This is an optimization exercise on Yosys and OpenROAD, whose aim is small area, not a production implementation.
Only simulation tests tie the RTL to the original design; equivalence was not proved.
The series may have gaps, and a smaller design here may also do less where the tests do not look.
The clock port is modelled as an ideal driver; clocking choices that lean on that would not hold on a real chip.
Power figures rest on the tool's default switching activity, not on a simulated workload.

## config.mk

```make
export PLATFORM = sky130hd
export DESIGN_NAME = dataPath
export DESIGN_NICKNAME = dataPath
export VERILOG_FILES = /design/flow/design.v
export SDC_FILE = /design/flow/constraint.sdc
export NUM_CORES = 4
export LEC_CHECK = 0
export CAP_MARGIN = 20
export CORE_MARGIN = 2
export CORE_UTILIZATION = 40
export PLACE_DENSITY = 0.6
export SETUP_SLACK_MARGIN = 0.3
export SLEW_MARGIN = 20
```

## constraint.sdc

```tcl
create_clock -name core_clock -period 8.0 [get_ports {clk}]
set_input_delay 1.6000 -clock core_clock [delete_from_list [all_inputs] [get_ports {clk}]]
set_output_delay 1.6000 -clock core_clock [all_outputs]
set_load 0.01 [all_outputs]
```

## design.v

```verilog
module alu_ctrl_ckt(input [1:0] aluOp, input ff, output reg [1:0] finalaluOp);
	always@(aluOp, ff)  
		if(aluOp == 2'b11)
			if(ff == 1'b0) finalaluOp = 2'b10;
			else finalaluOp = 2'b11;
		else
			finalaluOp = aluOp;
endmodule
module alu(input [1:0] aluOp, input[31:0] in1, input[31:0] in2, output reg [31:0] res, output reg n_flag, z_flag, c_flag, o_flag);
	always@(aluOp, in1, in2)
	begin
		n_flag = 1'b0;
		z_flag = 1'b0;
		o_flag = 1'b0;
		c_flag = 1'b0;
		case(aluOp)
			2'b00:
			begin
				res = 32'd0;
			end
			2'b01:
			begin
				{c_flag, res} = in1+in2;
				n_flag = res[31];
				if(res == 32'd0) z_flag = 1'b1;
				if(in1[31] == in2[31] && in1[31] != res[31]) o_flag = 1'b1;
			end
			2'b10:
			begin
				{c_flag, res} = in1-in2;
				n_flag = res[31];
				if(res == 32'd0) z_flag = 1'b1;
				if((in1[31] != in2[31]) && (in1[31] != res[31])) o_flag = 1'b1;
			end
			2'b11:
			begin
				{c_flag, res} = in1 << in2;
				n_flag = res[31];
				if(res == 32'd0) z_flag = 1'b1;
			end
		endcase
	end
endmodule
module CtrlCkt(input [6:0] opcode1, input [4:0] opcode2, output reg regWrite1, output reg regWrite2,
               output reg g1DstReg, output reg [1:0] aluSrc1, output reg [1:0] aluSrc2, output reg [1:0] aluOp, 
               output reg memRd, output reg memWr, output reg branch, output reg jump, output reg flagWrite1, output reg flagWrite2,  
               output reg invalid, output reg cause);
	reg invalid1, invalid2;
	always @ (*)
	begin
		invalid = invalid1 | invalid2;
		cause = ~(invalid1 | invalid2);
	end
	always @ (opcode1)
	begin
		invalid1 = 1'b0;
		regWrite1 = 1'b0;
		flagWrite1 = 1'b0;
		g1DstReg = 1'b0;
		aluSrc1 = 2'b00;
		aluSrc2 = 2'b00;
		aluOp = 2'b00;
		case(opcode1[6:2])
			5'b00100:  
			begin
				regWrite1 = 1'b1;
				flagWrite1 = 1'b1;
				g1DstReg = 1'b0;
				aluSrc1 = 2'b00;  
				aluSrc2 = 2'b10;  
				aluOp = 2'b01;
			end
			5'b00011:  
			begin
				regWrite1 = 1'b1;
				flagWrite1 = 1'b1;
				g1DstReg = 1'b1;
				aluSrc1 = 2'b01;  
				aluSrc2 = 2'b00;  
				aluOp = 2'b10;
			end
			5'b01000:  
			begin
				regWrite1 = 1'b0;  
				if(opcode1[1:0]==2'b01)  
				begin
					regWrite1 = 1'b1;
				end
				flagWrite1 = 1'b1;
				g1DstReg = 1'b1;
				aluSrc1 = 2'b10;  
				aluSrc2 = 2'b01;  
				aluOp = 2'b11;
			end
			5'b00000:
			begin
				regWrite1 = 1'b0;
				flagWrite1 = 1'b0;
				aluSrc1 = 2'b00;
				aluSrc2 = 2'b00;
				aluOp = 2'b00;
			end
			default:
			begin
				regWrite1 = 1'b0;
				flagWrite1 = 1'b0;
				invalid1 = 1'b1;
			end
		endcase
	end
	always @ (opcode2)
	begin
		invalid2 = 1'b0;
		regWrite2 = 1'b0;
		flagWrite2 = 1'b0;
		memRd = 1'b0;
		memWr = 1'b0;
		branch = 1'b0;
		jump = 1'b0;
		case(opcode2)
			5'b10001:
			begin
				regWrite2 = 1'b1;
				flagWrite2 = 1'b1;
				memRd = 1'b1;
				memWr = 1'b0;
				branch = 1'b0;
				jump = 1'b0;		
			end
			5'b10000:
			begin
				regWrite2 = 1'b0;
				flagWrite2 = 1'b0;
				memRd = 1'b0;
				memWr = 1'b1;
				branch = 1'b0;
				jump = 1'b0;
			end
			5'b11100:
			begin
				regWrite2 = 1'b0;
				flagWrite2 = 1'b0;
				memRd = 1'b0;
				memWr = 1'b0;
				branch = 1'b0;
				jump = 1'b1;
			end
			5'b11010:
			begin
				regWrite2 = 1'b0;
				flagWrite2 = 1'b0;
				memRd = 1'b0;
				memWr = 1'b0;
				branch = 1'b1;
				jump = 1'b0;
			end
			5'b00000:
			begin
				regWrite2 = 1'b0;
				flagWrite2 = 1'b0;
				memWr = 1'b0;
				memRd = 1'b0;
				branch = 1'b0;
				jump = 1'b0;
			end
			default:
			begin
				regWrite2 = 1'b0;
				flagWrite2 = 1'b0;
				memWr = 1'b0;
				memRd = 1'b0;
				invalid2 = 1'b1;
			end
		endcase
	end
endmodule
module forwarding(input [2:0] rd_sw, input [2:0] lw_sw_sel, input [2:0] add_sel, input [2:0] sub_rm_sel,
	input [2:0] sub_rn_sel, input [2:0] cmp_shft_rd, input [2:0] EXMEM_rd1, input [2:0] MEMWB_rd1, input [2:0] MEMWB_rd2, 
	input EXMEM_regWrite1, input MEMWB_regWrite1, input MEMWB_regWrite2, input [1:0] ALUsrc1, input [1:0] ALUsrc2,
	input EXMEM_flagWrite1, input EXMEM_flagWrite2, input EXMEM_n_flag, output reg sel_n_flag, 
	output reg [1:0] sel_ALUsrc1, output reg [1:0] sel_ALUsrc2, output reg [1:0] sel_StoreData, output reg [1:0] sel_lw_sw_sel);
	always @(*)
	begin
		sel_ALUsrc1 = 2'b00;
		sel_ALUsrc2 = 2'b00;
		sel_lw_sw_sel = 2'b00;
		sel_n_flag = 1'b0;
		sel_StoreData = 2'b00;
		if((EXMEM_regWrite1==1'b1) && (EXMEM_rd1==rd_sw)) sel_StoreData = 2'b01;
		else
		begin
			if((MEMWB_regWrite1==1'b1) && (MEMWB_rd1==rd_sw)) sel_StoreData = 2'b10;			
			if((MEMWB_regWrite2==1'b1) && (MEMWB_rd2==rd_sw)) sel_StoreData = 2'b11;
		end
		if((EXMEM_regWrite1==1'b1) && (EXMEM_rd1==lw_sw_sel)) sel_lw_sw_sel = 2'b01;
		else
		begin
			if((MEMWB_regWrite1==1'b1) && (MEMWB_rd1==lw_sw_sel)) sel_lw_sw_sel = 2'b10;			
			if((MEMWB_regWrite2==1'b1) && (MEMWB_rd2==lw_sw_sel)) sel_lw_sw_sel = 2'b11;
		end
		if((EXMEM_regWrite1==1'b1) && ((ALUsrc1==2'b00 && EXMEM_rd1==add_sel) || 
		   (ALUsrc1==2'b01 && EXMEM_rd1==sub_rn_sel) || 
		   (ALUsrc1==2'b10 && EXMEM_rd1==cmp_shft_rd))) sel_ALUsrc1 = 2'b01; 
		else
		begin
			if((MEMWB_regWrite1==1'b1) && ((ALUsrc1==2'b00 && MEMWB_rd1==add_sel) || 
			   (ALUsrc1==2'b01 && MEMWB_rd1==sub_rn_sel) || 
			   (ALUsrc1==2'b10 && MEMWB_rd1==cmp_shft_rd))) sel_ALUsrc1 = 2'b10; 
			if((MEMWB_regWrite2==1'b1) && ((ALUsrc1==2'b00 && MEMWB_rd2==add_sel) || 
			   (ALUsrc1==2'b01 && MEMWB_rd2==sub_rn_sel) || 
			   (ALUsrc1==2'b10 && MEMWB_rd2==cmp_shft_rd))) sel_ALUsrc1 = 2'b11; 
		end
		if((EXMEM_regWrite1==1'b1) && ((ALUsrc2==2'b00 && EXMEM_rd1==sub_rm_sel) ||
		   (ALUsrc2==2'b01 && EXMEM_rd1==sub_rn_sel))) sel_ALUsrc2 = 2'b01; 
		else
		begin
			if((MEMWB_regWrite1==1'b1) && ((ALUsrc2==2'b00 && MEMWB_rd1==sub_rm_sel) || 
			  (ALUsrc2==2'b01 && MEMWB_rd1==sub_rn_sel))) sel_ALUsrc2 = 2'b10; 
			if((MEMWB_regWrite2==1'b1) && ((ALUsrc2==2'b00 && MEMWB_rd2==sub_rm_sel) || 
			  (ALUsrc2==2'b01 && MEMWB_rd2==sub_rn_sel))) sel_ALUsrc2 = 2'b11; 
		end
		if((EXMEM_flagWrite1==1'b1) && ((EXMEM_n_flag==1'b1) || (EXMEM_flagWrite2==1'b0))) sel_n_flag = 1'b1;  
	end
endmodule
module hazard_detection_ckt (input [15:0] opcodeg2, input[15:0] opcodeg1, input IDEX_MemRead,
	input EXMEM_MemRead, input IDEX_flagWrite1, input [2:0] IDEX_rd, input EXMEM_n_flag,
	output reg PCWrite, output reg IFWrite, output reg IDEX_ctrl_flush);
	always@(opcodeg1, opcodeg2, IDEX_MemRead, EXMEM_MemRead, IDEX_flagWrite1, IDEX_rd, EXMEM_n_flag)
	begin
		PCWrite = 1'b1;
		IFWrite = 1'b1;
		IDEX_ctrl_flush = 1'b0;
		if(IDEX_MemRead == 1'b1)
		begin
			if( (opcodeg1[15:11] == 5'b00100 && IDEX_rd == opcodeg1[10:8]) ||  
				(opcodeg1[15:11] == 5'b00011 && (IDEX_rd == opcodeg1[8:6] || IDEX_rd == opcodeg1[5:3])) ||  
				(opcodeg1[15:11] == 5'b01000 && (IDEX_rd == opcodeg1[5:3] || IDEX_rd == opcodeg1[2:0])) ||  
				(opcodeg2[15:11] == 5'b10001 && IDEX_rd == opcodeg2[5:3]) ||  
				(opcodeg2[15:11] == 5'b10000 && (IDEX_rd == opcodeg2[5:3] || IDEX_rd == opcodeg2[2:0])) ||  
				(opcodeg2[15:11] == 5'b11010)  
				)	
			begin
				PCWrite = 1'b0;
				IFWrite = 1'b0;
				IDEX_ctrl_flush = 1'b1;
			end
		end
		else if(opcodeg2[15:11] == 5'b11010)
		begin
			if( (EXMEM_MemRead == 1'b1 && EXMEM_n_flag == 1'b0) ||  
				(IDEX_flagWrite1 == 1'b1)  
				)
			begin
				PCWrite = 1'b0;
				IFWrite = 1'b0;
				IDEX_ctrl_flush = 1'b1;
			end
		end
	end
endmodule
module mux_4_1_32_bit(input [31:0] in1, in2, in3, in4, input [1:0] sel, output reg [31:0] muxout);
  always @ (in1 or in2 or in3 or in4 or sel)
  begin
    case(sel)
      2'b00: muxout = in1;
      2'b01: muxout = in2;
      2'b10: muxout = in3;
      2'b11: muxout = in4;
    endcase
  end
endmodule
module prio_Enc(input invalid_overflow,input branch,input jump,output reg [1:0] to_pc_sel);
  always @(invalid_overflow, branch, jump)
  begin
			if(invalid_overflow==1'b1)	
				to_pc_sel=2'b11;
			else if(branch==1'b1)
					to_pc_sel=2'b10;
			else if(jump==1'b1)
					to_pc_sel=2'b01;	
			else
				to_pc_sel=2'b00;	
    end  
  endmodule
module setflag(input [31:0] loadData, input memRd, output reg z_flag2, output reg n_flag2);
  always @(loadData, memRd)
  begin
    if(memRd==0)
    begin
        n_flag2 = 1'b0;
        z_flag2 = 1'b0;
    end
    else
    begin
        n_flag2 = loadData[31];
        z_flag2 = (loadData == 32'd0);
    end 
  end
endmodule
module mux_2_1_1_bit(input in1, input in2, input sel, output reg muxout);
  always @(in1 or in2 or sel)
  begin
    case(sel)
      1'b0: muxout = in1;
      1'b1: muxout = in2;
    endcase
  end
endmodule
module mux_2_1_3_bit(input [2:0] in1, input [2:0] in2, input sel, output reg [2:0] muxout);
  always @(in1 or in2 or sel)
  begin
    case(sel)
      1'b0: muxout = in1;
      1'b1: muxout = in2;
    endcase
  end
endmodule
module signExt_lw_sw(input [4:0] in, output reg [31:0] out);
  always @ (in)
    out = {{27{in[4]}}, in};
endmodule
module signExt_add_branch(input [7:0] in, output reg [31:0] out);
  always @ (in)
    out = {{24{in[7]}}, in};
endmodule
module signExt_jump(input [10:0] in, output reg [31:0] out);
  always @ (in)
    out = {{21{in[10]}}, in};
endmodule
module left_shift_2bit(input [31:0] in, output reg [31:0] out);
  always @(in)
    out = in << 2;
endmodule
module left_shift_1bit_branch(input [31:0] in, output reg [31:0] out);
  always @(in)
    out = in << 1;
endmodule
module left_shift_1bit_jump(input [10:0] in, output reg [11:0] out);
  always @ (in)
    out = {in[10:0], 1'b0};
endmodule
module concat(input [11:0] in1, input [19:0] in2, output reg [31:0] out);
  always @ (in1 or in2)
    out = {in2, in1};
endmodule
module D_ff_registers( input clk, input reset, input regWrite1, input regWrite2, input decOut1b1, input decOut1b2, input d1, input d2, output reg q);
		always @ (posedge clk)
			begin						  
				if(reset==1)
					q<=0;
				else
				   if(regWrite1 == 1 && decOut1b1==1)
									q<=d1;
					if(regWrite2 == 1 && decOut1b2==1)
									q<=d2;
			 end
endmodule
module register32bit_registerfile( input clk, input reset, input regWrite1, input regWrite2,
 input decOut1b1, input decOut1b2, input [31:0] writeData1, input [31:0] writeData2,
 output [31:0] outR );
  D_ff_registers d[31:0](clk, reset, regWrite1,regWrite2, decOut1b1, decOut1b2, writeData1, writeData2, outR);
endmodule
module registerSet( input clk, input reset, input regWrite1, input regWrite2, input [7:0] decOut1,
  input [7:0] decOut2, input [31:0] writeData1, input [31:0] writeData2,
  output [31:0] outR0, output [31:0] outR1, output [31:0] outR2, output [31:0] outR3,
  output [31:0] outR4, output [31:0] outR5, output [31:0] outR6, output [31:0] outR7);
		register32bit_registerfile r0 (clk, reset, regWrite1, regWrite2, decOut1[0], decOut2[0], writeData1, writeData2 , outR0 );
		register32bit_registerfile r1 (clk, reset, regWrite1, regWrite2, decOut1[1], decOut2[1], writeData1, writeData2 , outR1 );
		register32bit_registerfile r2 (clk, reset, regWrite1, regWrite2, decOut1[2], decOut2[2], writeData1, writeData2 , outR2 );
		register32bit_registerfile r3 (clk, reset, regWrite1, regWrite2, decOut1[3], decOut2[3], writeData1, writeData2 , outR3 );
		register32bit_registerfile r4 (clk, reset, regWrite1, regWrite2, decOut1[4], decOut2[4], writeData1, writeData2 , outR4 );
		register32bit_registerfile r5 (clk, reset, regWrite1, regWrite2, decOut1[5], decOut2[5], writeData1, writeData2 , outR5 );
		register32bit_registerfile r6 (clk, reset, regWrite1, regWrite2, decOut1[6], decOut2[6], writeData1, writeData2 , outR6 );
		register32bit_registerfile r7 (clk, reset, regWrite1, regWrite2, decOut1[7], decOut2[7], writeData1, writeData2 , outR7 );
endmodule
module decoder3to8( input [2:0] destReg, output reg [7:0] decOut);
	always@(destReg)
	case(destReg)
				3'b000: decOut=8'b00000001;
				3'b001: decOut=8'b00000010;
				3'b010: decOut=8'b00000100;
				3'b011: decOut=8'b00001000;
				3'b100: decOut=8'b00010000;
				3'b101: decOut=8'b00100000;
				3'b110: decOut=8'b01000000;
				3'b111: decOut=8'b10000000;
			endcase
endmodule
module mux2to1_3bits(input [2:0] in1, input [2:0] in2, input sel, output reg [2:0] muxout);
	always @(in1 or in2 or sel)
		case(sel)				
				1'b0: muxout=in1;
				1'b1: muxout=in2;	
		endcase	
endmodule
module mux8to1( input [31:0] outR0,outR1,outR2,outR3,outR4,outR5,outR6,outR7, input [2:0] Sel, output reg [31:0] outBus );
	always@(outR0 or outR1 or outR2 or outR3 or outR4 or outR5 or outR6 or outR7 or Sel)
	case (Sel)
				3'b000 : outBus=outR0;
				3'b001 : outBus=outR1;
				3'b010 : outBus=outR2;
				3'b011 : outBus=outR3;
				3'b100 : outBus=outR4;
				3'b101 : outBus=outR5;
				3'b110 : outBus=outR6;
				3'b111 : outBus=outR7;
	endcase
endmodule
module D_ff_flag (input clk, input reset, input regWrite, input d, output reg q);
	always @ (posedge clk)
	begin
	if(reset==1'b1)
		q<=0;
	else
		if(regWrite == 1'b1)
		 begin
		  q<=d;
		 end
	end
endmodule
module flagRegisterSet(input clk, input reset, input p3_n_flag, input p3_z_flag, input p3_c_flag, input p3_o_flag, input flagWrite1, input flagWrite2, output n, output z, output c, output o);
	D_ff_flag n_flag(clk, reset, flagWrite1 | flagWrite2, p3_n_flag, n);
	D_ff_flag z_flag(clk, reset, flagWrite1 | flagWrite2, p3_z_flag, z);
	D_ff_flag c_flag(clk, reset, flagWrite1, p3_c_flag, c);
	D_ff_flag o_flag(clk, reset, flagWrite1, p3_o_flag, o);
endmodule
module registerFile(input clk, input reset, input regWrite1, input regWrite2,
  input [2:0] storeDataSel, input [2:0] loadStoreAdd,input [2:0] cmpShift,input [2:0] cmpShiftSub, input [2:0] subSrc ,input [2:0] addSrc, 
  input [2:0] destReg1,input [2:0] destReg2,  input [31:0] writeData1, input [31:0] writeData2,
  output [31:0] outBus1,output [31:0] outBus2,output [31:0] outBus3,
  output [31:0] outBus4,output [31:0] outBus5,output [31:0] outBus6);
	  wire [7:0] decOut1;
	  wire [7:0] decOut2;
	  wire [31:0] outR0, outR1, outR2, outR3, outR4, outR5, outR6, outR7;
		decoder3to8 dec1(destReg1, decOut1);
		decoder3to8 dec2(destReg2, decOut2);
		registerSet regSet( clk, reset, regWrite1, regWrite2, decOut1, decOut2, writeData1, writeData2, outR0, outR1, outR2, outR3, outR4, outR5, outR6, outR7);
		mux8to1 muxStoreData( outR0,outR1,outR2,outR3,outR4,outR5,outR6,outR7, storeDataSel, outBus1 );
		mux8to1 muxLoadStoreAdd( outR0,outR1,outR2,outR3,outR4,outR5,outR6,outR7, loadStoreAdd, outBus2 );
		mux8to1 muxcmpShift( outR0,outR1,outR2,outR3,outR4,outR5,outR6,outR7, cmpShift, outBus3 );
		mux8to1 muxcmpShiftSub( outR0,outR1,outR2,outR3,outR4,outR5,outR6,outR7, cmpShiftSub, outBus4 );
		mux8to1 muxSubSrc( outR0,outR1,outR2,outR3,outR4,outR5,outR6,outR7, subSrc, outBus5 );
		mux8to1 muxAddSrc(outR0,outR1,outR2,outR3,outR4,outR5,outR6,outR7, addSrc, outBus6 );
endmodule
module D_ff_Mem (input clk, input reset, input regWrite, input decOut1b,input init, input d, output reg q);
	always @ (negedge clk)
	if(reset==1)
		q<=init;
	else
		if(regWrite == 1 && decOut1b==1) q<=d;
endmodule
module register_Mem(input clk,input reset,input regWrite,input decOut1b,input [31:0]init, input [31:0] d_in, output [31:0] q_out);
	D_ff_Mem dMem[31:0] (clk,reset,regWrite,decOut1b,init,d_in,q_out);
endmodule
module Mem(input clk, input reset,input memWrite,input memRead, input [31:0] pc, input [31:0] dataIn,
	output [31:0] IR );
	wire [31:0] Qout0, Qout1, Qout2, Qout3, Qout4, Qout5, Qout6, Qout7,
	Qout8, Qout9, Qout10, Qout11, Qout12, Qout13, Qout14, Qout15;
	wire [15:0] decOut;
	decoder4to16 dec0( pc[5:2], decOut);
	register_Mem r0(clk,reset,memWrite,decOut[0],	32'b 00100_000_00001010__10001_00011_001_001,	dataIn,Qout0);
	register_Mem r1(clk,reset,memWrite,decOut[1],	32'b 00011_01_010_000_000__11010_000_00010000,	dataIn,Qout1);
	register_Mem r2(clk,reset,memWrite,decOut[2],	32'b 0000000000000000__0000000000000000,		dataIn,Qout2);
	register_Mem r3(clk,reset,memWrite,decOut[3],	32'b 00100_001_00000010__11100_00000001100,		dataIn,Qout3);
	register_Mem r4(clk,reset,memWrite,decOut[4],	32'b 0000000000000000__0000000000000000,		dataIn,Qout4);
	register_Mem r5(clk,reset,memWrite,decOut[5],	32'b 0000000000000000__0000000000000000,		dataIn,Qout5);
	register_Mem r6(clk,reset,memWrite,decOut[6],	32'b 01000_01000_001_001__10001_00000_011_100,	dataIn,Qout6);
	register_Mem r7(clk,reset,memWrite,decOut[7],	32'b 01000_00001_000_001__10000_00000_000_001,	dataIn,Qout7);
	register_Mem r8(clk,reset,memWrite,decOut[8],	32'b 00011_01_000_001_000__11010_000_00000100,	dataIn,Qout8);	
	register_Mem r9(clk,reset,memWrite,decOut[9],	32'b 0000000000000000__0000000000000000,		dataIn,Qout9);
	register_Mem r10(clk,reset,memWrite,decOut[10],	32'b 0000000000000000__0000000000000000,		dataIn,Qout10);
	register_Mem r11(clk,reset,memWrite,decOut[11],	32'b 00100_000_00000110__0000000000000000,		dataIn,Qout11);
	register_Mem r12(clk,reset,memWrite,decOut[12],	32'b 00100_001_00000010__100000000000001,		dataIn,Qout12);
	register_Mem r13(clk,reset,memWrite,decOut[13],	32'b 00100_000_11111111__0000000000000000,		dataIn,Qout13);
	register_Mem r14(clk,reset,memWrite,decOut[14],	32'b 0000000000000000__0000000000000000,		dataIn,Qout14);
	register_Mem r15(clk,reset,memWrite,decOut[15],	32'b 0000000000000000__0000000000000000,		dataIn,Qout15);
	mux16to1 mMem (Qout0,Qout1,Qout2,Qout3,Qout4,Qout5,Qout6,Qout7,Qout8,Qout9,Qout10,Qout11,Qout12,Qout13,Qout14,Qout15,pc[5:2],IR);
endmodule
module mux16to1( input [31:0] outR0,outR1,outR2,outR3,outR4,outR5,outR6,outR7,outR8,outR9,outR10,outR11,outR12,outR13,outR14,outR15, input [3:0] Sel, output reg [31:0] outBus );
	always@(outR0 or outR1 or outR2 or outR3 or outR4 or outR5 or outR6 or outR7 or outR8 or outR9 or outR10 or outR11 or outR12 or outR13 or outR14 or outR15 or Sel)
		case (Sel)
			4'b0000: outBus=outR0;
			4'b0001: outBus=outR1;
			4'b0010: outBus=outR2;
			4'b0011: outBus=outR3;
			4'b0100: outBus=outR4;
			4'b0101: outBus=outR5;
			4'b0110: outBus=outR6;
			4'b0111: outBus=outR7;
			4'b1000: outBus=outR8;
			4'b1001: outBus=outR9;
			4'b1010: outBus=outR10;
			4'b1011: outBus=outR11;
			4'b1100: outBus=outR12;
			4'b1101: outBus=outR13;
			4'b1110: outBus=outR14;
			4'b1111: outBus=outR15;
		endcase
endmodule
module decoder4to16( input [3:0] destReg, output reg [15:0] decOut);
	always@(destReg)
		case(destReg)
			4'b0000: decOut=16'b0000000000000001; 
			4'b0001: decOut=16'b0000000000000010;
			4'b0010: decOut=16'b0000000000000100;
			4'b0011: decOut=16'b0000000000001000;
			4'b0100: decOut=16'b0000000000010000;
			4'b0101: decOut=16'b0000000000100000;
			4'b0110: decOut=16'b0000000001000000;
			4'b0111: decOut=16'b0000000010000000;
			4'b1000: decOut=16'b0000000100000000; 
			4'b1001: decOut=16'b0000001000000000;
			4'b1010: decOut=16'b0000010000000000;
			4'b1011: decOut=16'b0000100000000000;
			4'b1100: decOut=16'b0001000000000000;
			4'b1101: decOut=16'b0010000000000000;
			4'b1110: decOut=16'b0100000000000000;
			4'b1111: decOut=16'b1000000000000000;
		endcase
endmodule
module D_ff_pipeline (input clk, input reset, input regWrite, input d, output reg q);
	always @ (negedge clk)
	begin
	if(reset==1'b1)
		q<=0;
	else
		if(regWrite == 1'b1) begin q<=d; end
	end
endmodule
module register16bit( input clk, input reset, input regWrite, input [15:0] writeData, output  [15:0] outR );
	D_ff_pipeline d[15:0] (clk, reset, regWrite, writeData, outR);
endmodule
module register32bit( input clk, input reset, input regWrite, input [31:0] writeData, output  [31:0] outR );
	D_ff_pipeline d[31:0] (clk, reset, regWrite, writeData, outR);
endmodule
module register4bit( input clk, input reset, input regWrite, input [3:0] writeData, output  [3:0] outR );
	D_ff_pipeline d[3:0](clk, reset, regWrite, writeData, outR);
endmodule
module register1bit( input clk, input reset, input regWrite, input writeData, output outR );
	D_ff_pipeline d0(clk, reset, regWrite, writeData, outR);
endmodule
module register2bit( input clk, input reset, input regWrite, input [1:0]writeData, output [1:0] outR );
	D_ff_pipeline d[1:0](clk, reset, regWrite, writeData, outR);	
endmodule
module register3bit( input clk, input reset, input regWrite, input [2:0]writeData, output [2:0] outR );
	D_ff_pipeline d[2:0](clk, reset, regWrite, writeData, outR);
endmodule
module IF_ID(input clk, input reset, input flush,input IF_Write,
  input [15:0] instr_set1,input [15:0] instr_set2,input [31:0] pc, 
  output [15:0] p0_intr1,output [15:0] p0_intr2,output [31:0] p0_pc);
	register16bit set1( clk, reset|flush, IF_Write,  instr_set1, p0_intr1 );  
	register16bit set2( clk, reset|flush, IF_Write,  instr_set2, p0_intr2 );  
	register32bit pc_pipe( clk, reset|flush, IF_Write,  pc, p0_pc );  
endmodule
module ID_EX(input clk, input reset, input flush, input ID_Write, input [2:0] loadStoreAddSel, input [2:0] cmpShiftSubSel, input [2:0] subSrcSel,
  input [31:0] storeData, input [31:0] loadStoreAdd,input [31:0] cmpShift, input [31:0] cmpShiftSub, input [31:0] subSrc ,input [31:0] addSrc,
  input [31:0] sExtOut_loadstore,input [31:0] sExtOut_add, input [31:0] p0_pc, input [2:0] rd_add,input [2:0] rd_load,input [2:0] rd_remain, 
  input [1:0]ctr_aluSrcA,input [1:0]ctr_aluSrcB,input [1:0] ctr_aluOp, input ctr_g1regDst, input ctr_memRead,
  input ctr_memWrite,input ctr_regWrite1,input ctr_regWrite2,input cause, input invalid, input ctr_flagWrite1, input ctr_flagWrite2,
  output [2:0] p1_loadStoreAddSel, output [2:0] p1_cmpShiftSubSel, output [2:0] p1_subSrcSel,output [31:0] p1_storeData,
  output [31:0] p1_loadStoreAdd, output [31:0] p1_cmpShift, output [31:0] p1_cmpShiftSub, output [31:0] p1_subSrc ,
  output [31:0] p1_addSrc, output [31:0] p1_sExtOut_loadstore, output [31:0] p1_sExtOut_add, output [2:0] p1_rd_add, output [2:0] p1_rd_load, 
  output [2:0] p1_rd_remain, output [1:0] p1_aluSrcA, output [1:0] p1_aluSrcB, output [1:0] p1_aluOp, output p1_g1regDst, output p1_memRead, 
  output p1_memWrite, output p1_regWrite1, output p1_regWrite2, output p1_cause, output p1_invalid, output [31:0] p1_pc,
  output p1_flagWrite1, output p1_flagWrite2);
	register32bit r1(  clk,  reset|flush,  ID_Write, storeData, p1_storeData );
	register32bit r2(  clk,  reset|flush,  ID_Write, loadStoreAdd, p1_loadStoreAdd);
	register32bit r3(  clk,  reset|flush,  ID_Write, cmpShift,  p1_cmpShift );
	register32bit r4(  clk,  reset|flush,  ID_Write, cmpShiftSub, p1_cmpShiftSub);
	register32bit r5(  clk,  reset|flush,  ID_Write, subSrc ,  p1_subSrc );
	register32bit r6(  clk,  reset|flush,  ID_Write, addSrc, p1_addSrc );
	register32bit r7(  clk,  reset|flush,  ID_Write, sExtOut_loadstore, p1_sExtOut_loadstore );
	register32bit r8(  clk,  reset|flush,  ID_Write, sExtOut_add, p1_sExtOut_add);
	register3bit r9( clk, reset|flush,  ID_Write, rd_add,  p1_rd_add );
	register3bit r10(  clk,  reset|flush,  ID_Write, rd_load,  p1_rd_load );
	register3bit r11(  clk,  reset|flush,  ID_Write, rd_remain,  p1_rd_remain );
	register3bit r12(  clk,  reset|flush,  ID_Write, loadStoreAddSel,  p1_loadStoreAddSel );
	register3bit r13(  clk,  reset|flush,  ID_Write, cmpShiftSubSel,  p1_cmpShiftSubSel );
	register3bit r14(  clk,  reset|flush,  ID_Write, subSrcSel,  p1_subSrcSel );		
	register2bit r15(  clk,  reset|flush,  ID_Write, ctr_aluSrcA,  p1_aluSrcA );
	register2bit r16(  clk,  reset|flush,  ID_Write, ctr_aluSrcB,  p1_aluSrcB );
	register2bit r17(  clk,  reset|flush,  ID_Write, ctr_aluOp,  p1_aluOp );		
	register1bit r18(  clk,  reset|flush, ID_Write, ctr_g1regDst, p1_g1regDst );
	register1bit r19(  clk,  reset|flush, ID_Write,  ctr_memRead,p1_memRead);
	register1bit r20(  clk,  reset|flush, ID_Write,  ctr_memWrite, p1_memWrite);
	register1bit r21(  clk,  reset|flush, ID_Write,  ctr_regWrite1, p1_regWrite1);
	register1bit r22(  clk,  reset|flush, ID_Write,  ctr_regWrite2, p1_regWrite2);
	register1bit r23(  clk,  reset|flush, ID_Write,  ctr_flagWrite1, p1_flagWrite1);
	register1bit r24(  clk,  reset|flush, ID_Write,  ctr_flagWrite2, p1_flagWrite2);
	register1bit r25(  clk,  reset|flush, ID_Write,  cause, p1_cause);
	register1bit r26(  clk,  reset|flush, ID_Write,  invalid, p1_invalid);
	register32bit r27( clk,  reset|flush,  ID_Write, p0_pc, p1_pc );
endmodule	
module EX_MEM( input clk, input reset, input flush, input EX_MEMregWrite, input [31:0] aluOut,input [31:0] address_lw_sw,input [31:0] p1_storeData,
   input [2:0] g1destreg, input [2:0] p1_rd_load, input p1_memRead, input p1_memWrite, input p1_regWrite1, input p1_regWrite2,
   input g1z_flag,input g1c_flag,input g1n_flag,input g1o_flag, input p1_flagWrite1, input p1_flagWrite2, 
   output [31:0] p2_aluOut,output [31:0] p2_address_lw_sw, output [31:0] p2_storeData, output[2:0] p2_g1destreg,output[2:0] p2_rd_load,
   output p2_memRead, output p2_memWrite, output p2_regWrite1, output p2_regWrite2, output p2_g1z_flag, output p2_g1c_flag, 
   output p2_g1n_flag,output p2_g1o_flag, output p2_flagWrite1, output p2_flagWrite2);
	register32bit r1(clk, reset|flush, EX_MEMregWrite, aluOut, p2_aluOut);
	register32bit r2(clk, reset|flush, EX_MEMregWrite, address_lw_sw, p2_address_lw_sw);  
	register32bit r3(clk, reset|flush, EX_MEMregWrite, p1_storeData, p2_storeData);
	register3bit  r4(clk, reset|flush, EX_MEMregWrite, g1destreg, p2_g1destreg);
	register3bit  r5(clk, reset|flush, EX_MEMregWrite, p1_rd_load, p2_rd_load);
	register1bit r6(clk, reset|flush, EX_MEMregWrite, p1_memRead, p2_memRead);
	register1bit r7(clk, reset|flush, EX_MEMregWrite, p1_memWrite, p2_memWrite);
	register1bit r8(clk, reset|flush, EX_MEMregWrite, g1z_flag, p2_g1z_flag);
	register1bit r9(clk, reset|flush, EX_MEMregWrite, g1c_flag, p2_g1c_flag);
	register1bit r10(clk, reset|flush, EX_MEMregWrite, g1n_flag, p2_g1n_flag);
	register1bit r11(clk, reset|flush, EX_MEMregWrite, g1o_flag, p2_g1o_flag);
	register1bit r12(clk, reset|flush, EX_MEMregWrite, p1_regWrite1, p2_regWrite1);
	register1bit r13(clk, reset|flush, EX_MEMregWrite, p1_regWrite2, p2_regWrite2);
	register1bit r14(clk, reset|flush, EX_MEMregWrite, p1_flagWrite1, p2_flagWrite1);
	register1bit r15(clk, reset|flush, EX_MEMregWrite, p1_flagWrite2, p2_flagWrite2);
endmodule
module MEM_WB(input clk, input reset, input flush, input MEM_WBregWrite, input [31:0] p2_aluOut, input [31:0] loadData,
   input [2:0] p2_g1destreg, input [2:0] p2_rd_load, input p2_regWrite1, input p2_regWrite2, input p2_g1z_flag, input p2_g1c_flag,
   input p2_g1n_flag, input p2_g1o_flag, input p2_flagWrite1, input p2_flagWrite2,  
   output [31:0] p3_aluOut, output [31:0] p3_loadData, output [2:0] p3_g1destreg, output[2:0] p3_rd_load,
   output p3_regWrite1, output p3_regWrite2, output p3_g1z_flag, output p3_g1c_flag, output p3_g1n_flag, output p3_g1o_flag,
   output p3_flagWrite1, output p3_flagWrite2);
	register32bit r1(clk, reset|flush, MEM_WBregWrite, p2_aluOut, p3_aluOut);
	register32bit r2(clk, reset|flush, MEM_WBregWrite, loadData, p3_loadData);
	register1bit r3(clk, reset|flush, MEM_WBregWrite, p2_g1z_flag, p3_g1z_flag);
	register1bit r4(clk, reset|flush, MEM_WBregWrite, p2_g1c_flag, p3_g1c_flag);
	register1bit r5(clk, reset|flush, MEM_WBregWrite, p2_g1n_flag, p3_g1n_flag);
	register1bit r6(clk, reset|flush, MEM_WBregWrite, p2_g1o_flag, p3_g1o_flag);
	register1bit r7(clk, reset|flush, MEM_WBregWrite, p2_regWrite1, p3_regWrite1);
	register1bit r8(clk, reset|flush, MEM_WBregWrite, p2_regWrite2, p3_regWrite2);
	register1bit r9(clk, reset|flush, MEM_WBregWrite, p2_flagWrite1, p3_flagWrite1);
	register1bit r10(clk, reset|flush, MEM_WBregWrite, p2_flagWrite2, p3_flagWrite2);
	register3bit r11(clk, reset|flush, MEM_WBregWrite, p2_g1destreg, p3_g1destreg);
	register3bit r12(clk, reset|flush, MEM_WBregWrite, p2_rd_load, p3_rd_load);
endmodule
module adder(input [31:0] in1, input [31:0] in2, output reg [31:0] adder_out);
	always@(in1 or in2)
		adder_out = in1 +in2;
endmodule
module dataPath(input clk, input reset,
  output [31:0] imem_addr, input [31:0] imem_data,
  output wb1_en, output [2:0] wb1_rd, output [31:0] wb1_data,
  output wb2_en, output [2:0] wb2_rd, output [31:0] wb2_data,
  output dm_we, output [31:0] dm_addr, output [31:0] dm_wdata,
  output [3:0] flags);
  wire [31:0] pc_in, pc_out, p0_pc, p1_pc;
  wire [31:0] new_pc_value, jumpAddress, branchAddress, osAddress;
  wire [31:0] instr32;
  wire [15:0] p0_intr1, p0_intr2;
  wire PCWrite, IF_Write, IF_flush, id_ex_flush;
  wire [31:0] store_data, loadStore_address, add_value, sub_rm_value, subCmpShift_value, cmpShift_value;
  wire [31:0] aluSrc1_out, aluSrc2_out, aluSrc1_out_new, aluSrc2_out_new, loadStore_address_new, store_data_new;
  wire regWrite1, regWrite2, regWrite1_out, regWrite2_out, p1_regWrite1, p1_regWrite2, p2_regWrite1,
		p2_regWrite2, p3_regWrite1, p3_regWrite2, flagWrite1, flagWrite2,
       flagWrite1_out, flagWrite2_out, p1_flagWrite1, p1_flagWrite2, p2_flagWrite1, p2_flagWrite2,
	   p3_flagWrite1, p3_flagWrite2,
       memRd, memWr, memRd_out, memWr_out, p1_memRd, p1_memWr, p2_memRd, p2_memWr;
  wire [1:0] frwrd_aluSrc1_sel, frwrd_aluSrc2_sel, frwrd_lw_sw_address_sel, frwrd_store_data_sel;
  wire sel_n_flag;
  wire [31:0] load_data;
  wire n, z, c, o ;
  wire g1DstReg,  p1_g1DstReg;
  wire [1:0] aluSrc1, aluSrc2, aluOp, p1_aluSrc1, p1_aluSrc2, p1_aluOp, finalaluOp;
  wire n_flag, z_flag, c_flag, o_flag, n_flag_out, p2_n_flag, p2_z_flag, p2_c_flag, p2_o_flag, n_flag2,
	z_flag2, p3_n_flag, p3_z_flag, p3_c_flag, p3_o_flag;
  wire branch, jump;
  wire cause, invalid, p1_cause, p1_invalid;
  wire [31:0] signExtforlw_sw, signExtforadd, signExtforbranch;
  wire [31:0] leftShiftforlw_sw, leftShiftforbranch;
  wire [11:0] leftShiftforjump;
  wire [2:0] p1_loadStoreAddSel, p1_cmpShiftSubSel, p1_subSrcSel, p1_rd_add, p1_rd_load, p1_rd_remain;
  wire [31:0] p1_store_data, p1_loadStore_address, p1_cmpShift_value, p1_subCmpShift_value, p1_sub_rm_value,
	p1_add_value, p1_signExtforlw_sw, p1_signExtforadd;
  wire [1:0] to_pc_sel;
  wire [2:0] g1destreg, p2_g1destreg, p2_rd_load, p3_g1destreg, p3_rd_load;
  wire real_cause, cause_out;
  wire[31:0] aluOut, p2_aluOut, p2_address_lw_sw, p2_storeData, p3_aluOut, p3_load_data, epc_out, address_lw_sw;
  prio_Enc p_enc(invalid|o_flag, branch&n_flag_out  , jump, to_pc_sel);
  mux_4_1_32_bit mux_pc(new_pc_value, jumpAddress, branchAddress, 32'd1603, to_pc_sel, pc_in);
  register32bit pc(clk, reset, PCWrite, pc_in, pc_out);
  assign imem_addr = pc_out;
  assign instr32 = imem_data;
  adder increment_pc(pc_out, 32'd4, new_pc_value);
  IF_ID if_id(clk, reset, invalid | o_flag, IF_Write, instr32[31:16], instr32[15:0], new_pc_value, p0_intr1,
	p0_intr2, p0_pc);
  registerFile regF(clk, reset, p3_regWrite1, p3_regWrite2, p0_intr2[2:0], p0_intr2[5:3], p0_intr1[10:8],
	p0_intr1[8:6], 
  p0_intr1[5:3], p0_intr1[2:0], p3_g1destreg, p3_rd_load, p3_aluOut, p3_load_data,
  store_data, loadStore_address, add_value, sub_rm_value, subCmpShift_value, cmpShift_value);
  flagRegisterSet frs(clk, reset, p3_n_flag, p3_z_flag, p3_c_flag, p3_o_flag, p3_flagWrite1, p3_flagWrite2, n,
	z, c, o);
  mux_2_1_1_bit mux_n_flag(n, p2_n_flag, sel_n_flag, n_flag_out);
  hazard_detection_ckt hdc(p0_intr2, p0_intr1, p1_memRd, p2_memRd, p1_flagWrite1, p1_rd_load, p2_n_flag,
	                         PCWrite, IF_Write, id_ex_flush);
  CtrlCkt ckt(p0_intr1[15:9], p0_intr2[15:11], regWrite1, regWrite2, g1DstReg, aluSrc1, aluSrc2, aluOp, memRd,
	memWr, branch, jump,
          flagWrite1, flagWrite2, invalid, cause);
  signExt_lw_sw s_lw_sw(p0_intr2[10:6], signExtforlw_sw);
  signExt_add_branch s_add(p0_intr1[7:0], signExtforadd);
  signExt_add_branch s_branch(p0_intr2[7:0], signExtforbranch);
  left_shift_2bit ls21(signExtforlw_sw, leftShiftforlw_sw);
  left_shift_1bit_branch ls12(signExtforbranch, leftShiftforbranch);
  adder adderforbranch(p0_pc, leftShiftforbranch, branchAddress);
  left_shift_1bit_jump ls11(p0_intr2[10:0], leftShiftforjump); 
  concat con_jump(leftShiftforjump, p0_pc[31:12], jumpAddress);
  mux_2_1_1_bit mux1(regWrite1, 1'b0, id_ex_flush | invalid, regWrite1_out);
  mux_2_1_1_bit mux2(regWrite2, 1'b0, id_ex_flush | invalid, regWrite2_out);
  mux_2_1_1_bit mux3(flagWrite1, 1'b0, id_ex_flush | invalid, flagWrite1_out);
  mux_2_1_1_bit mux4(flagWrite2, 1'b0, id_ex_flush | invalid, flagWrite2_out);
  mux_2_1_1_bit mux5(memRd, 1'b0, id_ex_flush | invalid, memRd_out);
  mux_2_1_1_bit mux6(memWr, 1'b0, id_ex_flush | invalid, memWr_out);
  ID_EX id_ex(clk, reset, o_flag, 1'b1, p0_intr2[5:3], p0_intr1[5:3], p0_intr1[8:6], store_data, loadStore_address, cmpShift_value,
              subCmpShift_value, sub_rm_value, add_value, leftShiftforlw_sw, signExtforadd, p0_pc, p0_intr1[10:8],
              p0_intr2[2:0], p0_intr1[2:0], aluSrc1, aluSrc2, aluOp, g1DstReg, memRd_out, memWr_out, regWrite1_out,
              regWrite2_out, cause, invalid, flagWrite1_out, flagWrite2_out, p1_loadStoreAddSel, p1_cmpShiftSubSel, 
              p1_subSrcSel, p1_store_data, p1_loadStore_address, p1_cmpShift_value, p1_subCmpShift_value, p1_sub_rm_value,
              p1_add_value, p1_signExtforlw_sw, p1_signExtforadd, p1_rd_add, p1_rd_load, p1_rd_remain,
              p1_aluSrc1, p1_aluSrc2, p1_aluOp, p1_g1DstReg, p1_memRd, p1_memWr, p1_regWrite1, p1_regWrite2,
              p1_cause, p1_invalid, p1_pc, p1_flagWrite1, p1_flagWrite2);
  mux_4_1_32_bit mux_alusrc1(p1_add_value, p1_subCmpShift_value, p1_cmpShift_value, 32'd0, p1_aluSrc1, aluSrc1_out);
  mux_4_1_32_bit mux_alusrc2(p1_sub_rm_value, p1_subCmpShift_value, p1_signExtforadd, 32'd0, p1_aluSrc2, aluSrc2_out);
  mux_4_1_32_bit mux_alusrc1_new(aluSrc1_out, p2_aluOut, p3_aluOut, p3_load_data, frwrd_aluSrc1_sel, aluSrc1_out_new);
  mux_4_1_32_bit mux_alusrc2_new(aluSrc2_out, p2_aluOut, p3_aluOut, p3_load_data, frwrd_aluSrc2_sel, aluSrc2_out_new);
  mux_4_1_32_bit mux_lw_sw_address(p1_loadStore_address, p2_aluOut, p3_aluOut, p3_load_data, frwrd_lw_sw_address_sel, loadStore_address_new);
  mux_4_1_32_bit mux_store_data(p1_store_data, p2_aluOut, p3_aluOut, p3_load_data, frwrd_store_data_sel, store_data_new);
  mux_2_1_3_bit mux_dest_reg(p1_rd_add, p1_rd_remain, p1_g1DstReg, g1destreg);
  mux_2_1_1_bit mux_cause(1'b0, 1'b1, invalid, real_cause);
  register32bit epc(clk, reset, 1'b1, p1_pc, epc_out);
  register1bit cause_register(clk, reset, 1'b1, real_cause, cause_out);
  alu_ctrl_ckt alu_ctrl(p1_aluOp, p1_rd_add[1], finalaluOp);
  alu ALU( finalaluOp, aluSrc1_out_new, aluSrc2_out_new, aluOut, n_flag, z_flag, c_flag, o_flag);
  adder address(loadStore_address_new, p1_signExtforlw_sw, address_lw_sw);
forwarding forward( p1_rd_load, p1_loadStoreAddSel, p1_rd_add, p1_subSrcSel, p1_cmpShiftSubSel, p1_rd_remain, p2_g1destreg, p3_g1destreg, p3_rd_load, 
					p2_regWrite1, p3_regWrite1, p3_regWrite2, p1_aluSrc1, p1_aluSrc2, p2_flagWrite1, p2_flagWrite2, p2_n_flag, sel_n_flag, 
					frwrd_aluSrc1_sel, frwrd_aluSrc2_sel, frwrd_store_data_sel, frwrd_lw_sw_address_sel);
  EX_MEM ex_mem(clk, reset, o_flag , 1'b1, aluOut, address_lw_sw, store_data_new, g1destreg, p1_rd_load, 
                p1_memRd, p1_memWr, p1_regWrite1, p1_regWrite2, z_flag, c_flag, n_flag, o_flag, p1_flagWrite1, 
                p1_flagWrite2, p2_aluOut, p2_address_lw_sw, p2_storeData, p2_g1destreg, p2_rd_load, p2_memRd, p2_memWr,
                p2_regWrite1,  p2_regWrite2, p2_z_flag, p2_c_flag, p2_n_flag,p2_o_flag, p2_flagWrite1, p2_flagWrite2);
  Mem DM(clk,reset,p2_memWr, p2_memRd, p2_address_lw_sw, p2_storeData, load_data);
  setflag setFlag(load_data, memRd, z_flag2, n_flag2);
  MEM_WB mem_wb(clk, reset, 1'b0 , 1'b1, p2_aluOut, load_data, p2_g1destreg, p2_rd_load, p2_regWrite1, 
                p2_regWrite2, p2_z_flag || z_flag2, p2_c_flag, p2_n_flag || n_flag2, p2_o_flag, p2_flagWrite1, p2_flagWrite2,  
                p3_aluOut, p3_load_data, p3_g1destreg, p3_rd_load, p3_regWrite1, p3_regWrite2, p3_z_flag, p3_c_flag, p3_n_flag,
                p3_o_flag, p3_flagWrite1, p3_flagWrite2);
  assign wb1_en = p3_regWrite1;
  assign wb1_rd = p3_g1destreg;
  assign wb1_data = p3_aluOut;
  assign wb2_en = p3_regWrite2;
  assign wb2_rd = p3_rd_load;
  assign wb2_data = p3_load_data;
  assign dm_we = p2_memWr;
  assign dm_addr = p2_address_lw_sw;
  assign dm_wdata = p2_storeData;
  assign flags = {n, z, c, o};
endmodule
```

## run.sh

```bash
#!/bin/bash
# synth_recipe.tcl (not shown) runs the flow's synth.tcl, then flattens the netlist and writes it again
# the make line also repeats each setting of config.mk as NAME=value (left out here)
make -C /OpenROAD-flow-scripts/flow DESIGN_CONFIG=/design/flow/config.mk WORK_HOME=/design/flow/orfs CLKGATE_MAP_FILE= SYNTH_SCRIPT=/design/flow/synth_recipe.tcl finish
```

==> run_1/clk_routes.png <==
Drawn at 1 px/um.
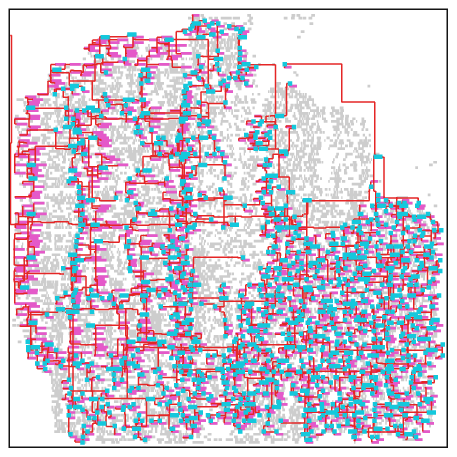
flip-flops: marked magenta, count 1310. clock drivers: marked cyan, count 1205. clock wires: marked red, length 23.3 mm.
There are 1206 routed clock nets. Position of the flops: spread over the die.

==> run_1/by_instance.png <==
Drawn at 1 px/um.
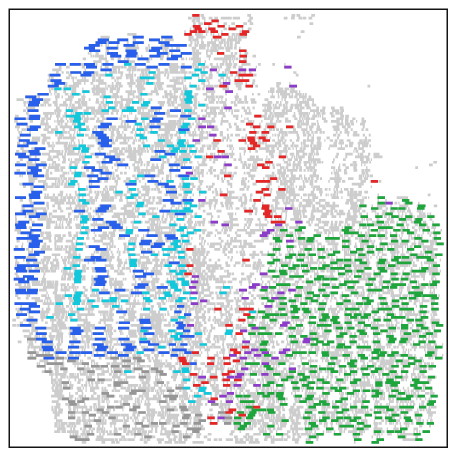
DM: marked green, sequential cells 528. regF: marked blue, sequential cells 272. ex_mem: marked red, sequential cells 109, where a vertical strip down the middle. mem_wb: marked purple, sequential cells 77, where a vertical strip down the middle. id_ex: marked cyan, sequential cells 224.

==> run_1/placement.png <==
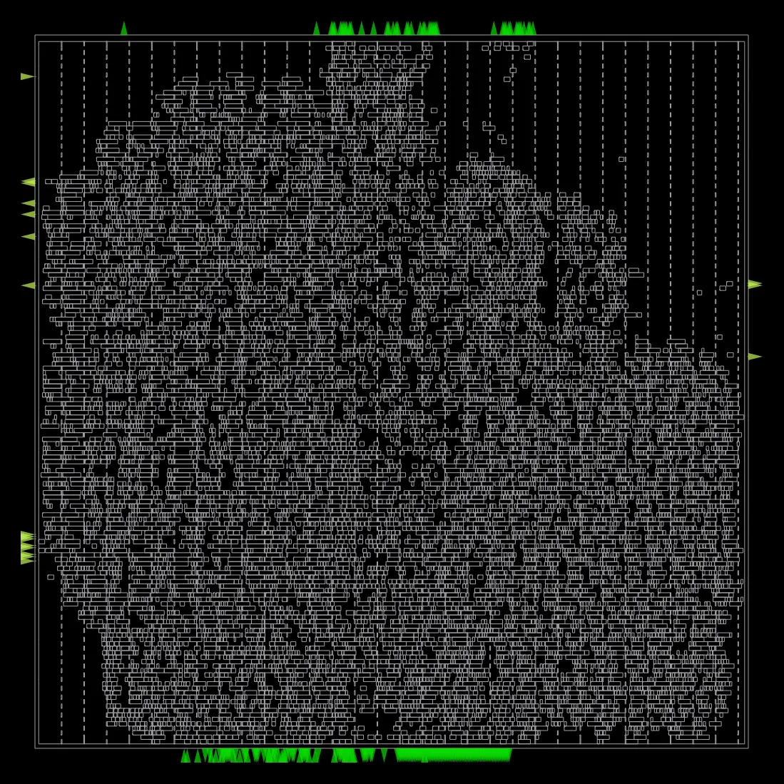
Seq area share: 0.327
Core Rows: 158
tap cell count: 2480
Fill cells: 18000
Core Util, Final: 0.477

==> impl_metrics.py, run 1 <==
metrics = {
    "sta": {
        "final-hold-violation-count": 0,
        "rsz0062_at_grt": "false",
        "whs_ns": 0.406,
        "tns_ns": 0,
        "max_slew_margin": 0.151,
        "fin_skew_ns": 0.125,
        "tightestPinTransition_ns": 1.27,
        "maxSlewViolCount": 0,
    },
    "worst_setup_path": {
        "start_kind": "register",
        "cp_slowest_cell": "clkdlybuf4s50_1",
        "critical_path.max_stage_delay_ns": 0.69,
        "required_ns": 6.40,
        "endpoint_kind": "primary output",
        "crit_chain": "buf_4, clkdlybuf4s50_1",
        "crit_type": "register to primary output",
        "cp_max_fo": 13,
    },
    "clock_network": {
        "cts.path.max_buffers": 3,
        "holdBufCountCts": 0,
        "cts_buffers": 155,
        "clk_latency_ns": 0.88,
        "cts_resized": 42,
        "clk_pin_slew_ns": 0.04,
        "tritoncts": "built",
        "htree_num_levels": 4,
    },
    "finish": {
        "area_delta_synth_final_pct": 18.2,
        "nets": 10200,
        "final_common_cell": "nand2_1",
        "postLayoutCellArea_mm2": 0.0885,
        "layout_common_cells": "nand2_1 (1582), inv_1 (1230), a21oi_1 (1012), dfxtp_1 (1011), nor2_1 (703)",
    },
    "pwr": {
        "p_int_uw": 18500,
        "p_per_area_mw_per_mm2": 412,
        "swShare": 0.493,
        "p_switching_uw": 18000,
        "pwr-share-clk": 0.260,
        "irDropWorstVdd_mv": 0.211,
        "leakage_uw": 0.0366,
        "pwr-share-comb": 0.494,
        "finalPower_uw": 36500,
        "power_frac_seq": 0.246,
    },
    "route": {
        "wl_met1_um": 133000,
        "vias_per_cell": 6.38,
        "vias": 80600,
        "met2_length_um": 158000,
        "met3_length_um": 53100,
        "drt_iter0_markers": 13300,
        "routed_wl_um": 377000,
        "drtAntennaViolNets": 0,
        "drtPass1Iterations": 8,
        "highest_layer": "met5",
    },
    "place": {
        "io_buffers": 206,
        "place.gp.congestion": 1.10,
        "placed_cell_area_mm2": 0.0791,
    },
    "logic_synthesis": {
        "netlist_area_mm2": 0.0748,
        "synth-seq-cells": 1310,
        "synth_edf_count": 256,
        "ys_types": 102,
        "synth.net_count": 9343,
        "netlist_instances": 9181,
        "synth-main-ff-cell": "dfxtp_1",
        "async_flop_share": 0,
        "ys_warn_count": 25,
    },
    "outcome": {
        "status": "no timing/DRC/antenna violations",
    },
    "die": {
        "initial_utilization": 0.403,
        "io_pins": 207,
        "die_h_um": 437,
        "die_width_um": 437,
        "core_area_mm2": 0.186,
        "die-area_mm2": 0.191,
    },
    "global_route": {
        "grt_pass1_wl_um": 532000,
        "met1_usage": 0.444,
        "antenna_found_initial": 28,
        "grt.busiest_layer": "met2",
        "track_usage": 0.379,
        "overflow": 0,
        "grt_pass1_vias": 76500,
        "grt_max_degree": 184,
        "grtUsageMet3": 0.150,
    },
}
-- run 1: critical path: cells and delay by family, from the launching register on --
kind     cells  cell delay (ns)
buf+inv      2             0.97
flops        1             0.31
-- run 1: kinds of logic after synthesis --
kind of cell             after synthesis  share of synthesized area
adder cells (fa/ha/maj)              128                     0.0218
XOR/XNOR                             199                     0.0233
flip-flops                          1310                      0.385
AND/OR/NAND/NOR                     3151                      0.183
multiplexers                         520                     0.0894
other                                  1                  0.0000501
AO/OA/AOI/OAI                       2690                      0.227
buffers and inverters               1182                     0.0703
-- run 1: synth_stat cells (131+ instances only) --
library cell	count	area, um2
o22ai_1	205	1280
clkbuf_1	662	2480
nand2_1	1596	5990
nand3_1	170	851
o21ai_0	435	2180
a221oi_1	138	1210
inv_1	159	597
nor3_1	200	1000
a21oi_1	1013	5070
a211oi_1	131	983
buf_4	180	1350
edfxtp_1	256	7690
dfxtp_1	1054	21100
a22oi_1	242	1820
mux2i_1	353	3530
nor2_1	720	2700
-- run 1: worst paths after layout --
kind / from / to / slack (ns) / cells after the start
min: ex_mem.r5.d[1].q / regF.dec2.decOut[1] / 0.41 / 1
max reg2reg: ex_mem.r4.d[0].q / DM.dec0.decOut[6] / 0.75 / 25
min reg2reg: ex_mem.r5.d[1].q / regF.dec2.decOut[1] / 0.41 / 1
max: mem_wb.r2.d[5].q / wb2_data[5] / 0.28 / 2
-- run 1: final cells by class --
| class | instances | area [um2] | area share |
|---|---|---|---|
| repair buffers | 628 | 5540 | 0.0626 |
| inverters | 171 | 647 | 0.00731 |
| diodes | 13 | 32.5 | 0.000368 |
| flip-flops and latches | 1310 | 28900 | 0.327 |
| clock buffers | 170 | 4040 | 0.0457 |
| clock inverters | 1163 | 5140 | 0.0581 |
| well taps | 2480 | 3100 | 0.0351 |
| multi-input cells | 6689 | 41100 | 0.464 |
-- run 1: power groups by stage --
stage | logic (uW) | registers, uW | clock network [uW]
final | 18000 | 8980 | 9460
after global routing | 18500 | 8980 | 10200
after CTS | 17000 | 8870 | 9560
after detailed placement | 17000 | 8960 | 791
after global placement | 16900 | 8950 | 791
after floorplan | 10900 | 8040 | 791
-- run 1: metrics by stage --
step / worst slack (ns) / instances
global route: 0.277 / 12600
global placement: 0.585 / 11300
floorplan: 0.670 / 9181
detailed placement: 0.571 / 11300
CTS: 0.215 / 12600
finish: 0.280 / 12600
==> run_1/placement_by_type.png <==
Drawn at 1 px/um. Fill, decap, tap and diode cells in gray.
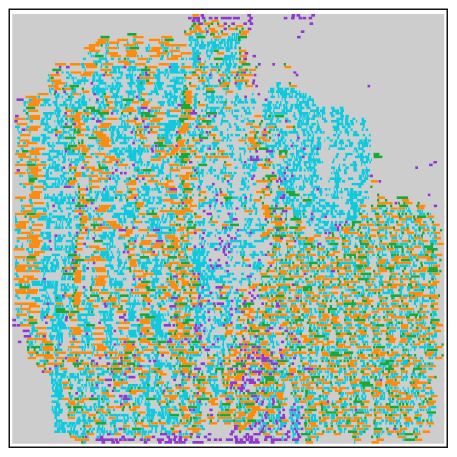

## Run 2: files that changed since run 1, shown whole
==> design.v <==
module dataPath(input clk, input reset,
  output [31:0] imem_addr, input [31:0] imem_data,
  output wb1_en, output [2:0] wb1_rd, output [31:0] wb1_data,
  output wb2_en, output [2:0] wb2_rd, output [31:0] wb2_data,
  output dm_we, output [31:0] dm_addr, output [31:0] dm_wdata,
  output [3:0] flags);
  reg [31:0] pc;
  reg [6:0]  d_op1;     
  reg [4:0]  d_op2;     
  reg [8:0]  d_f1;      
  reg [10:0] d_f2;      
  reg [31:0] d_pc;      
  reg [1:0]  e_op;      
  reg        e_sub;
  reg        e_rw1, e_rw2, e_fw1, e_fw2, e_mr, e_mw;
  reg [10:0] e_f1;
  reg [10:0] e_f2;
  reg        m_rw1, m_rw2, m_fw1, m_fw2, m_mr, m_mw;
  reg [31:0] m_alu, m_addr, m_sd;
  reg [2:0]  m_rd1, m_rdl;
  reg        m_z, m_c, m_n;
  reg        w_rw1, w_rw2, w_fw1, w_fw2;
  reg [31:0] w_alu, w_ld;
  reg [2:0]  w_rd1, w_rdl;
  reg        w_z, w_c, w_n;
  reg        f_n, f_z, f_c;
  reg [31:0] rf [0:7];
  reg [31:0] dm [0:15];
  wire [4:0] op1 = d_op1[6:2];
  wire i_add  = op1 == 5'b00100;
  wire i_sub  = op1 == 5'b00011;
  wire i_cs   = op1 == 5'b01000;
  wire i_nop1 = op1 == 5'b00000;
  wire i_lw   = d_op2 == 5'b10001;
  wire i_sw   = d_op2 == 5'b10000;
  wire i_jmp  = d_op2 == 5'b11100;
  wire i_br   = d_op2 == 5'b11010;
  wire i_nop2 = d_op2 == 5'b00000;
  wire invalid = ~(i_add | i_sub | i_cs | i_nop1) | ~(i_lw | i_sw | i_jmp | i_br | i_nop2);
  wire c_rw1 = i_add | i_sub | (i_cs & d_op1[1:0] == 2'b01);
  wire c_fw1 = i_add | i_sub | i_cs;
  wire [1:0] c_op = i_add ? 2'b01 : i_sub ? 2'b10 : i_cs ? {1'b1, d_op1[0]} : 2'b00;
  wire [10:0] f1 = {d_op1[1:0], d_f1};
  wire [2:0] e_rdl = e_f2[2:0];
  wire ld_use = e_mr & (
      (i_add & e_rdl == f1[10:8]) ||
      (i_sub & (e_rdl == f1[8:6] || e_rdl == f1[5:3])) ||
      (i_cs  & (e_rdl == f1[5:3] || e_rdl == f1[2:0])) ||
      (i_lw  & e_rdl == d_f2[5:3]) ||
      (i_sw  & (e_rdl == d_f2[5:3] || e_rdl == d_f2[2:0])) ||
      i_br);
  wire br_stall = ~e_mr & i_br & ((m_mr & ~m_n) | e_fw1);
  wire stall = ld_use | br_stall;
  wire kill = stall | invalid;
  wire ovf;
  wire n_fwd = (m_fw1 & (m_n | ~m_fw2)) ? m_n : f_n;
  wire [31:0] pc4 = pc + 32'd4;
  wire [31:0] br_tgt = d_pc + {{23{d_f2[7]}}, d_f2[7:0], 1'b0};
  wire [31:0] j_tgt = {d_pc[31:12], d_f2[10:0], 1'b0};
  wire [31:0] pc_in = (invalid | ovf) ? 32'd1603 :
                      (i_br & n_fwd) ? br_tgt :
                      i_jmp ? j_tgt : pc4;
  wire [2:0] a1 = (e_op == 2'b01) ? e_f1[10:8] : e_sub ? e_f1[5:3] : e_f1[2:0];
  wire [2:0] a2 = e_sub ? e_f1[8:6] : e_f1[5:3];
  function [31:0] rdp(input [2:0] a, input [255:0] flat);
    integer k;
    reg [7:0] oh;
    begin
      oh = 8'b1 << a;
      rdp = 32'd0;
      for (k = 0; k < 8; k = k + 1) rdp = rdp | ({32{oh[k]}} & flat[32*k +: 32]);
    end
  endfunction
  wire [255:0] rff = {rf[7], rf[6], rf[5], rf[4], rf[3], rf[2], rf[1], rf[0]};
  wire [31:0] r1 = rdp(a1, rff);
  wire [31:0] r2 = rdp(a2, rff);
  wire [31:0] ra = rdp(e_f2[5:3], rff);
  wire [31:0] rs = rdp(e_f2[2:0], rff);
  wire [31:0] opb = (e_op == 2'b01) ? {{24{e_f1[7]}}, e_f1[7:0]} : r2;
  wire is_sub = e_op == 2'b10;
  wire [32:0] sum = {1'b0, r1} + {1'b0, opb ^ {32{is_sub}}} + {32'd0, is_sub};
  wire [32:0] shl = (|opb[31:6]) ? 33'd0 : ({1'b0, r1} << opb[5:0]);
  reg [31:0] res;
  reg c_f;
  always @(*) begin
    case (e_op)
      2'b01: begin res = sum[31:0]; c_f = sum[32]; end
      2'b10: begin res = sum[31:0]; c_f = ~sum[32]; end
      2'b11: begin res = shl[31:0]; c_f = shl[32]; end
      default: begin res = 32'd0; c_f = 1'b0; end
    endcase
  end
  wire bx = opb[31] ^ is_sub;
  assign ovf = (e_op == 2'b01 || e_op == 2'b10) & (r1[31] == bx) & (r1[31] != sum[31]);
  wire n_f = (e_op != 2'b00) & res[31];
  wire z_f = (e_op != 2'b00) & (res == 32'd0);
  wire [2:0] rd1 = (e_op == 2'b01) ? e_f1[10:8] : e_f1[2:0];
  wire [31:0] addr = ra + {{25{e_f2[10]}}, e_f2[10:6], 2'b00};
  wire [31:0] ld = dm[m_addr[5:2]];
  wire zf2 = i_lw & (ld == 32'd0);
  wire nf2 = i_lw & ld[31];
  always @(negedge clk) begin
    if (reset) pc <= 32'd0;
    else if (~stall) pc <= pc_in;
  end
  always @(negedge clk) begin
    if (reset | invalid | ovf) begin
      d_op1 <= 7'd0; d_op2 <= 5'd0;
    end else if (~stall) begin
      d_op1 <= imem_data[31:25]; d_op2 <= imem_data[15:11];
    end
    if (~stall) begin
      d_f1 <= imem_data[24:16]; d_f2 <= imem_data[10:0]; d_pc <= pc4;
    end
  end
  always @(negedge clk) begin
    if (reset | ovf) begin
      e_op <= 2'd0; e_rw1 <= 1'b0; e_rw2 <= 1'b0; e_fw1 <= 1'b0; e_fw2 <= 1'b0;
      e_mr <= 1'b0; e_mw <= 1'b0;
    end else begin
      e_op <= c_op;
      e_rw1 <= c_rw1 & ~kill; e_rw2 <= i_lw & ~kill;
      e_fw1 <= c_fw1 & ~kill; e_fw2 <= i_lw & ~kill;
      e_mr <= i_lw & ~kill;   e_mw <= i_sw & ~kill;
    end
    e_sub <= i_sub;
    e_f1 <= f1;
    e_f2 <= d_f2;
  end
  always @(negedge clk) begin
    if (reset | ovf) begin
      m_rw1 <= 1'b0; m_rw2 <= 1'b0; m_fw1 <= 1'b0; m_fw2 <= 1'b0; m_mr <= 1'b0; m_mw <= 1'b0;
    end else begin
      m_rw1 <= e_rw1; m_rw2 <= e_rw2; m_fw1 <= e_fw1; m_fw2 <= e_fw2; m_mr <= e_mr; m_mw <= e_mw;
    end
    m_alu <= res; m_addr <= addr; m_sd <= rs;
    m_rd1 <= rd1; m_rdl <= e_f2[2:0];
    m_z <= z_f; m_c <= c_f; m_n <= n_f;
  end
  always @(negedge clk) begin
    if (reset) begin
      w_rw1 <= 1'b0; w_rw2 <= 1'b0; w_fw1 <= 1'b0; w_fw2 <= 1'b0;
    end else begin
      w_rw1 <= m_rw1; w_rw2 <= m_rw2; w_fw1 <= m_fw1; w_fw2 <= m_fw2;
    end
    w_alu <= m_alu; w_ld <= ld; w_rd1 <= m_rd1; w_rdl <= m_rdl;
    w_z <= m_z | zf2; w_c <= m_c; w_n <= m_n | nf2;
  end
  always @(posedge clk) begin
    if (reset) begin
      f_n <= 1'b0; f_z <= 1'b0; f_c <= 1'b0;
    end else begin
      if (w_fw1 | w_fw2) begin f_n <= w_n; f_z <= w_z; end
      if (w_fw1) f_c <= w_c;
    end
  end
  wire wa = e_rw1 & ~ovf & ~reset;
  wire wb = m_rw2 & ~reset;
  wire [7:0] sel_a = wa ? (8'b1 << rd1) : 8'd0;
  wire [7:0] sel_b = wb ? ((8'b1 << m_rdl) & ~sel_a) : 8'd0;
  wire [7:0] hold = ~(sel_a | sel_b) & {8{~reset}};
  genvar g;
  generate for (g = 0; g < 8; g = g + 1) begin : rfw
    always @(negedge clk)
      rf[g] <= ({32{sel_a[g]}} & res) | ({32{sel_b[g]}} & ld) | ({32{hold[g]}} & rf[g]);
  end endgenerate
  localparam [511:0] DM_INIT = {
      32'b0, 32'b0,
      32'b00100_000_11111111__0000000000000000,
      32'b00100_001_00000010__100000000000001,
      32'b00100_000_00000110__0000000000000000,
      32'b0, 32'b0,
      32'b00011_01_000_001_000__11010_000_00000100,
      32'b01000_00001_000_001__10000_00000_000_001,
      32'b01000_01000_001_001__10001_00000_011_100,
      32'b0, 32'b0,
      32'b00100_001_00000010__11100_00000001100,
      32'b0,
      32'b00011_01_010_000_000__11010_000_00010000,
      32'b00100_000_00001010__10001_00011_001_001};
  wire [31:0] wd0 = m_sd & {32{~reset}};
  wire [31:0] wd1 = m_sd | {32{reset}};
  generate for (g = 0; g < 16; g = g + 1) begin : dmw
    wire en = reset | (m_mw & m_addr[5:2] == g);
    wire [31:0] wd = (DM_INIT[32*g +: 32] & wd1) | (~DM_INIT[32*g +: 32] & wd0);
    always @(negedge clk) if (en) dm[g] <= wd;
  end endgenerate
  assign imem_addr = pc;
  assign wb1_en = w_rw1;
  assign wb1_rd = w_rd1;
  assign wb1_data = w_alu;
  assign wb2_en = w_rw2;
  assign wb2_rd = w_rdl;
  assign wb2_data = w_ld;
  assign dm_we = m_mw;
  assign dm_addr = m_addr;
  assign dm_wdata = m_sd;
  assign flags = {f_n, f_z, f_c, 1'b0};
endmodule
==> run_2/placement_by_type.png <==
Drawn at 1.5 px/um. Fill, decap, tap and diode cells in gray.
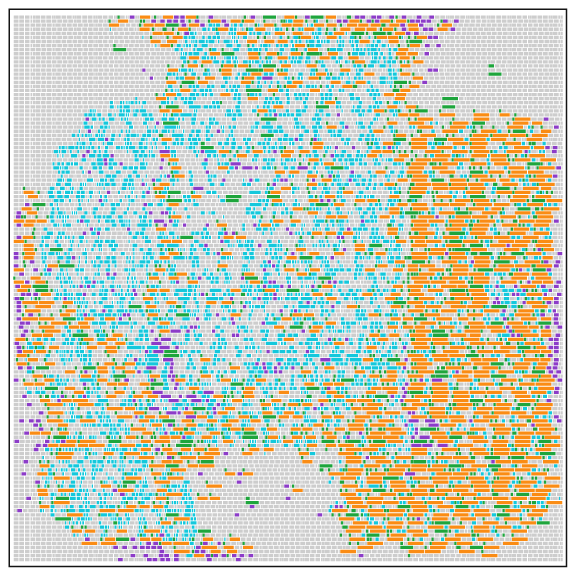
clock drivers and dummy loads: marked green, cells 1299. remaining buffers and delay cells: marked purple, cells 466. sequential cells: marked orange, cells 1081. combinational and other logic: marked cyan, cells 3602.

==> run_2/io_fan.png <==
Drawn at 1.5 px/um.
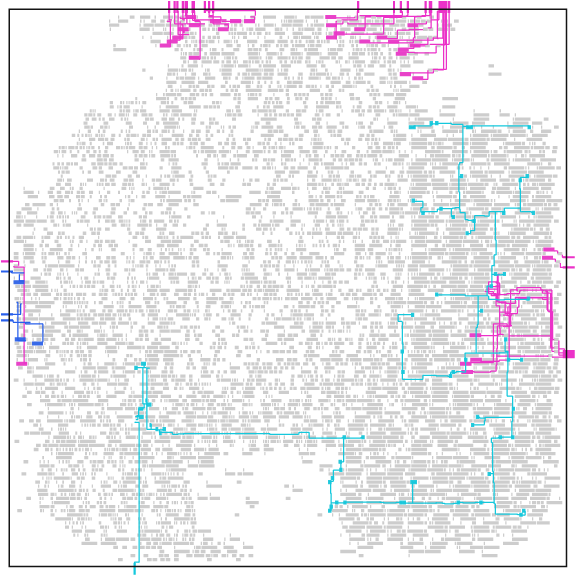
dm_addr: marked magenta, bits 32, direction output, edge 25 top, 6 right, 1 left, end cells 32, wire 1820 um. reset: marked cyan, bits 1, direction input, edge bottom, end cells 67, wire 1410 um. wb1_rd: marked blue, bits 3, direction output, edge left, end cells 3, wire 101 um.
I/O Buffers: 205
Ports: 207

==> run_2/flops_by_reg.png <==
Drawn at 1.5 px/um.
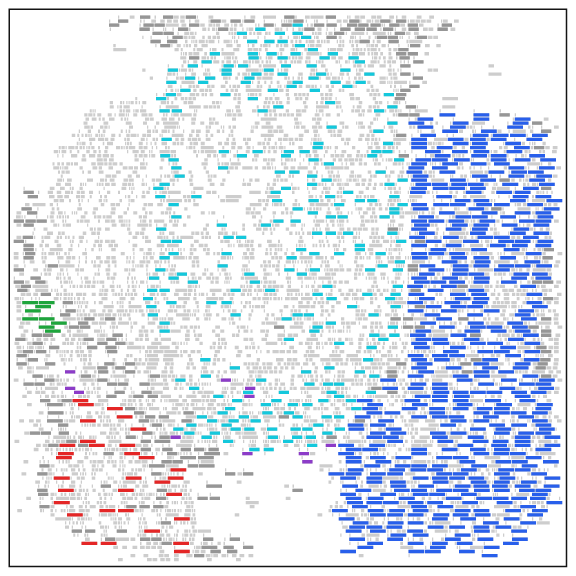
e_f2: marked purple, sequential cells 11. dm: marked blue, sequential cells 512. d_pc: marked red, sequential cells 32, where bottom left. d_f1: marked green, sequential cells 9, where left middle. rf: marked cyan, sequential cells 256.
Seq area share: 0.405
Seq. cell area: 0.0273 mm2
seq pwr: 6250 uW
Core Util, Final: 0.505

==> run_2/clk_routes.png <==
Drawn at 1 px/um.
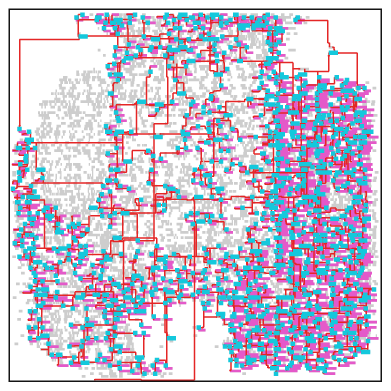
clock drivers: marked cyan, count 1199. clock wires: marked red, length 19200 um. flip-flops: marked magenta, count 1081.
Position of the flops: spread over the die.

==> impl_metrics.py, run 2 <==
metrics = {
    "finish": {
        "final_common_cell": "inv_1",
        "layout_common_cells": "inv_1 (1168), edfxtp_1 (564), dfxtp_1 (512), a22oi_1 (447), nand2_1 (379)",
        "area_delta_synth_final_pct": 25.4,
        "nets": 6484,
    },
    "clock_network": {
        "cts_buffers": 121,
        "cts.path.max_buffers": 3,
        "clk_pin_slew_ns": 0.04,
        "htree_num_levels": 3,
        "tritoncts": "built",
        "clk_latency_ns": 0.79,
    },
    "place": {
        "place.gp.congestion": 1.03,
        "place_hpwl_um": 152000,
    },
    "worst_setup_path": {
        "critical_path.max_stage_delay_ns": 0.63,
        "cp_top_family": "buffers and inverters",
        "r2r-start": "e_sub",
        "required_ns": 6.40,
        "timing.rr.end": "rf[7][22]",
        "critPathBufInv": 1,
        "crit_chain": "clkdlybuf4s50_1",
        "start_kind": "register",
        "endpoint_kind": "primary output",
        "cp_max_fo": 3,
        "crit_type": "register to primary output",
        "cp_slowest_cell": "clkdlybuf4s50_1",
        "r2r_setup_slack_ns": 0.54,
        "reg2regPathDepth": 21,
    },
    "logic_synthesis": {
        "synth_top_area_cell": "edfxtp_1",
        "synth-main-ff-cell": "edfxtp_1",
        "synth-seq-cells": 1081,
        "yosys-top-cells-area": "edfxtp_1 (32%), dfxtp_1 (19%), a22oi_1 (6.2%), mux2i_1 (5.9%), nand2_1 (2.8%)",
        "netlist_instances": 5081,
        "netlist_area_mm2": 0.0537,
        "synthTopCellsByCount": "edfxtp_1 (564), dfxtp_1 (517), a22oi_1 (447), nand2_1 (395), mux2i_1 (316)",
        "async_flop_share": 0,
        "netlist.area_leader.share": 0.315,
        "synth.net_count": 5215,
        "synth_most_common_cell": "edfxtp_1",
    },
    "global_route": {
        "track_usage": 0.337,
        "grt_max_degree": 123,
        "antenna_found_initial": 20,
        "grt_pass1_wl_um": 337000,
        "grt_pass1_vias": 50400,
        "overflow": 0,
    },
    "min_path": {
        "hold_depth": 0,
        "min_from": "m_alu[30]",
    },
    "die": {
        "num_rows": 134,
        "initial_utilization": 0.403,
        "die_width_um": 371,
        "die_h_um": 371,
        "die-area_mm2": 0.137,
    },
    "pwr": {
        "power_frac_seq": 0.366,
        "leakage_uw": 0.0308,
        "pwr-share-clk": 0.476,
        "swShare": 0.346,
        "irDropWorstVdd_mv": 0.216,
        "p_int_uw": 11200,
        "pwr-share-comb": 0.159,
        "p_switching_uw": 5920,
    },
    "route": {
        "drt_iter0_markers": 7233,
        "drtPass1Iterations": 7,
        "vias_per_cell": 6.22,
        "vias": 51200,
        "drtAntennaViolNets": 0,
    },
    "sta": {
        "maxSlewViolCount": 0,
        "fin_skew_ns": 0.0750,
        "tns_ns": 0,
        "final-hold-violation-count": 0,
        "rsz0062_at_grt": "false",
    },
    "outcome": {
        "status": "no timing/DRC/antenna violations",
    },
}
[run 2: worst max-delay path by stage]
stage,start,to,cells after the start
global route,e_sub,rf[7][10],21
finish,m_sd[4],dm_wdata[4],1
global placement,reset,rf[4][12],10
detailed placement,reset,rf[4][5],10
CTS,m_sd[4],dm_wdata[4],1
floorplan,reset,dm[0][0],6
[run 2: cells by family after synthesis]
family          synth area share
compound gates             0.187
xor+xnor                  0.0233
fa+ha+maj                 0.0237
buf+inv                   0.0371
flops                      0.508
mux                       0.0968
other cells            0.0000698
simple gates               0.124
[run 2: routing by layer]
metal / part of all wire / routed length, um / track usage / up-vias
met4: 0.066 / 15800 / 0.233 / 16
met2: 0.44 / 105000 / 0.503 / 3474
met3: 0.12 / 27800 / 0.119 / 868
met5: 0.00044 / 105 / 0 / -
met1: 0.38 / 90200 / 0.404 / 24800
li1: - / - / - / 22000
[run 2: cell type report]
class / instances / area [um2]
Multi-Input combinational cell: 3524 / 24800
Clock buffer: 121 / 3030
Timing Repair Buffer: 466 / 4420
Clock inverter: 1178 / 5300
Antenna cell: 8 / 20.0
Sequential cell: 1081 / 27300
Tap cell: 1768 / 2210
Inverter: 78 / 298
Fill cell: 12400 / 66100
[run 2: power by group through the flow]
stage / clock network [uW] / logic (uW) / registers, uW
finish: 8140 / 2720 / 6250
global placement: 804 / 2610 / 6310
global route: 8920 / 2820 / 6260
detailed placement: 804 / 2610 / 6320
floorplan: 804 / 1530 / 6270
CTS: 8320 / 2630 / 6250
[run 2: stage by stage]
stage               instances  setup WS (ns)  hold slack [ns]  cell area (um2)
floorplan                5081          0.111            0.310            53700
global placement         6917          0.436            0.310            59000
detailed placement       6917          0.433            0.312            59000
CTS                      8215          0.336            0.311            67400
global route             8217          0.313            0.316            67400
finish                   8224          0.392            0.312            67400
[run 2: repair_timing]
| item | in CTS | in global routing |
|---|---|---|
| endpoints found under the setup margin | 4 | 0 |
| hold buffers | 0 | 0 |
| gates resized for setup | 4 | 0 |
==> run_2/placement.png <==
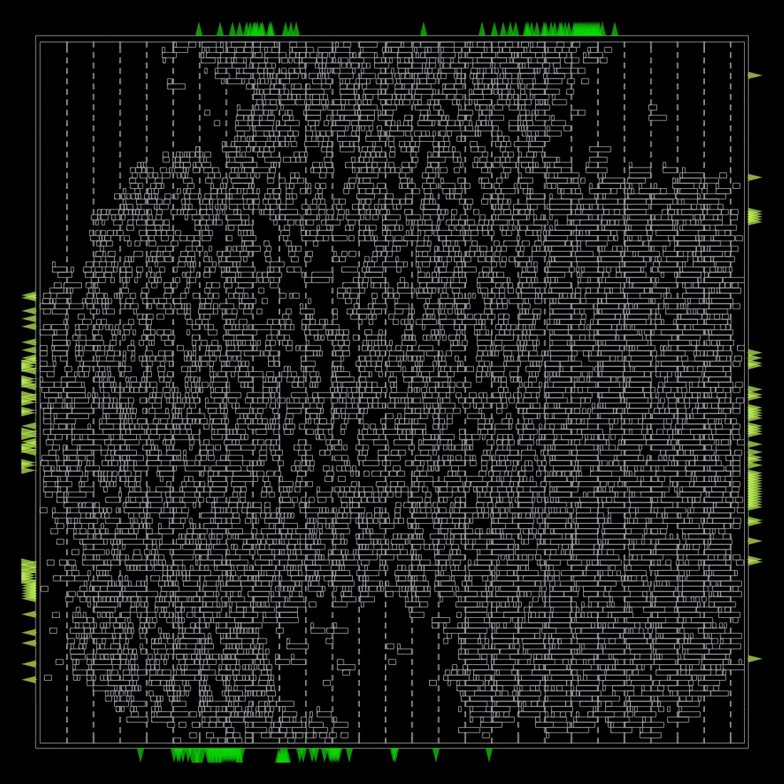

--- run 3 (diff from run 2) ---
--- a/design.v
+++ b/design.v
@@ -25,5 +25,5 @@
   reg        w_z, w_c, w_n;
   reg        f_n, f_z, f_c;
-  reg [31:0] rf [0:7];
+  reg [31:0] rfn [0:7];
   reg [31:0] dm [0:15];
   wire [4:0] op1 = d_op1[6:2];
@@ -72,5 +72,5 @@
     end
   endfunction
-  wire [255:0] rff = {rf[7], rf[6], rf[5], rf[4], rf[3], rf[2], rf[1], rf[0]};
+  wire [255:0] rff = ~{rfn[7], rfn[6], rfn[5], rfn[4], rfn[3], rfn[2], rfn[1], rfn[0]};
   wire [31:0] r1 = rdp(a1, rff);
   wire [31:0] r2 = rdp(a2, rff);
@@ -78,6 +78,27 @@
   wire [31:0] rs = rdp(e_f2[2:0], rff);
   wire [31:0] opb = (e_op == 2'b01) ? {{24{e_f1[7]}}, e_f1[7:0]} : r2;
+  function [32:0] bk_add(input [31:0] a, input [31:0] b, input cin);
+    reg [31:0] gg, pp, hp;
+    integer i, d;
+    begin
+      hp = a ^ b;
+      gg = a & b;
+      pp = hp;
+      gg[0] = gg[0] | (pp[0] & cin);
+      for (d = 1; d < 32; d = d * 2)
+        for (i = 2 * d - 1; i < 32; i = i + 2 * d) begin
+          gg[i] = gg[i] | (pp[i] & gg[i - d]);
+          pp[i] = pp[i] & pp[i - d];
+        end
+      for (d = 8; d >= 1; d = d / 2)
+        for (i = 3 * d - 1; i < 32; i = i + 2 * d) begin
+          gg[i] = gg[i] | (pp[i] & gg[i - d]);
+          pp[i] = pp[i] & pp[i - d];
+        end
+      bk_add = {gg[31], hp ^ {gg[30:0], cin}};
+    end
+  endfunction
   wire is_sub = e_op == 2'b10;
-  wire [32:0] sum = {1'b0, r1} + {1'b0, opb ^ {32{is_sub}}} + {32'd0, is_sub};
+  wire [32:0] sum = bk_add(r1, opb ^ {32{is_sub}}, is_sub);
   wire [32:0] shl = (|opb[31:6]) ? 33'd0 : ({1'b0, r1} << opb[5:0]);
   reg [31:0] res;
@@ -98,6 +119,11 @@
   wire [31:0] addr = ra + {{25{e_f2[10]}}, e_f2[10:6], 2'b00};
   wire [31:0] ld = dm[m_addr[5:2]];
-  wire zf2 = i_lw & (ld == 32'd0);
-  wire nf2 = i_lw & ld[31];
+  reg ld_z, ld_n;
+  always @(posedge clk) begin
+    ld_z <= ld == 32'd0;
+    ld_n <= ld[31];
+  end
+  wire zf2 = i_lw & ld_z;
+  wire nf2 = i_lw & ld_n;
   always @(negedge clk) begin
     if (reset) pc <= 32'd0;
@@ -163,5 +189,5 @@
   generate for (g = 0; g < 8; g = g + 1) begin : rfw
     always @(negedge clk)
-      rf[g] <= ({32{sel_a[g]}} & res) | ({32{sel_b[g]}} & ld) | ({32{hold[g]}} & rf[g]);
+      rfn[g] <= ~(({32{sel_a[g]}} & res) | ({32{sel_b[g]}} & ld) | ({32{hold[g]}} & ~rfn[g]));
   end endgenerate
   localparam [511:0] DM_INIT = {
@@ -184,5 +210,5 @@
     wire en = reset | (m_mw & m_addr[5:2] == g);
     wire [31:0] wd = (DM_INIT[32*g +: 32] & wd1) | (~DM_INIT[32*g +: 32] & wd0);
-    always @(negedge clk) if (en) dm[g] <= wd;
+    always @(posedge clk) if (en) dm[g] <= wd;
   end endgenerate
   assign imem_addr = pc;
==> flow/run.sh (new file) <==
#!/bin/bash
# The standard layout (standard.sh), with three changes made through ORFS's
# own variables and hooks:
#  - synthesis runs the standard flow's synthesis script through flow/synth.tcl, which only
#    swaps the ABC script used for combinational mapping (flow/abc_map.script);
#  - flow/pre_cts.tcl keeps a single clock inverter for the falling-edge
#    registers instead of cloning one inverter per register before CTS;
#  - the port buffers start as buf_1 (the resizer may upsize them).
# Each tool's output goes to a log file in this folder (ORFS also keeps its
# per-step logs under orfs/logs).
set -euo pipefail
W=$(pwd)
cat >> "$W/config.mk" <<EOF
export PRE_CTS_TCL = $W/flow/pre_cts.tcl
export BUFFER_PORTS_ARGS = -buffer_cell sky130_fd_sc_hd__buf_1
EOF
ORIG=$(grep -o 'SYNTH_SCRIPT=[^ ]*' "$W/standard.sh" | head -1 | cut -d= -f2-)
sed -e "s#SYNTH_SCRIPT=[^ ]*#SYNTH_SCRIPT=$W/flow/synth.tcl#" "$W/standard.sh" > "$W/synth_step.sh"
FLOW_SYNTH_TCL="$ORIG" FLOW_ABC_SCRIPT="$W/flow/abc_map.script" \
  bash "$W/synth_step.sh" synth > "$W/synth_step.log" 2>&1
bash "$W/standard.sh" > "$W/standard_flow.log" 2>&1
==> flow/abc_map.script (new file) <==
&get -n
&st
&dch
&nf
&put
buffer -c
topo
stime -c
upsize -c
dnsize -c
==> flow/pre_cts.tcl (new file) <==
# Keep one clock inverter in front of the falling-edge registers instead of
# cloning an inverter next to every one of them; CTS buffers the inverted
# clock net like any other clock net. The shared inverter gets a clock-strength
# cell since it now drives a clock tree.
proc repair_clock_inverters {args} {
  puts "flow/pre_cts.tcl: repair_clock_inverters skipped"
  set block [ord::get_db_block]
  set clknet [$block findNet clk]
  foreach it [$clknet getITerms] {
    set inst [$it getInst]
    set master [[$inst getMaster] getName]
    if {[string match "*__inv_*" $master] || [string match "*__clkinv_*" $master]} {
      puts "flow/pre_cts.tcl: clock inverter [$inst getName] $master -> sky130_fd_sc_hd__clkinv_4"
      replace_cell [$inst getName] sky130_fd_sc_hd__clkinv_4
    }
  }
}
==> flow/synth.tcl (new file) <==
# The standard flow's synthesis script (its path comes in FLOW_SYNTH_TCL), with one
# change: ABC maps the combinational logic with flow/abc_map.script (a single
# &dch/&nf mapping pass) instead of ORFS's abc_speed.script. Registers are
# mapped before ABC runs, so they are exactly the standard synthesis's.
proc abc {args} {
  set i [lsearch -exact $args -script]
  if {$i >= 0} {
    set args [lreplace $args [expr {$i + 1}] [expr {$i + 1}] $::env(FLOW_ABC_SCRIPT)]
  }
  yosys abc {*}$args
}
source $::env(FLOW_SYNTH_TCL)
==> standard.sh (new file) <==
#!/bin/bash
# synth_recipe.tcl (not shown) runs the flow's synth.tcl, then flattens the netlist and writes it again
# the make line also repeats each setting of config.mk as NAME=value (left out here)
make -C /OpenROAD-flow-scripts/flow DESIGN_CONFIG=/design/flow/config.mk WORK_HOME=/design/flow/orfs CLKGATE_MAP_FILE= SYNTH_SCRIPT=/design/flow/synth_recipe.tcl "${@:-finish}"
--- a/config.mk
+++ b/config.mk
@@ -9,5 +9,10 @@
 export CORE_MARGIN = 2
 export CORE_UTILIZATION = 40
+export CTS_BUF_LIST = sky130_fd_sc_hd__clkbuf_8
+export CTS_CLUSTER_DIAMETER = 50
+export CTS_CLUSTER_SIZE = 12
 export PLACE_DENSITY = 0.6
 export SETUP_SLACK_MARGIN = 0.3
 export SLEW_MARGIN = 20
+export PRE_CTS_TCL = /design/flow/flow/pre_cts.tcl
+export BUFFER_PORTS_ARGS = -buffer_cell sky130_fd_sc_hd__buf_1
removed: run.sh
==> run_3/placement.png <==
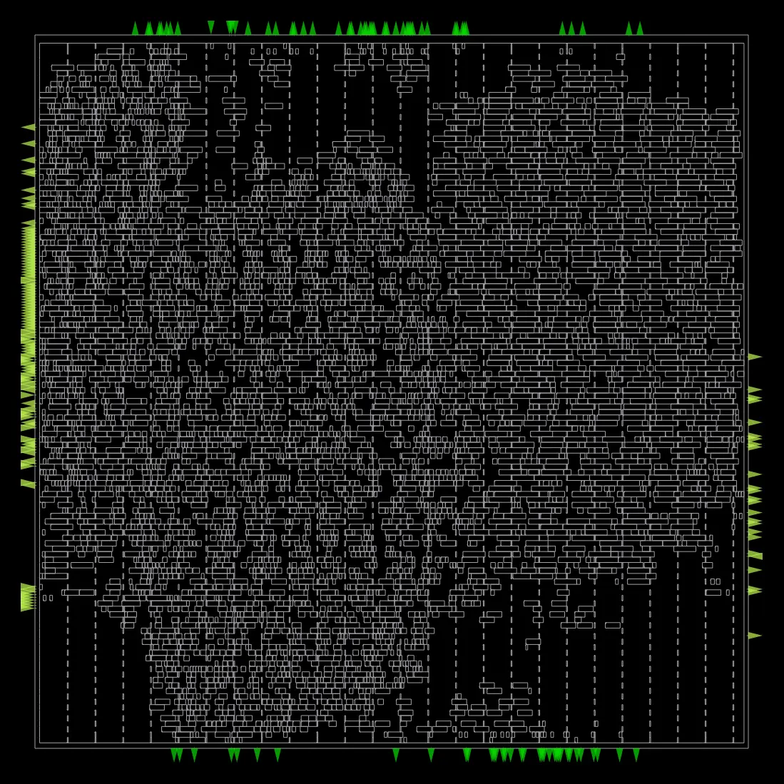
Core Util, Final: 0.468
Fill cells: 11300
tap cell count: 1625

==> run_3/io_fan.png <==
Drawn at 1.5 px/um.
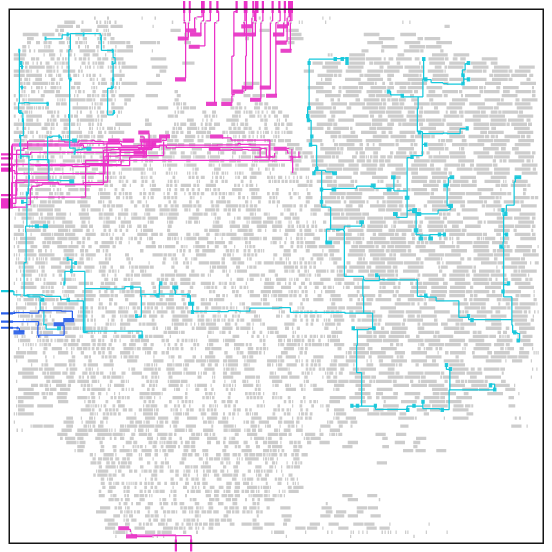
wb1_rd: marked blue, bits 3, direction output, edge left, end cells 3, wire 119 um. reset: marked cyan, bits 1, direction input, edge left, end cells 121, wire 2230 um. dm_addr: marked magenta, bits 32, direction output, edge 19 top, 11 left, 2 bottom, end cells 32, wire 2490 um.

==> run_3/placement_by_type.png <==
Drawn at 1.5 px/um. Fill, decap, tap and diode cells in gray.
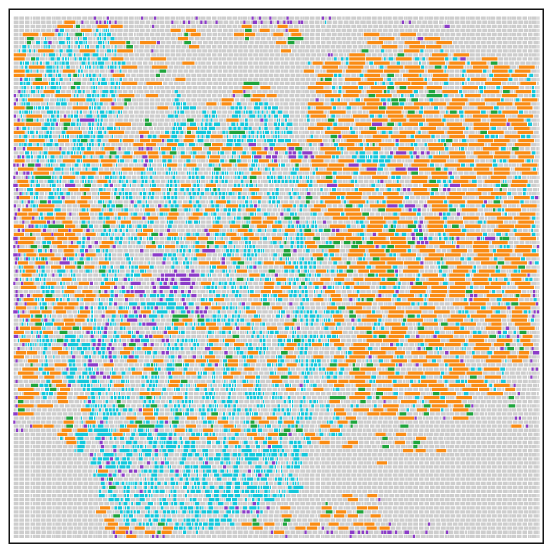
clock drivers and dummy loads: marked green, cells 268. sequential cells: marked orange, cells 1083. remaining buffers and delay cells: marked purple, cells 501. combinational and other logic: marked cyan, cells 3119.
Core Rows: 128
Core ar.: 0.122 mm2

==> run_3/clk_routes.png <==
Drawn at 1.5 px/um.
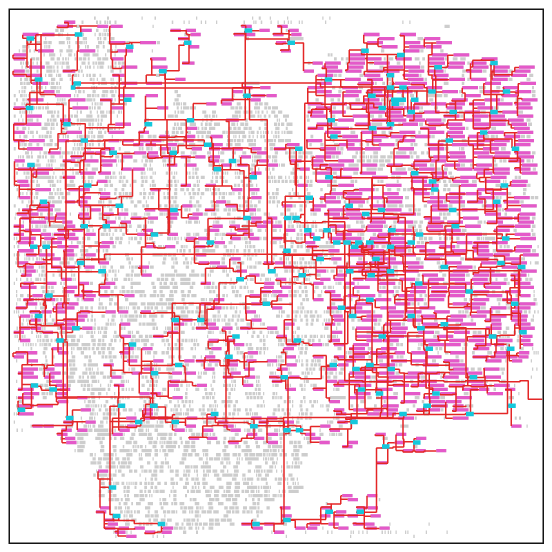
clock wires: marked red, length 15600 um. flip-flops: marked magenta, count 1083. clock drivers: marked cyan, count 165.
There are 166 routed clock nets.
power in the clock group: 4940 uW
power share of the clock group: 0.356
Final Skew: 0.327 ns

==> impl_metrics.py, run 3 <==
metrics = {
    "sta": {
        "max_slew_margin": 0.169,
        "rsz0062_at_grt": "true",
        "final-hold-violation-count": 0,
        "finalSetupViolations": 0,
        "maxSlewViolCount": 0,
        "tightestPinTransition_ns": 1.24,
        "tns_ns": 0,
    },
    "route": {
        "drcViolationCount": 0,
        "drt_iter0_markers": 7694,
        "wl_per_cell_um": 32.6,
        "routed_wl_um": 215000,
        "drtPass1Iterations": 10,
        "vias_per_cell": 6.71,
        "vias": 44300,
        "drtAntennaViolNets": 0,
    },
    "clock_network": {
        "tritoncts": "built",
        "clk_pin_slew_ns": 0.07,
        "holdBufCountCts": 0,
        "clk_latency_ns": 1.68,
    },
    "worst_setup_path": {
        "cp-startpoint": "m_addr[5]",
        "cp_max_fo": 2,
        "r2r_setup_slack_ns": 0.49,
        "start_kind": "register",
        "required_ns": 6.40,
        "endpoint_kind": "primary output",
        "r2r-start": "m_addr[2]",
        "crit_arrival_ns": 6.07,
        "crit_type": "register to primary output",
    },
    "die": {
        "die_h_um": 355,
        "die_width_um": 355,
        "io_pins": 207,
        "initial_utilization": 0.404,
        "die-area_mm2": 0.126,
    },
    "logic_synthesis": {
        "netlist_area_mm2": 0.0493,
        "netlist_instances": 4579,
        "synth_top_area_cell": "edfxtp_1",
        "synth_most_common_cell": "nor2_1",
        "netlist.area_leader.share": 0.344,
        "yosys-top-cells-area": "edfxtp_1 (34%), dfxtp_1 (21%), o22ai_1 (5.3%), a221oi_1 (5.2%), nor2_1 (4.6%)",
        "synth_edf_count": 564,
        "ys_warn_count": 3,
        "synth.net_count": 4727,
        "synth-seq-cells": 1083,
        "synthTopCellsByCount": "nor2_1 (601), edfxtp_1 (564), dfxtp_1 (519), o22ai_1 (416), a221oi_1 (292)",
        "ys_types": 85,
        "async_flop_share": 0,
        "syn_area_per_cell_um2": 10.8,
        "synth-main-ff-cell": "edfxtp_1",
        "yosysSeqAreaShare": 0.555,
    },
    "finish": {
        "largest_register_ffs": 512,
        "regMostFlops": "dm",
        "drive_above_1_share": 0.168,
        "final_common_cell": "nor2_1",
        "layout_common_cells": "nor2_1 (592), edfxtp_1 (564), dfxtp_1 (461), o22ai_1 (416), a221oi_1 (291)",
        "reg.largest.list": "dm (512), rfn (256)",
        "nets": 5018,
        "area_delta_synth_final_pct": 16.0,
    },
    "global_route": {
        "grt_max_degree": 49,
        "grt_pass1_wl_um": 300000,
        "grt_pass1_vias": 41400,
        "overflow": 0,
        "track_usage": 0.327,
        "antenna_found_initial": 17,
    },
    "place": {
        "place_hpwl_um": 136000,
        "io_buffers": 205,
        "place.gp.congestion": 1.00,
    },
    "outcome": {
        "status": "no timing/DRC/antenna violations",
    },
    "pwr": {
        "irDropWorstVdd_mv": 0.168,
        "leakage_uw": 0.0206,
        "p_per_area_mw_per_mm2": 243,
    },
    "run": {
        "cap_viol_max_count": 0,
    },
    "min_path": {
        "hold_path.class": "register to register",
        "min_from": "m_alu[18]",
    },
}
==> run 3: critical path: stages (launching register included) <==
cell and delay, ns:
dfxtp_4 0.36, buf_6 0.12, buf_8 0.13
==> run 3: timing repair <==
action / in CTS / in global routing
cloned: 0 / 1
setup endpoints to repair: 69 / 290
pin swaps: 0 / 5
resized for setup: 157 / 22
buffers inserted: 11 / 7
==> run 3: logic make-up after synthesis <==
logic type | after synthesis | share of synthesized area
compound gates | 1386 | 0.205
xor+xnor | 141 | 0.0251
fa+ha+maj | 114 | 0.0317
buf+inv | 432 | 0.0367
flops | 1083 | 0.555
mux | 91 | 0.0195
other cells | 1 | 0.0000761
simple gates | 1331 | 0.127
==> run 3: worst paths after layout <==
path	endpoint	cells after the start
setup / recovery	dm_addr[5]	2
hold / removal	w_alu[18]	0
setup reg to reg	ld_z	12
hold reg to reg	w_alu[18]	0
==> run 3: where the power goes <==
part,switching (uW),total [uW],internal (uW)
Sequential,124,6160,6040
Combinational,1950,2760,813
Clock,2540,4940,2400
==> run 3: through the flow <==
| stage | total power [uW] | cells | area [um2] | setup slack [ns] | hold WS (ns) |
|---|---|---|---|---|---|
| after floorplan | 8200 | 4579 | 49400 | 0.328 | 0.310 |
| after global placement | 9290 | 6309 | 53200 | 0.108 | 0.312 |
| after detailed placement | 9290 | 6309 | 53200 | 0.362 | 0.312 |
| after CTS | 13800 | 6587 | 56900 | 0.192 | 0.323 |
| after global routing | 14200 | 6597 | 57100 | 0.260 | 0.331 |
| final | 13900 | 6603 | 57100 | 0.330 | 0.327 |
==> run 3: final cells by class <==
type / count / area, um2
timing repair buffer: 501 / 3510
antenna: 7 / 17.5
sequential: 1083 / 27500
clock buffer: 172 / 2370
inverter: 56 / 215
multi-input combinational: 3064 / 20600
fill: 11300 / 64900
tap: 1625 / 2030
clock inverter: 95 / 951
==> run 3: per-layer routing <==
metal | global-route usage | vias up | wire length (um)
met1 | 0.422 | 21400 | 79800
met4 | 0.184 | 6 | 15200
met3 | 0.108 | 876 | 29900
met5 | 0 | - | 153
li1 | - | 18400 | -
met2 | 0.481 | 3583 | 90000
==> run_3/flops_by_reg.png <==
Drawn at 1.5 px/um.
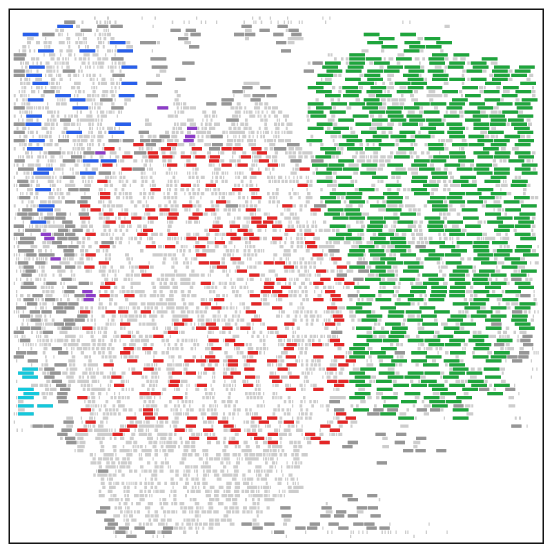

--- run 4 (diff from run 3) ---
--- a/config.mk
+++ b/config.mk
@@ -8,9 +8,9 @@
 export CAP_MARGIN = 20
 export CORE_MARGIN = 2
-export CORE_UTILIZATION = 40
+export CORE_UTILIZATION = 55
 export CTS_BUF_LIST = sky130_fd_sc_hd__clkbuf_8
-export CTS_CLUSTER_DIAMETER = 50
-export CTS_CLUSTER_SIZE = 12
-export PLACE_DENSITY = 0.6
+export CTS_CLUSTER_DIAMETER = 55
+export CTS_CLUSTER_SIZE = 16
+export PLACE_DENSITY = 0.7
 export SETUP_SLACK_MARGIN = 0.3
 export SLEW_MARGIN = 20
==> run_4/flops_by_reg.png <==
Drawn at 2 px/um.
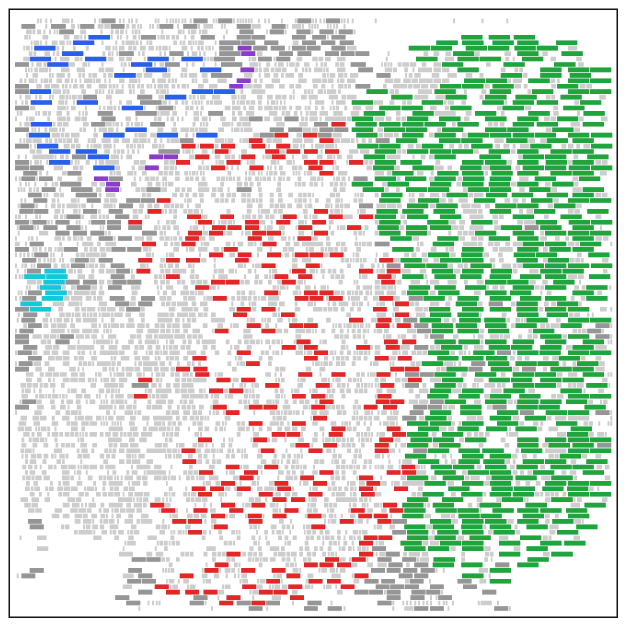
rfn: marked red, sequential cells 256. d_f1: marked cyan, sequential cells 9, where left middle. e_f2: marked purple, sequential cells 11, where top left. dm: marked green, sequential cells 512. d_pc: marked blue, sequential cells 32, where top left.
Seq. cell area: 0.0274 mm2
seq pwr: 6170 uW
Seq area share: 0.496

==> run_4/placement.png <==
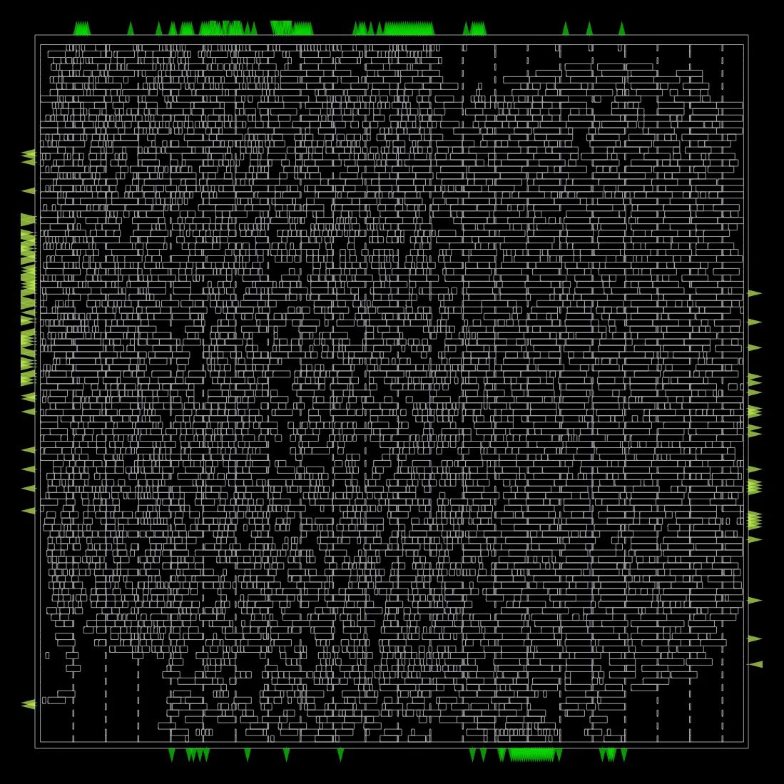
Core Rows: 109
Core ar.: 0.0886 mm2
tap cell count: 1165
Core Util, Final: 0.622
num sequential: 1083

==> run_4/io_fan.png <==
Drawn at 2 px/um.
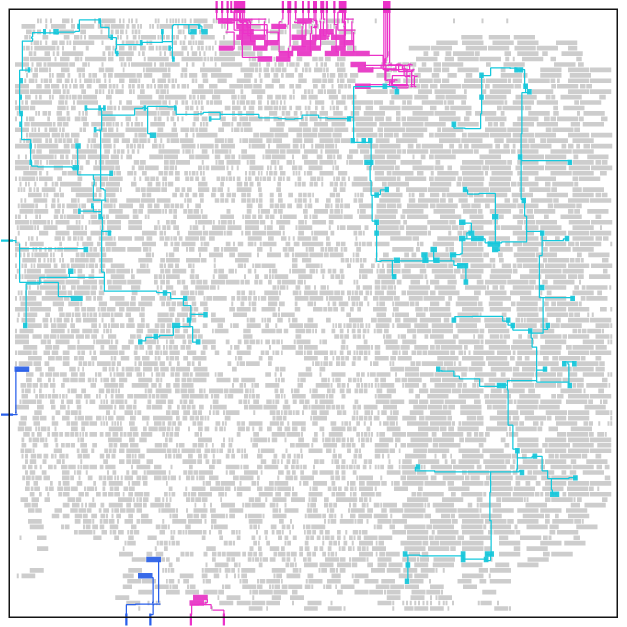
dm_addr: marked magenta, bits 32, direction output, edge 30 top, 2 bottom, end cells 32, wire 924 um. wb1_rd: marked blue, bits 3, direction output, edge 2 bottom, 1 left, end cells 3, wire 96.7 um. reset: marked cyan, bits 1, direction input, edge left, end cells 121, wire 1940 um.

==> run_4/clk_routes.png <==
Drawn at 1.5 px/um.
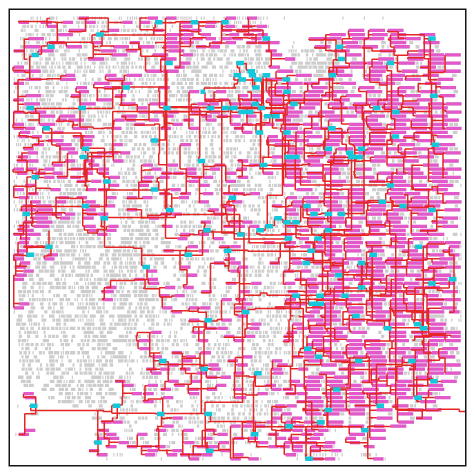
clock wires: marked red, length 13400 um. clock drivers: marked cyan, count 133. flip-flops: marked magenta, count 1083.
There are 134 routed clock nets.
power share of the clock group: 0.324
Clk Latency, worst-skew pair: 1.49 ns
power in the clock group: 4200 uW

==> impl_metrics.py, run 4 <==
metrics = {
    "outcome": {
        "status": "no timing/DRC/antenna violations",
    },
    "die": {
        "die_width_um": 303,
        "io_pins": 207,
        "initial_utilization": 0.556,
        "die-area_mm2": 0.0920,
        "die_h_um": 303,
    },
    "logic_synthesis": {
        "synth_edf_count": 564,
        "synth_top_area_cell": "edfxtp_1",
        "async_flop_share": 0,
        "netlist_instances": 4579,
        "synth_most_common_cell": "nor2_1",
        "synth-main-ff-cell": "edfxtp_1",
        "netlist_area_mm2": 0.0493,
        "synth-seq-cells": 1083,
        "synthTopCellsByCount": "nor2_1 (601), edfxtp_1 (564), dfxtp_1 (519), o22ai_1 (416), a221oi_1 (292)",
        "synth.net_count": 4727,
        "ys_types": 85,
        "yosys-top-cells-area": "edfxtp_1 (34%), dfxtp_1 (21%), o22ai_1 (5.3%), a221oi_1 (5.2%), nor2_1 (4.6%)",
        "netlist.area_leader.share": 0.344,
        "yosysSeqAreaShare": 0.555,
        "syn_area_per_cell_um2": 10.8,
        "ys_warn_count": 3,
    },
    "sta": {
        "rsz0062_at_grt": "false",
        "tightestPinTransition_ns": 1.16,
        "final-hold-violation-count": 0,
        "max_slew_margin": 0.227,
        "tns_ns": 0,
        "maxSlewViolCount": 0,
        "whs_ns": 0.310,
        "fin_skew_ns": 0.174,
        "finalSetupViolations": 0,
        "final.setup.worst_slack_ns": 0.314,
    },
    "place": {
        "place.gp.congestion": 1.02,
        "place_hpwl_um": 125000,
        "dp_slack_ns": -0.0707,
        "dp.cells": 5817,
        "io_buffers": 205,
    },
    "worst_setup_path": {
        "r2r-start": "m_addr[3]",
        "crit_arrival_ns": 6.09,
        "cp_top_family": "flip-flops",
        "endpoint_kind": "primary output",
        "reg2regPathDepth": 10,
        "timing.rr.end": "ld_z",
        "cp_slowest_cell": "dfxtp_2",
        "start_kind": "register",
        "crit_type": "register to primary output",
        "critical_path.max_stage_delay_ns": 0.49,
        "critPathBufInv": 1,
        "r2r_setup_slack_ns": 0.41,
        "crit_chain": "buf_1",
        "required_ns": 6.40,
        "cp_max_fo": 3,
    },
    "route": {
        "drtAntennaViolNets": 0,
        "drt_iter0_markers": 7639,
        "drcViolationCount": 0,
        "drtPass1Iterations": 11,
        "vias_per_cell": 7.27,
        "wl_per_cell_um": 32.3,
        "vias": 43800,
        "routed_wl_um": 195000,
    },
    "global_route": {
        "grt_max_degree": 82,
        "grt_pass1_vias": 41400,
        "track_usage": 0.411,
        "antenna_found_initial": 10,
        "overflow": 0,
        "grt_pass1_wl_um": 278000,
    },
    "min_path": {
        "min_from": "m_rd1[1]",
        "hold_path.class": "register to register",
        "whs_endpoint": "w_rd1[1]",
        "hold_depth": 0,
    },
    "finish": {
        "nets": 4950,
        "largest_register_ffs": 512,
        "drive_above_1_share": 0.133,
        "regMostFlops": "dm",
        "layout_common_cells": "nor2_1 (592), edfxtp_1 (564), dfxtp_1 (500), o22ai_1 (416), a221oi_1 (291)",
        "fin_cells": 6032,
        "final_common_cell": "nor2_1",
        "reg.largest.list": "dm (512), rfn (256)",
        "area_delta_synth_final_pct": 12.0,
        "n_fill_cell": 7129,
    },
    "pwr": {
        "irDropWorstVdd_mv": 0.192,
        "p_per_area_mw_per_mm2": 235,
        "leakage_uw": 0.0197,
        "finalPower_uw": 12900,
    },
    "clock_network": {
        "clk_pin_slew_ns": 0.10,
        "tritoncts": "built",
        "holdBufCountCts": 0,
    },
    "run": {
        "cap_viol_max_count": 0,
    },
}
run 4: area by class of cell:
cell class                      count  area [um2]  share of cell area
Multi-Input combinational cell   3065       20600               0.373
Sequential cell                  1083       27400               0.496
Clock inverter                     64         806              0.0146
Timing Repair Buffer              464        2960              0.0537
Antenna cell                        3        7.51            0.000136
Clock buffer                      132        1820              0.0329
Inverter                           56         215             0.00390
Tap cell                         1165        1460              0.0264
run 4: metrics by stage:
stage                      util  area, um2
after global placement    0.589      52200
after global routing      0.622      55200
final                     0.622      55200
after CTS                 0.620      54900
after floorplan               -      49400
after detailed placement  0.589      52200
run 4: metal layers:
| layer | wire [um] | global-route usage | vias up |
|---|---|---|---|
| met2 | 83400 | 0.618 | 3720 |
| met3 | 28400 | 0.147 | 946 |
| met1 | 68300 | 0.510 | 20900 |
| li1 | - | - | 18300 |
| met4 | 14500 | 0.249 | 16 |
| met5 | 105 | 0.00466 | - |
run 4: worst max path at each step:
stage | end | slack (ns) | from | depth (start not counted)
floorplan | rfn[3][14] | 0.33 | e_sub | 37
detailed placement | rfn[3][30] | -0.07 | e_sub | 31
finish | dm_wdata[25] | 0.31 | m_sd[25] | 1
global placement | rfn[3][16] | 0.13 | reset | 9
global route | rfn[2][16] | 0.26 | e_op[1] | 33
CTS | imem_addr[22] | 0.30 | pc[22] | 1
run 4: what timing repair did:
action | CTS | global route
buffers inserted | 1 | 14
gates cloned | 0 | 1
endpoints found under the hold margin | 0 | 0
setup endpoints to repair | 272 | 259
resized for setup | 23 | 34
pin swaps | 2 | 12
run 4: power breakdown:
group | switching [uW] | leakage, uW | internal [uW] | total (uW)
clock | 2320 | 0.00135 | 1880 | 4200
combinational | 1800 | 0.00827 | 777 | 2580
sequential | 124 | 0.0101 | 6040 | 6170
total | 4240 | 0.0197 | 8700 | 12900
run 4: kinds of logic (layout without fill, tap and decap cells):
kind of cell | count (synthesis) | after routing | synth area share
simple gates | 1331 | 1332 | 0.127
buf+inv | 432 | 716 | 0.0367
other cells | 1 | 4 | 0.0000761
mux | 91 | 91 | 0.0195
fa+ha+maj | 114 | 114 | 0.0317
compound gates | 1386 | 1386 | 0.205
flops | 1083 | 1083 | 0.555
xor+xnor | 141 | 141 | 0.0251
==> run_4/placement_by_type.png <==
Drawn at 2 px/um. Fill, decap, tap and diode cells in gray.
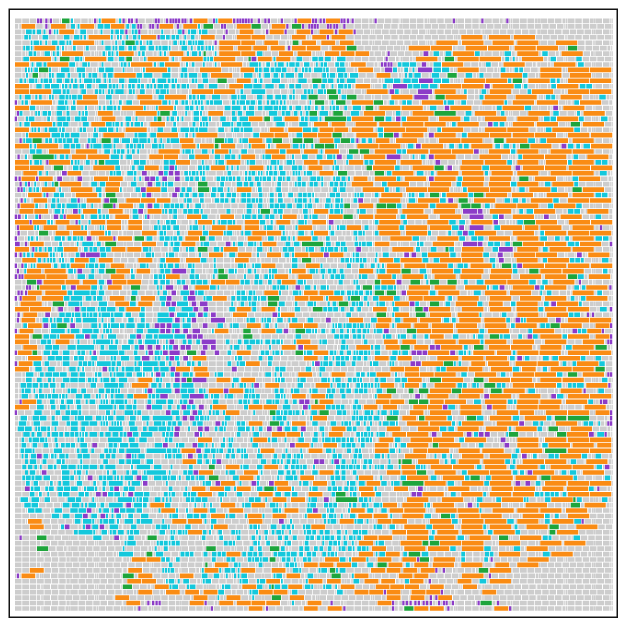

--- run 5 (diff from run 4) ---
--- a/config.mk
+++ b/config.mk
@@ -8,9 +8,9 @@
 export CAP_MARGIN = 20
 export CORE_MARGIN = 2
-export CORE_UTILIZATION = 55
+export CORE_UTILIZATION = 60
 export CTS_BUF_LIST = sky130_fd_sc_hd__clkbuf_8
 export CTS_CLUSTER_DIAMETER = 55
 export CTS_CLUSTER_SIZE = 16
-export PLACE_DENSITY = 0.7
+export PLACE_DENSITY = 0.75
 export SETUP_SLACK_MARGIN = 0.3
 export SLEW_MARGIN = 20
==> run_5/placement_by_type.png <==
Drawn at 2 px/um. Fill, decap, tap and diode cells in gray.
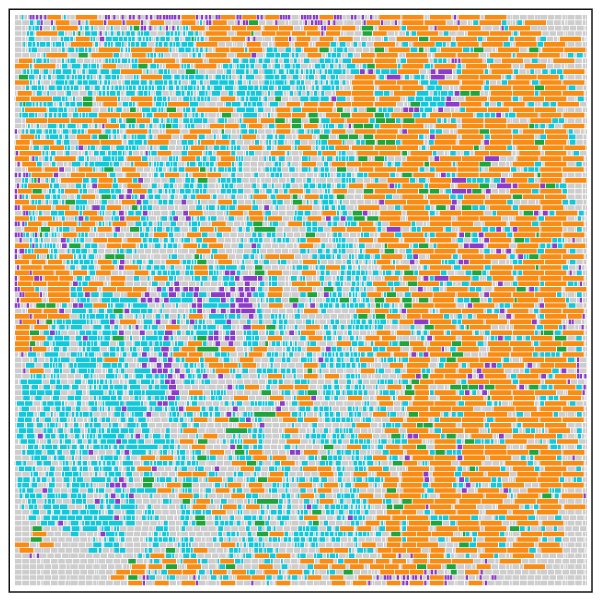
clock drivers and dummy loads: marked green, cells 218. combinational and other logic: marked cyan, cells 3119. remaining buffers and delay cells: marked purple, cells 465. sequential cells: marked orange, cells 1083.

==> run_5/placement.png <==
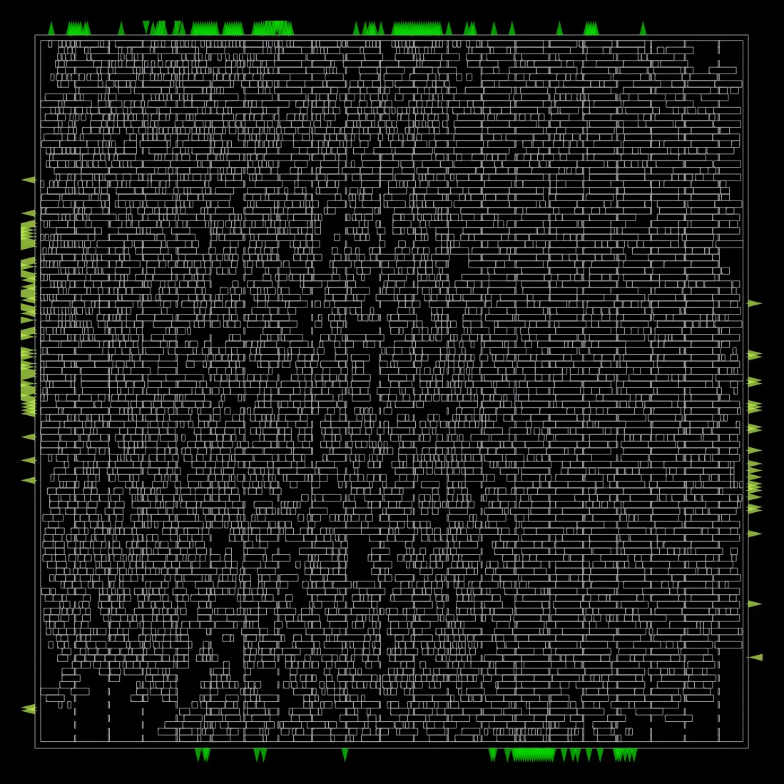
Core ar.: 0.0817 mm2
Seq area share: 0.495

==> impl_metrics.py, run 5 <==
metrics = {
    "outcome": {
        "status": "no timing/DRC/antenna violations",
    },
    "worst_setup_path": {
        "reg2regPathDepth": 33,
        "start_kind": "register",
        "critical_path.max_stage_delay_ns": 0.56,
        "cp_top_family": "flip-flops",
        "r2r-start": "e_sub",
        "endpoint_kind": "primary output",
        "critPathCapture": "dm_wdata[21]",
        "cp_max_fo": 3,
        "crit_arrival_ns": 6.05,
        "required_ns": 6.40,
        "timing.rr.end": "rfn[7][2]",
        "cp-startpoint": "m_sd[21]",
        "r2r_setup_slack_ns": 0.58,
        "crit_chain": "buf_1",
        "cp_slowest_cell": "dfxtp_1",
        "cp.depth": 1,
        "critPathBufInv": 1,
        "crit_type": "register to primary output",
    },
    "logic_synthesis": {
        "synth_top_area_cell": "edfxtp_1",
        "yosysSeqAreaShare": 0.555,
        "async_flop_share": 0,
        "synth_edf_count": 564,
        "synthTopCellsByCount": "nor2_1 (601), edfxtp_1 (564), dfxtp_1 (519), o22ai_1 (416), a221oi_1 (292)",
        "synth-main-ff-cell": "edfxtp_1",
        "synth_most_common_cell": "nor2_1",
        "synth-seq-cells": 1083,
        "netlist.area_leader.share": 0.344,
        "synth.net_count": 4727,
        "yosys-top-cells-area": "edfxtp_1 (34%), dfxtp_1 (21%), o22ai_1 (5.3%), a221oi_1 (5.2%), nor2_1 (4.6%)",
        "netlist_instances": 4579,
        "ys_types": 85,
        "netlist_area_mm2": 0.0493,
        "syn_area_per_cell_um2": 10.8,
        "ys_warn_count": 3,
    },
    "pwr": {
        "power_frac_seq": 0.472,
        "pwr-share-comb": 0.200,
        "pwr-share-clk": 0.328,
        "swShare": 0.331,
        "irDropWorstVdd_mv": 0.224,
        "p_switching_uw": 4320,
        "p_per_area_mw_per_mm2": 237,
        "leakage_uw": 0.0198,
        "p_int_uw": 8740,
    },
    "min_path": {
        "hold_depth": 0,
        "hold_path.class": "register to register",
    },
    "route": {
        "drtAntennaViolNets": 0,
        "routed_wl_um": 196000,
        "vias": 44500,
        "vias_per_cell": 7.47,
        "wl_per_cell_um": 32.9,
        "drtPass1Iterations": 10,
        "drcViolationCount": 0,
        "drt_iter0_markers": 7777,
    },
    "sta": {
        "whs_ns": 0.330,
        "tightestPinTransition_ns": 1.19,
        "rsz0062_at_grt": "false",
        "final.setup.worst_slack_ns": 0.355,
        "maxSlewViolCount": 0,
        "max_slew_margin": 0.202,
        "tns_ns": 0,
        "fin_skew_ns": 0.288,
        "finalSetupViolations": 0,
        "final-hold-violation-count": 0,
    },
    "finish": {
        "reg.largest.list": "dm (512), rfn (256)",
        "largest_register_ffs": 512,
        "area_delta_synth_final_pct": 12.0,
        "regMostFlops": "dm",
        "final_common_cell": "nor2_1",
        "n_fill_cell": 6184,
        "nets": 4955,
        "drive_above_1_share": 0.133,
        "layout_common_cells": "nor2_1 (592), edfxtp_1 (564), dfxtp_1 (510), o22ai_1 (416), a221oi_1 (291)",
    },
    "clock_network": {
        "holdBufCountCts": 0,
        "clk_pin_slew_ns": 0.10,
        "tritoncts": "built",
        "clk_latency_ns": 1.51,
    },
    "die": {
        "initial_utilization": 0.603,
        "die_h_um": 291,
        "num_rows": 105,
        "die_width_um": 291,
        "io_pins": 207,
        "die-area_mm2": 0.0844,
    },
    "global_route": {
        "antenna_found_initial": 8,
        "grt_max_degree": 66,
        "grt_pass1_wl_um": 281000,
        "track_usage": 0.448,
        "overflow": 0,
        "grt_pass1_vias": 41900,
    },
    "place": {
        "io_buffers": 205,
        "place_hpwl_um": 127000,
        "dp_slack_ns": 0.101,
        "place.gp.congestion": 1.03,
    },
    "run": {
        "cap_viol_max_count": 0,
    },
}
==> run_5/io_fan.png <==
Drawn at 2 px/um.
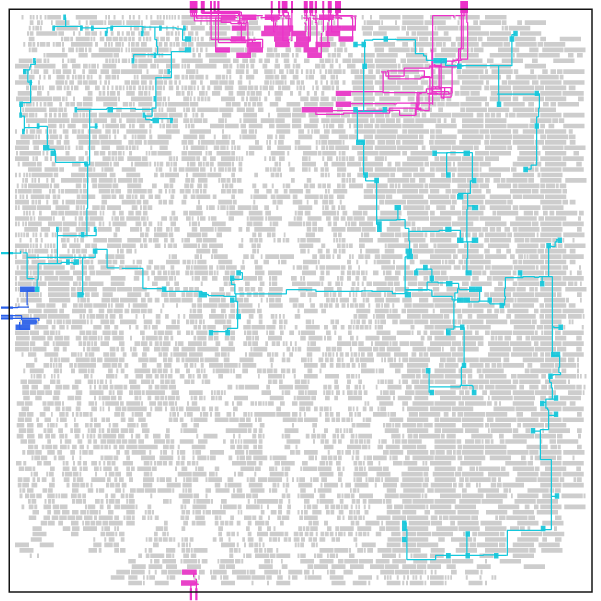
dm_addr: marked magenta, bits 32, direction output, edge 30 top, 2 bottom, end cells 32, wire 1270 um. wb1_rd: marked blue, bits 3, direction output, edge left, end cells 3, wire 52.3 um. reset: marked cyan, bits 1, direction input, edge left, end cells 121, wire 1940 um.

==> run_5/flops_by_reg.png <==
Drawn at 2 px/um.
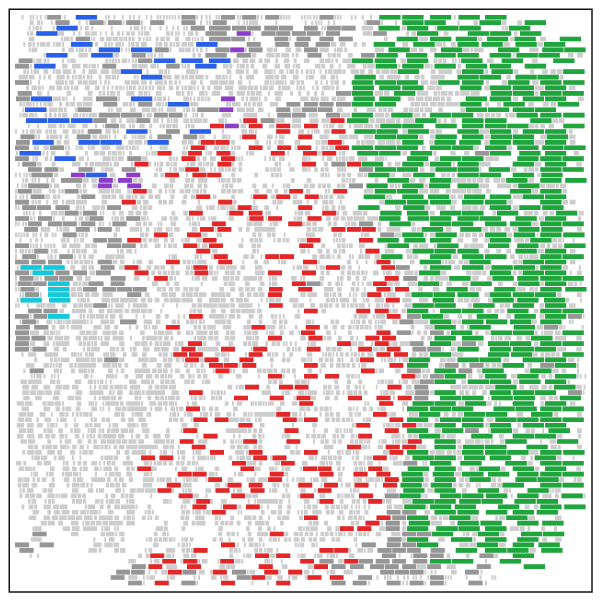
dm: marked green, sequential cells 512. rfn: marked red, sequential cells 256. d_f1: marked cyan, sequential cells 9, where left middle. e_f2: marked purple, sequential cells 11. d_pc: marked blue, sequential cells 32, where top left.

## run 5: changes by cell type in the layout (fill, tap and decap cells not counted), sizes merged
cell	previous run	this run
buf	463	464
bufinv	8	5
clkbuf	133	144
clkinv	24	18
clkinvlp	4	9
diode	3	5
inv	84	98
nand2	261	260
## run 5: stage by stage
step	std cells	power (uW)	cell area (um2)	util
2_1_floorplan	4579	8200	49400	-
3_3_place_gp	5723	9120	52200	0.638
3_5_place_dp	5723	9140	52200	0.638
4_1_cts	5942	12900	54900	0.672
5_1_grt	5956	13400	55200	0.675
6_report	5960	13100	55200	0.675
## run 5: worst min path at each step
stage / from / end
2_1_floorplan: m_alu[0] / w_alu[0]
3_3_place_gp: m_alu[5] / w_alu[5]
3_5_place_dp: m_alu[18] / w_alu[18]
4_1_cts: m_alu[3] / w_alu[3]
5_1_grt: m_alu[21] / w_alu[21]
6_report: m_alu[21] / w_alu[21]
## run 5: timing repair
item | 4_1_cts | 5_1_grt
endpoints found under the setup margin | 199 | 258
resized for setup | 7 | 31
setup buffers | 2 | 13
pin swaps | 1 | 13
hold endpoints to repair | 0 | 0
## run 5: power groups by stage
| stage | clock [uW] | sequential [uW] | combinational [uW] |
|---|---|---|---|
| 3_5_place_dp | 426 | 6290 | 2420 |
| 4_1_cts | 4280 | 6170 | 2440 |
| 5_1_grt | 4500 | 6190 | 2680 |
| 6_report | 4290 | 6170 | 2610 |
| 2_1_floorplan | 426 | 6270 | 1500 |
| 3_3_place_gp | 426 | 6280 | 2410 |
## run 5: cell families after synthesis
kind of cell / share of synthesized area
AO/OA/AOI/OAI: 0.205
XOR/XNOR: 0.0251
other: 0.0000761
flip-flops: 0.555
AND/OR/NAND/NOR: 0.127
adder cells (fa/ha/maj): 0.0317
multiplexers: 0.0195
buffers and inverters: 0.0367
## run 5: routing by layer
metal | vias to the layer above | GRT usage | share of wire
li1 | 18300 | - | -
met1 | 21000 | 0.557 | 0.34
met2 | 4141 | 0.652 | 0.42
met3 | 1110 | 0.165 | 0.16
met4 | 6 | 0.307 | 0.083
met5 | - | 0 | 0.00018
## run 5: final cells by class
cell class,count,area [um2],area share
diodes,5,12.5,0.000227
repair buffers,465,2960,0.0537
clock buffers,143,1970,0.0357
multi-input cells,3064,20600,0.373
clock inverters,74,790,0.0143
inverters,56,215,0.00390
well taps,1070,1340,0.0243
flip-flops and latches,1083,27300,0.495
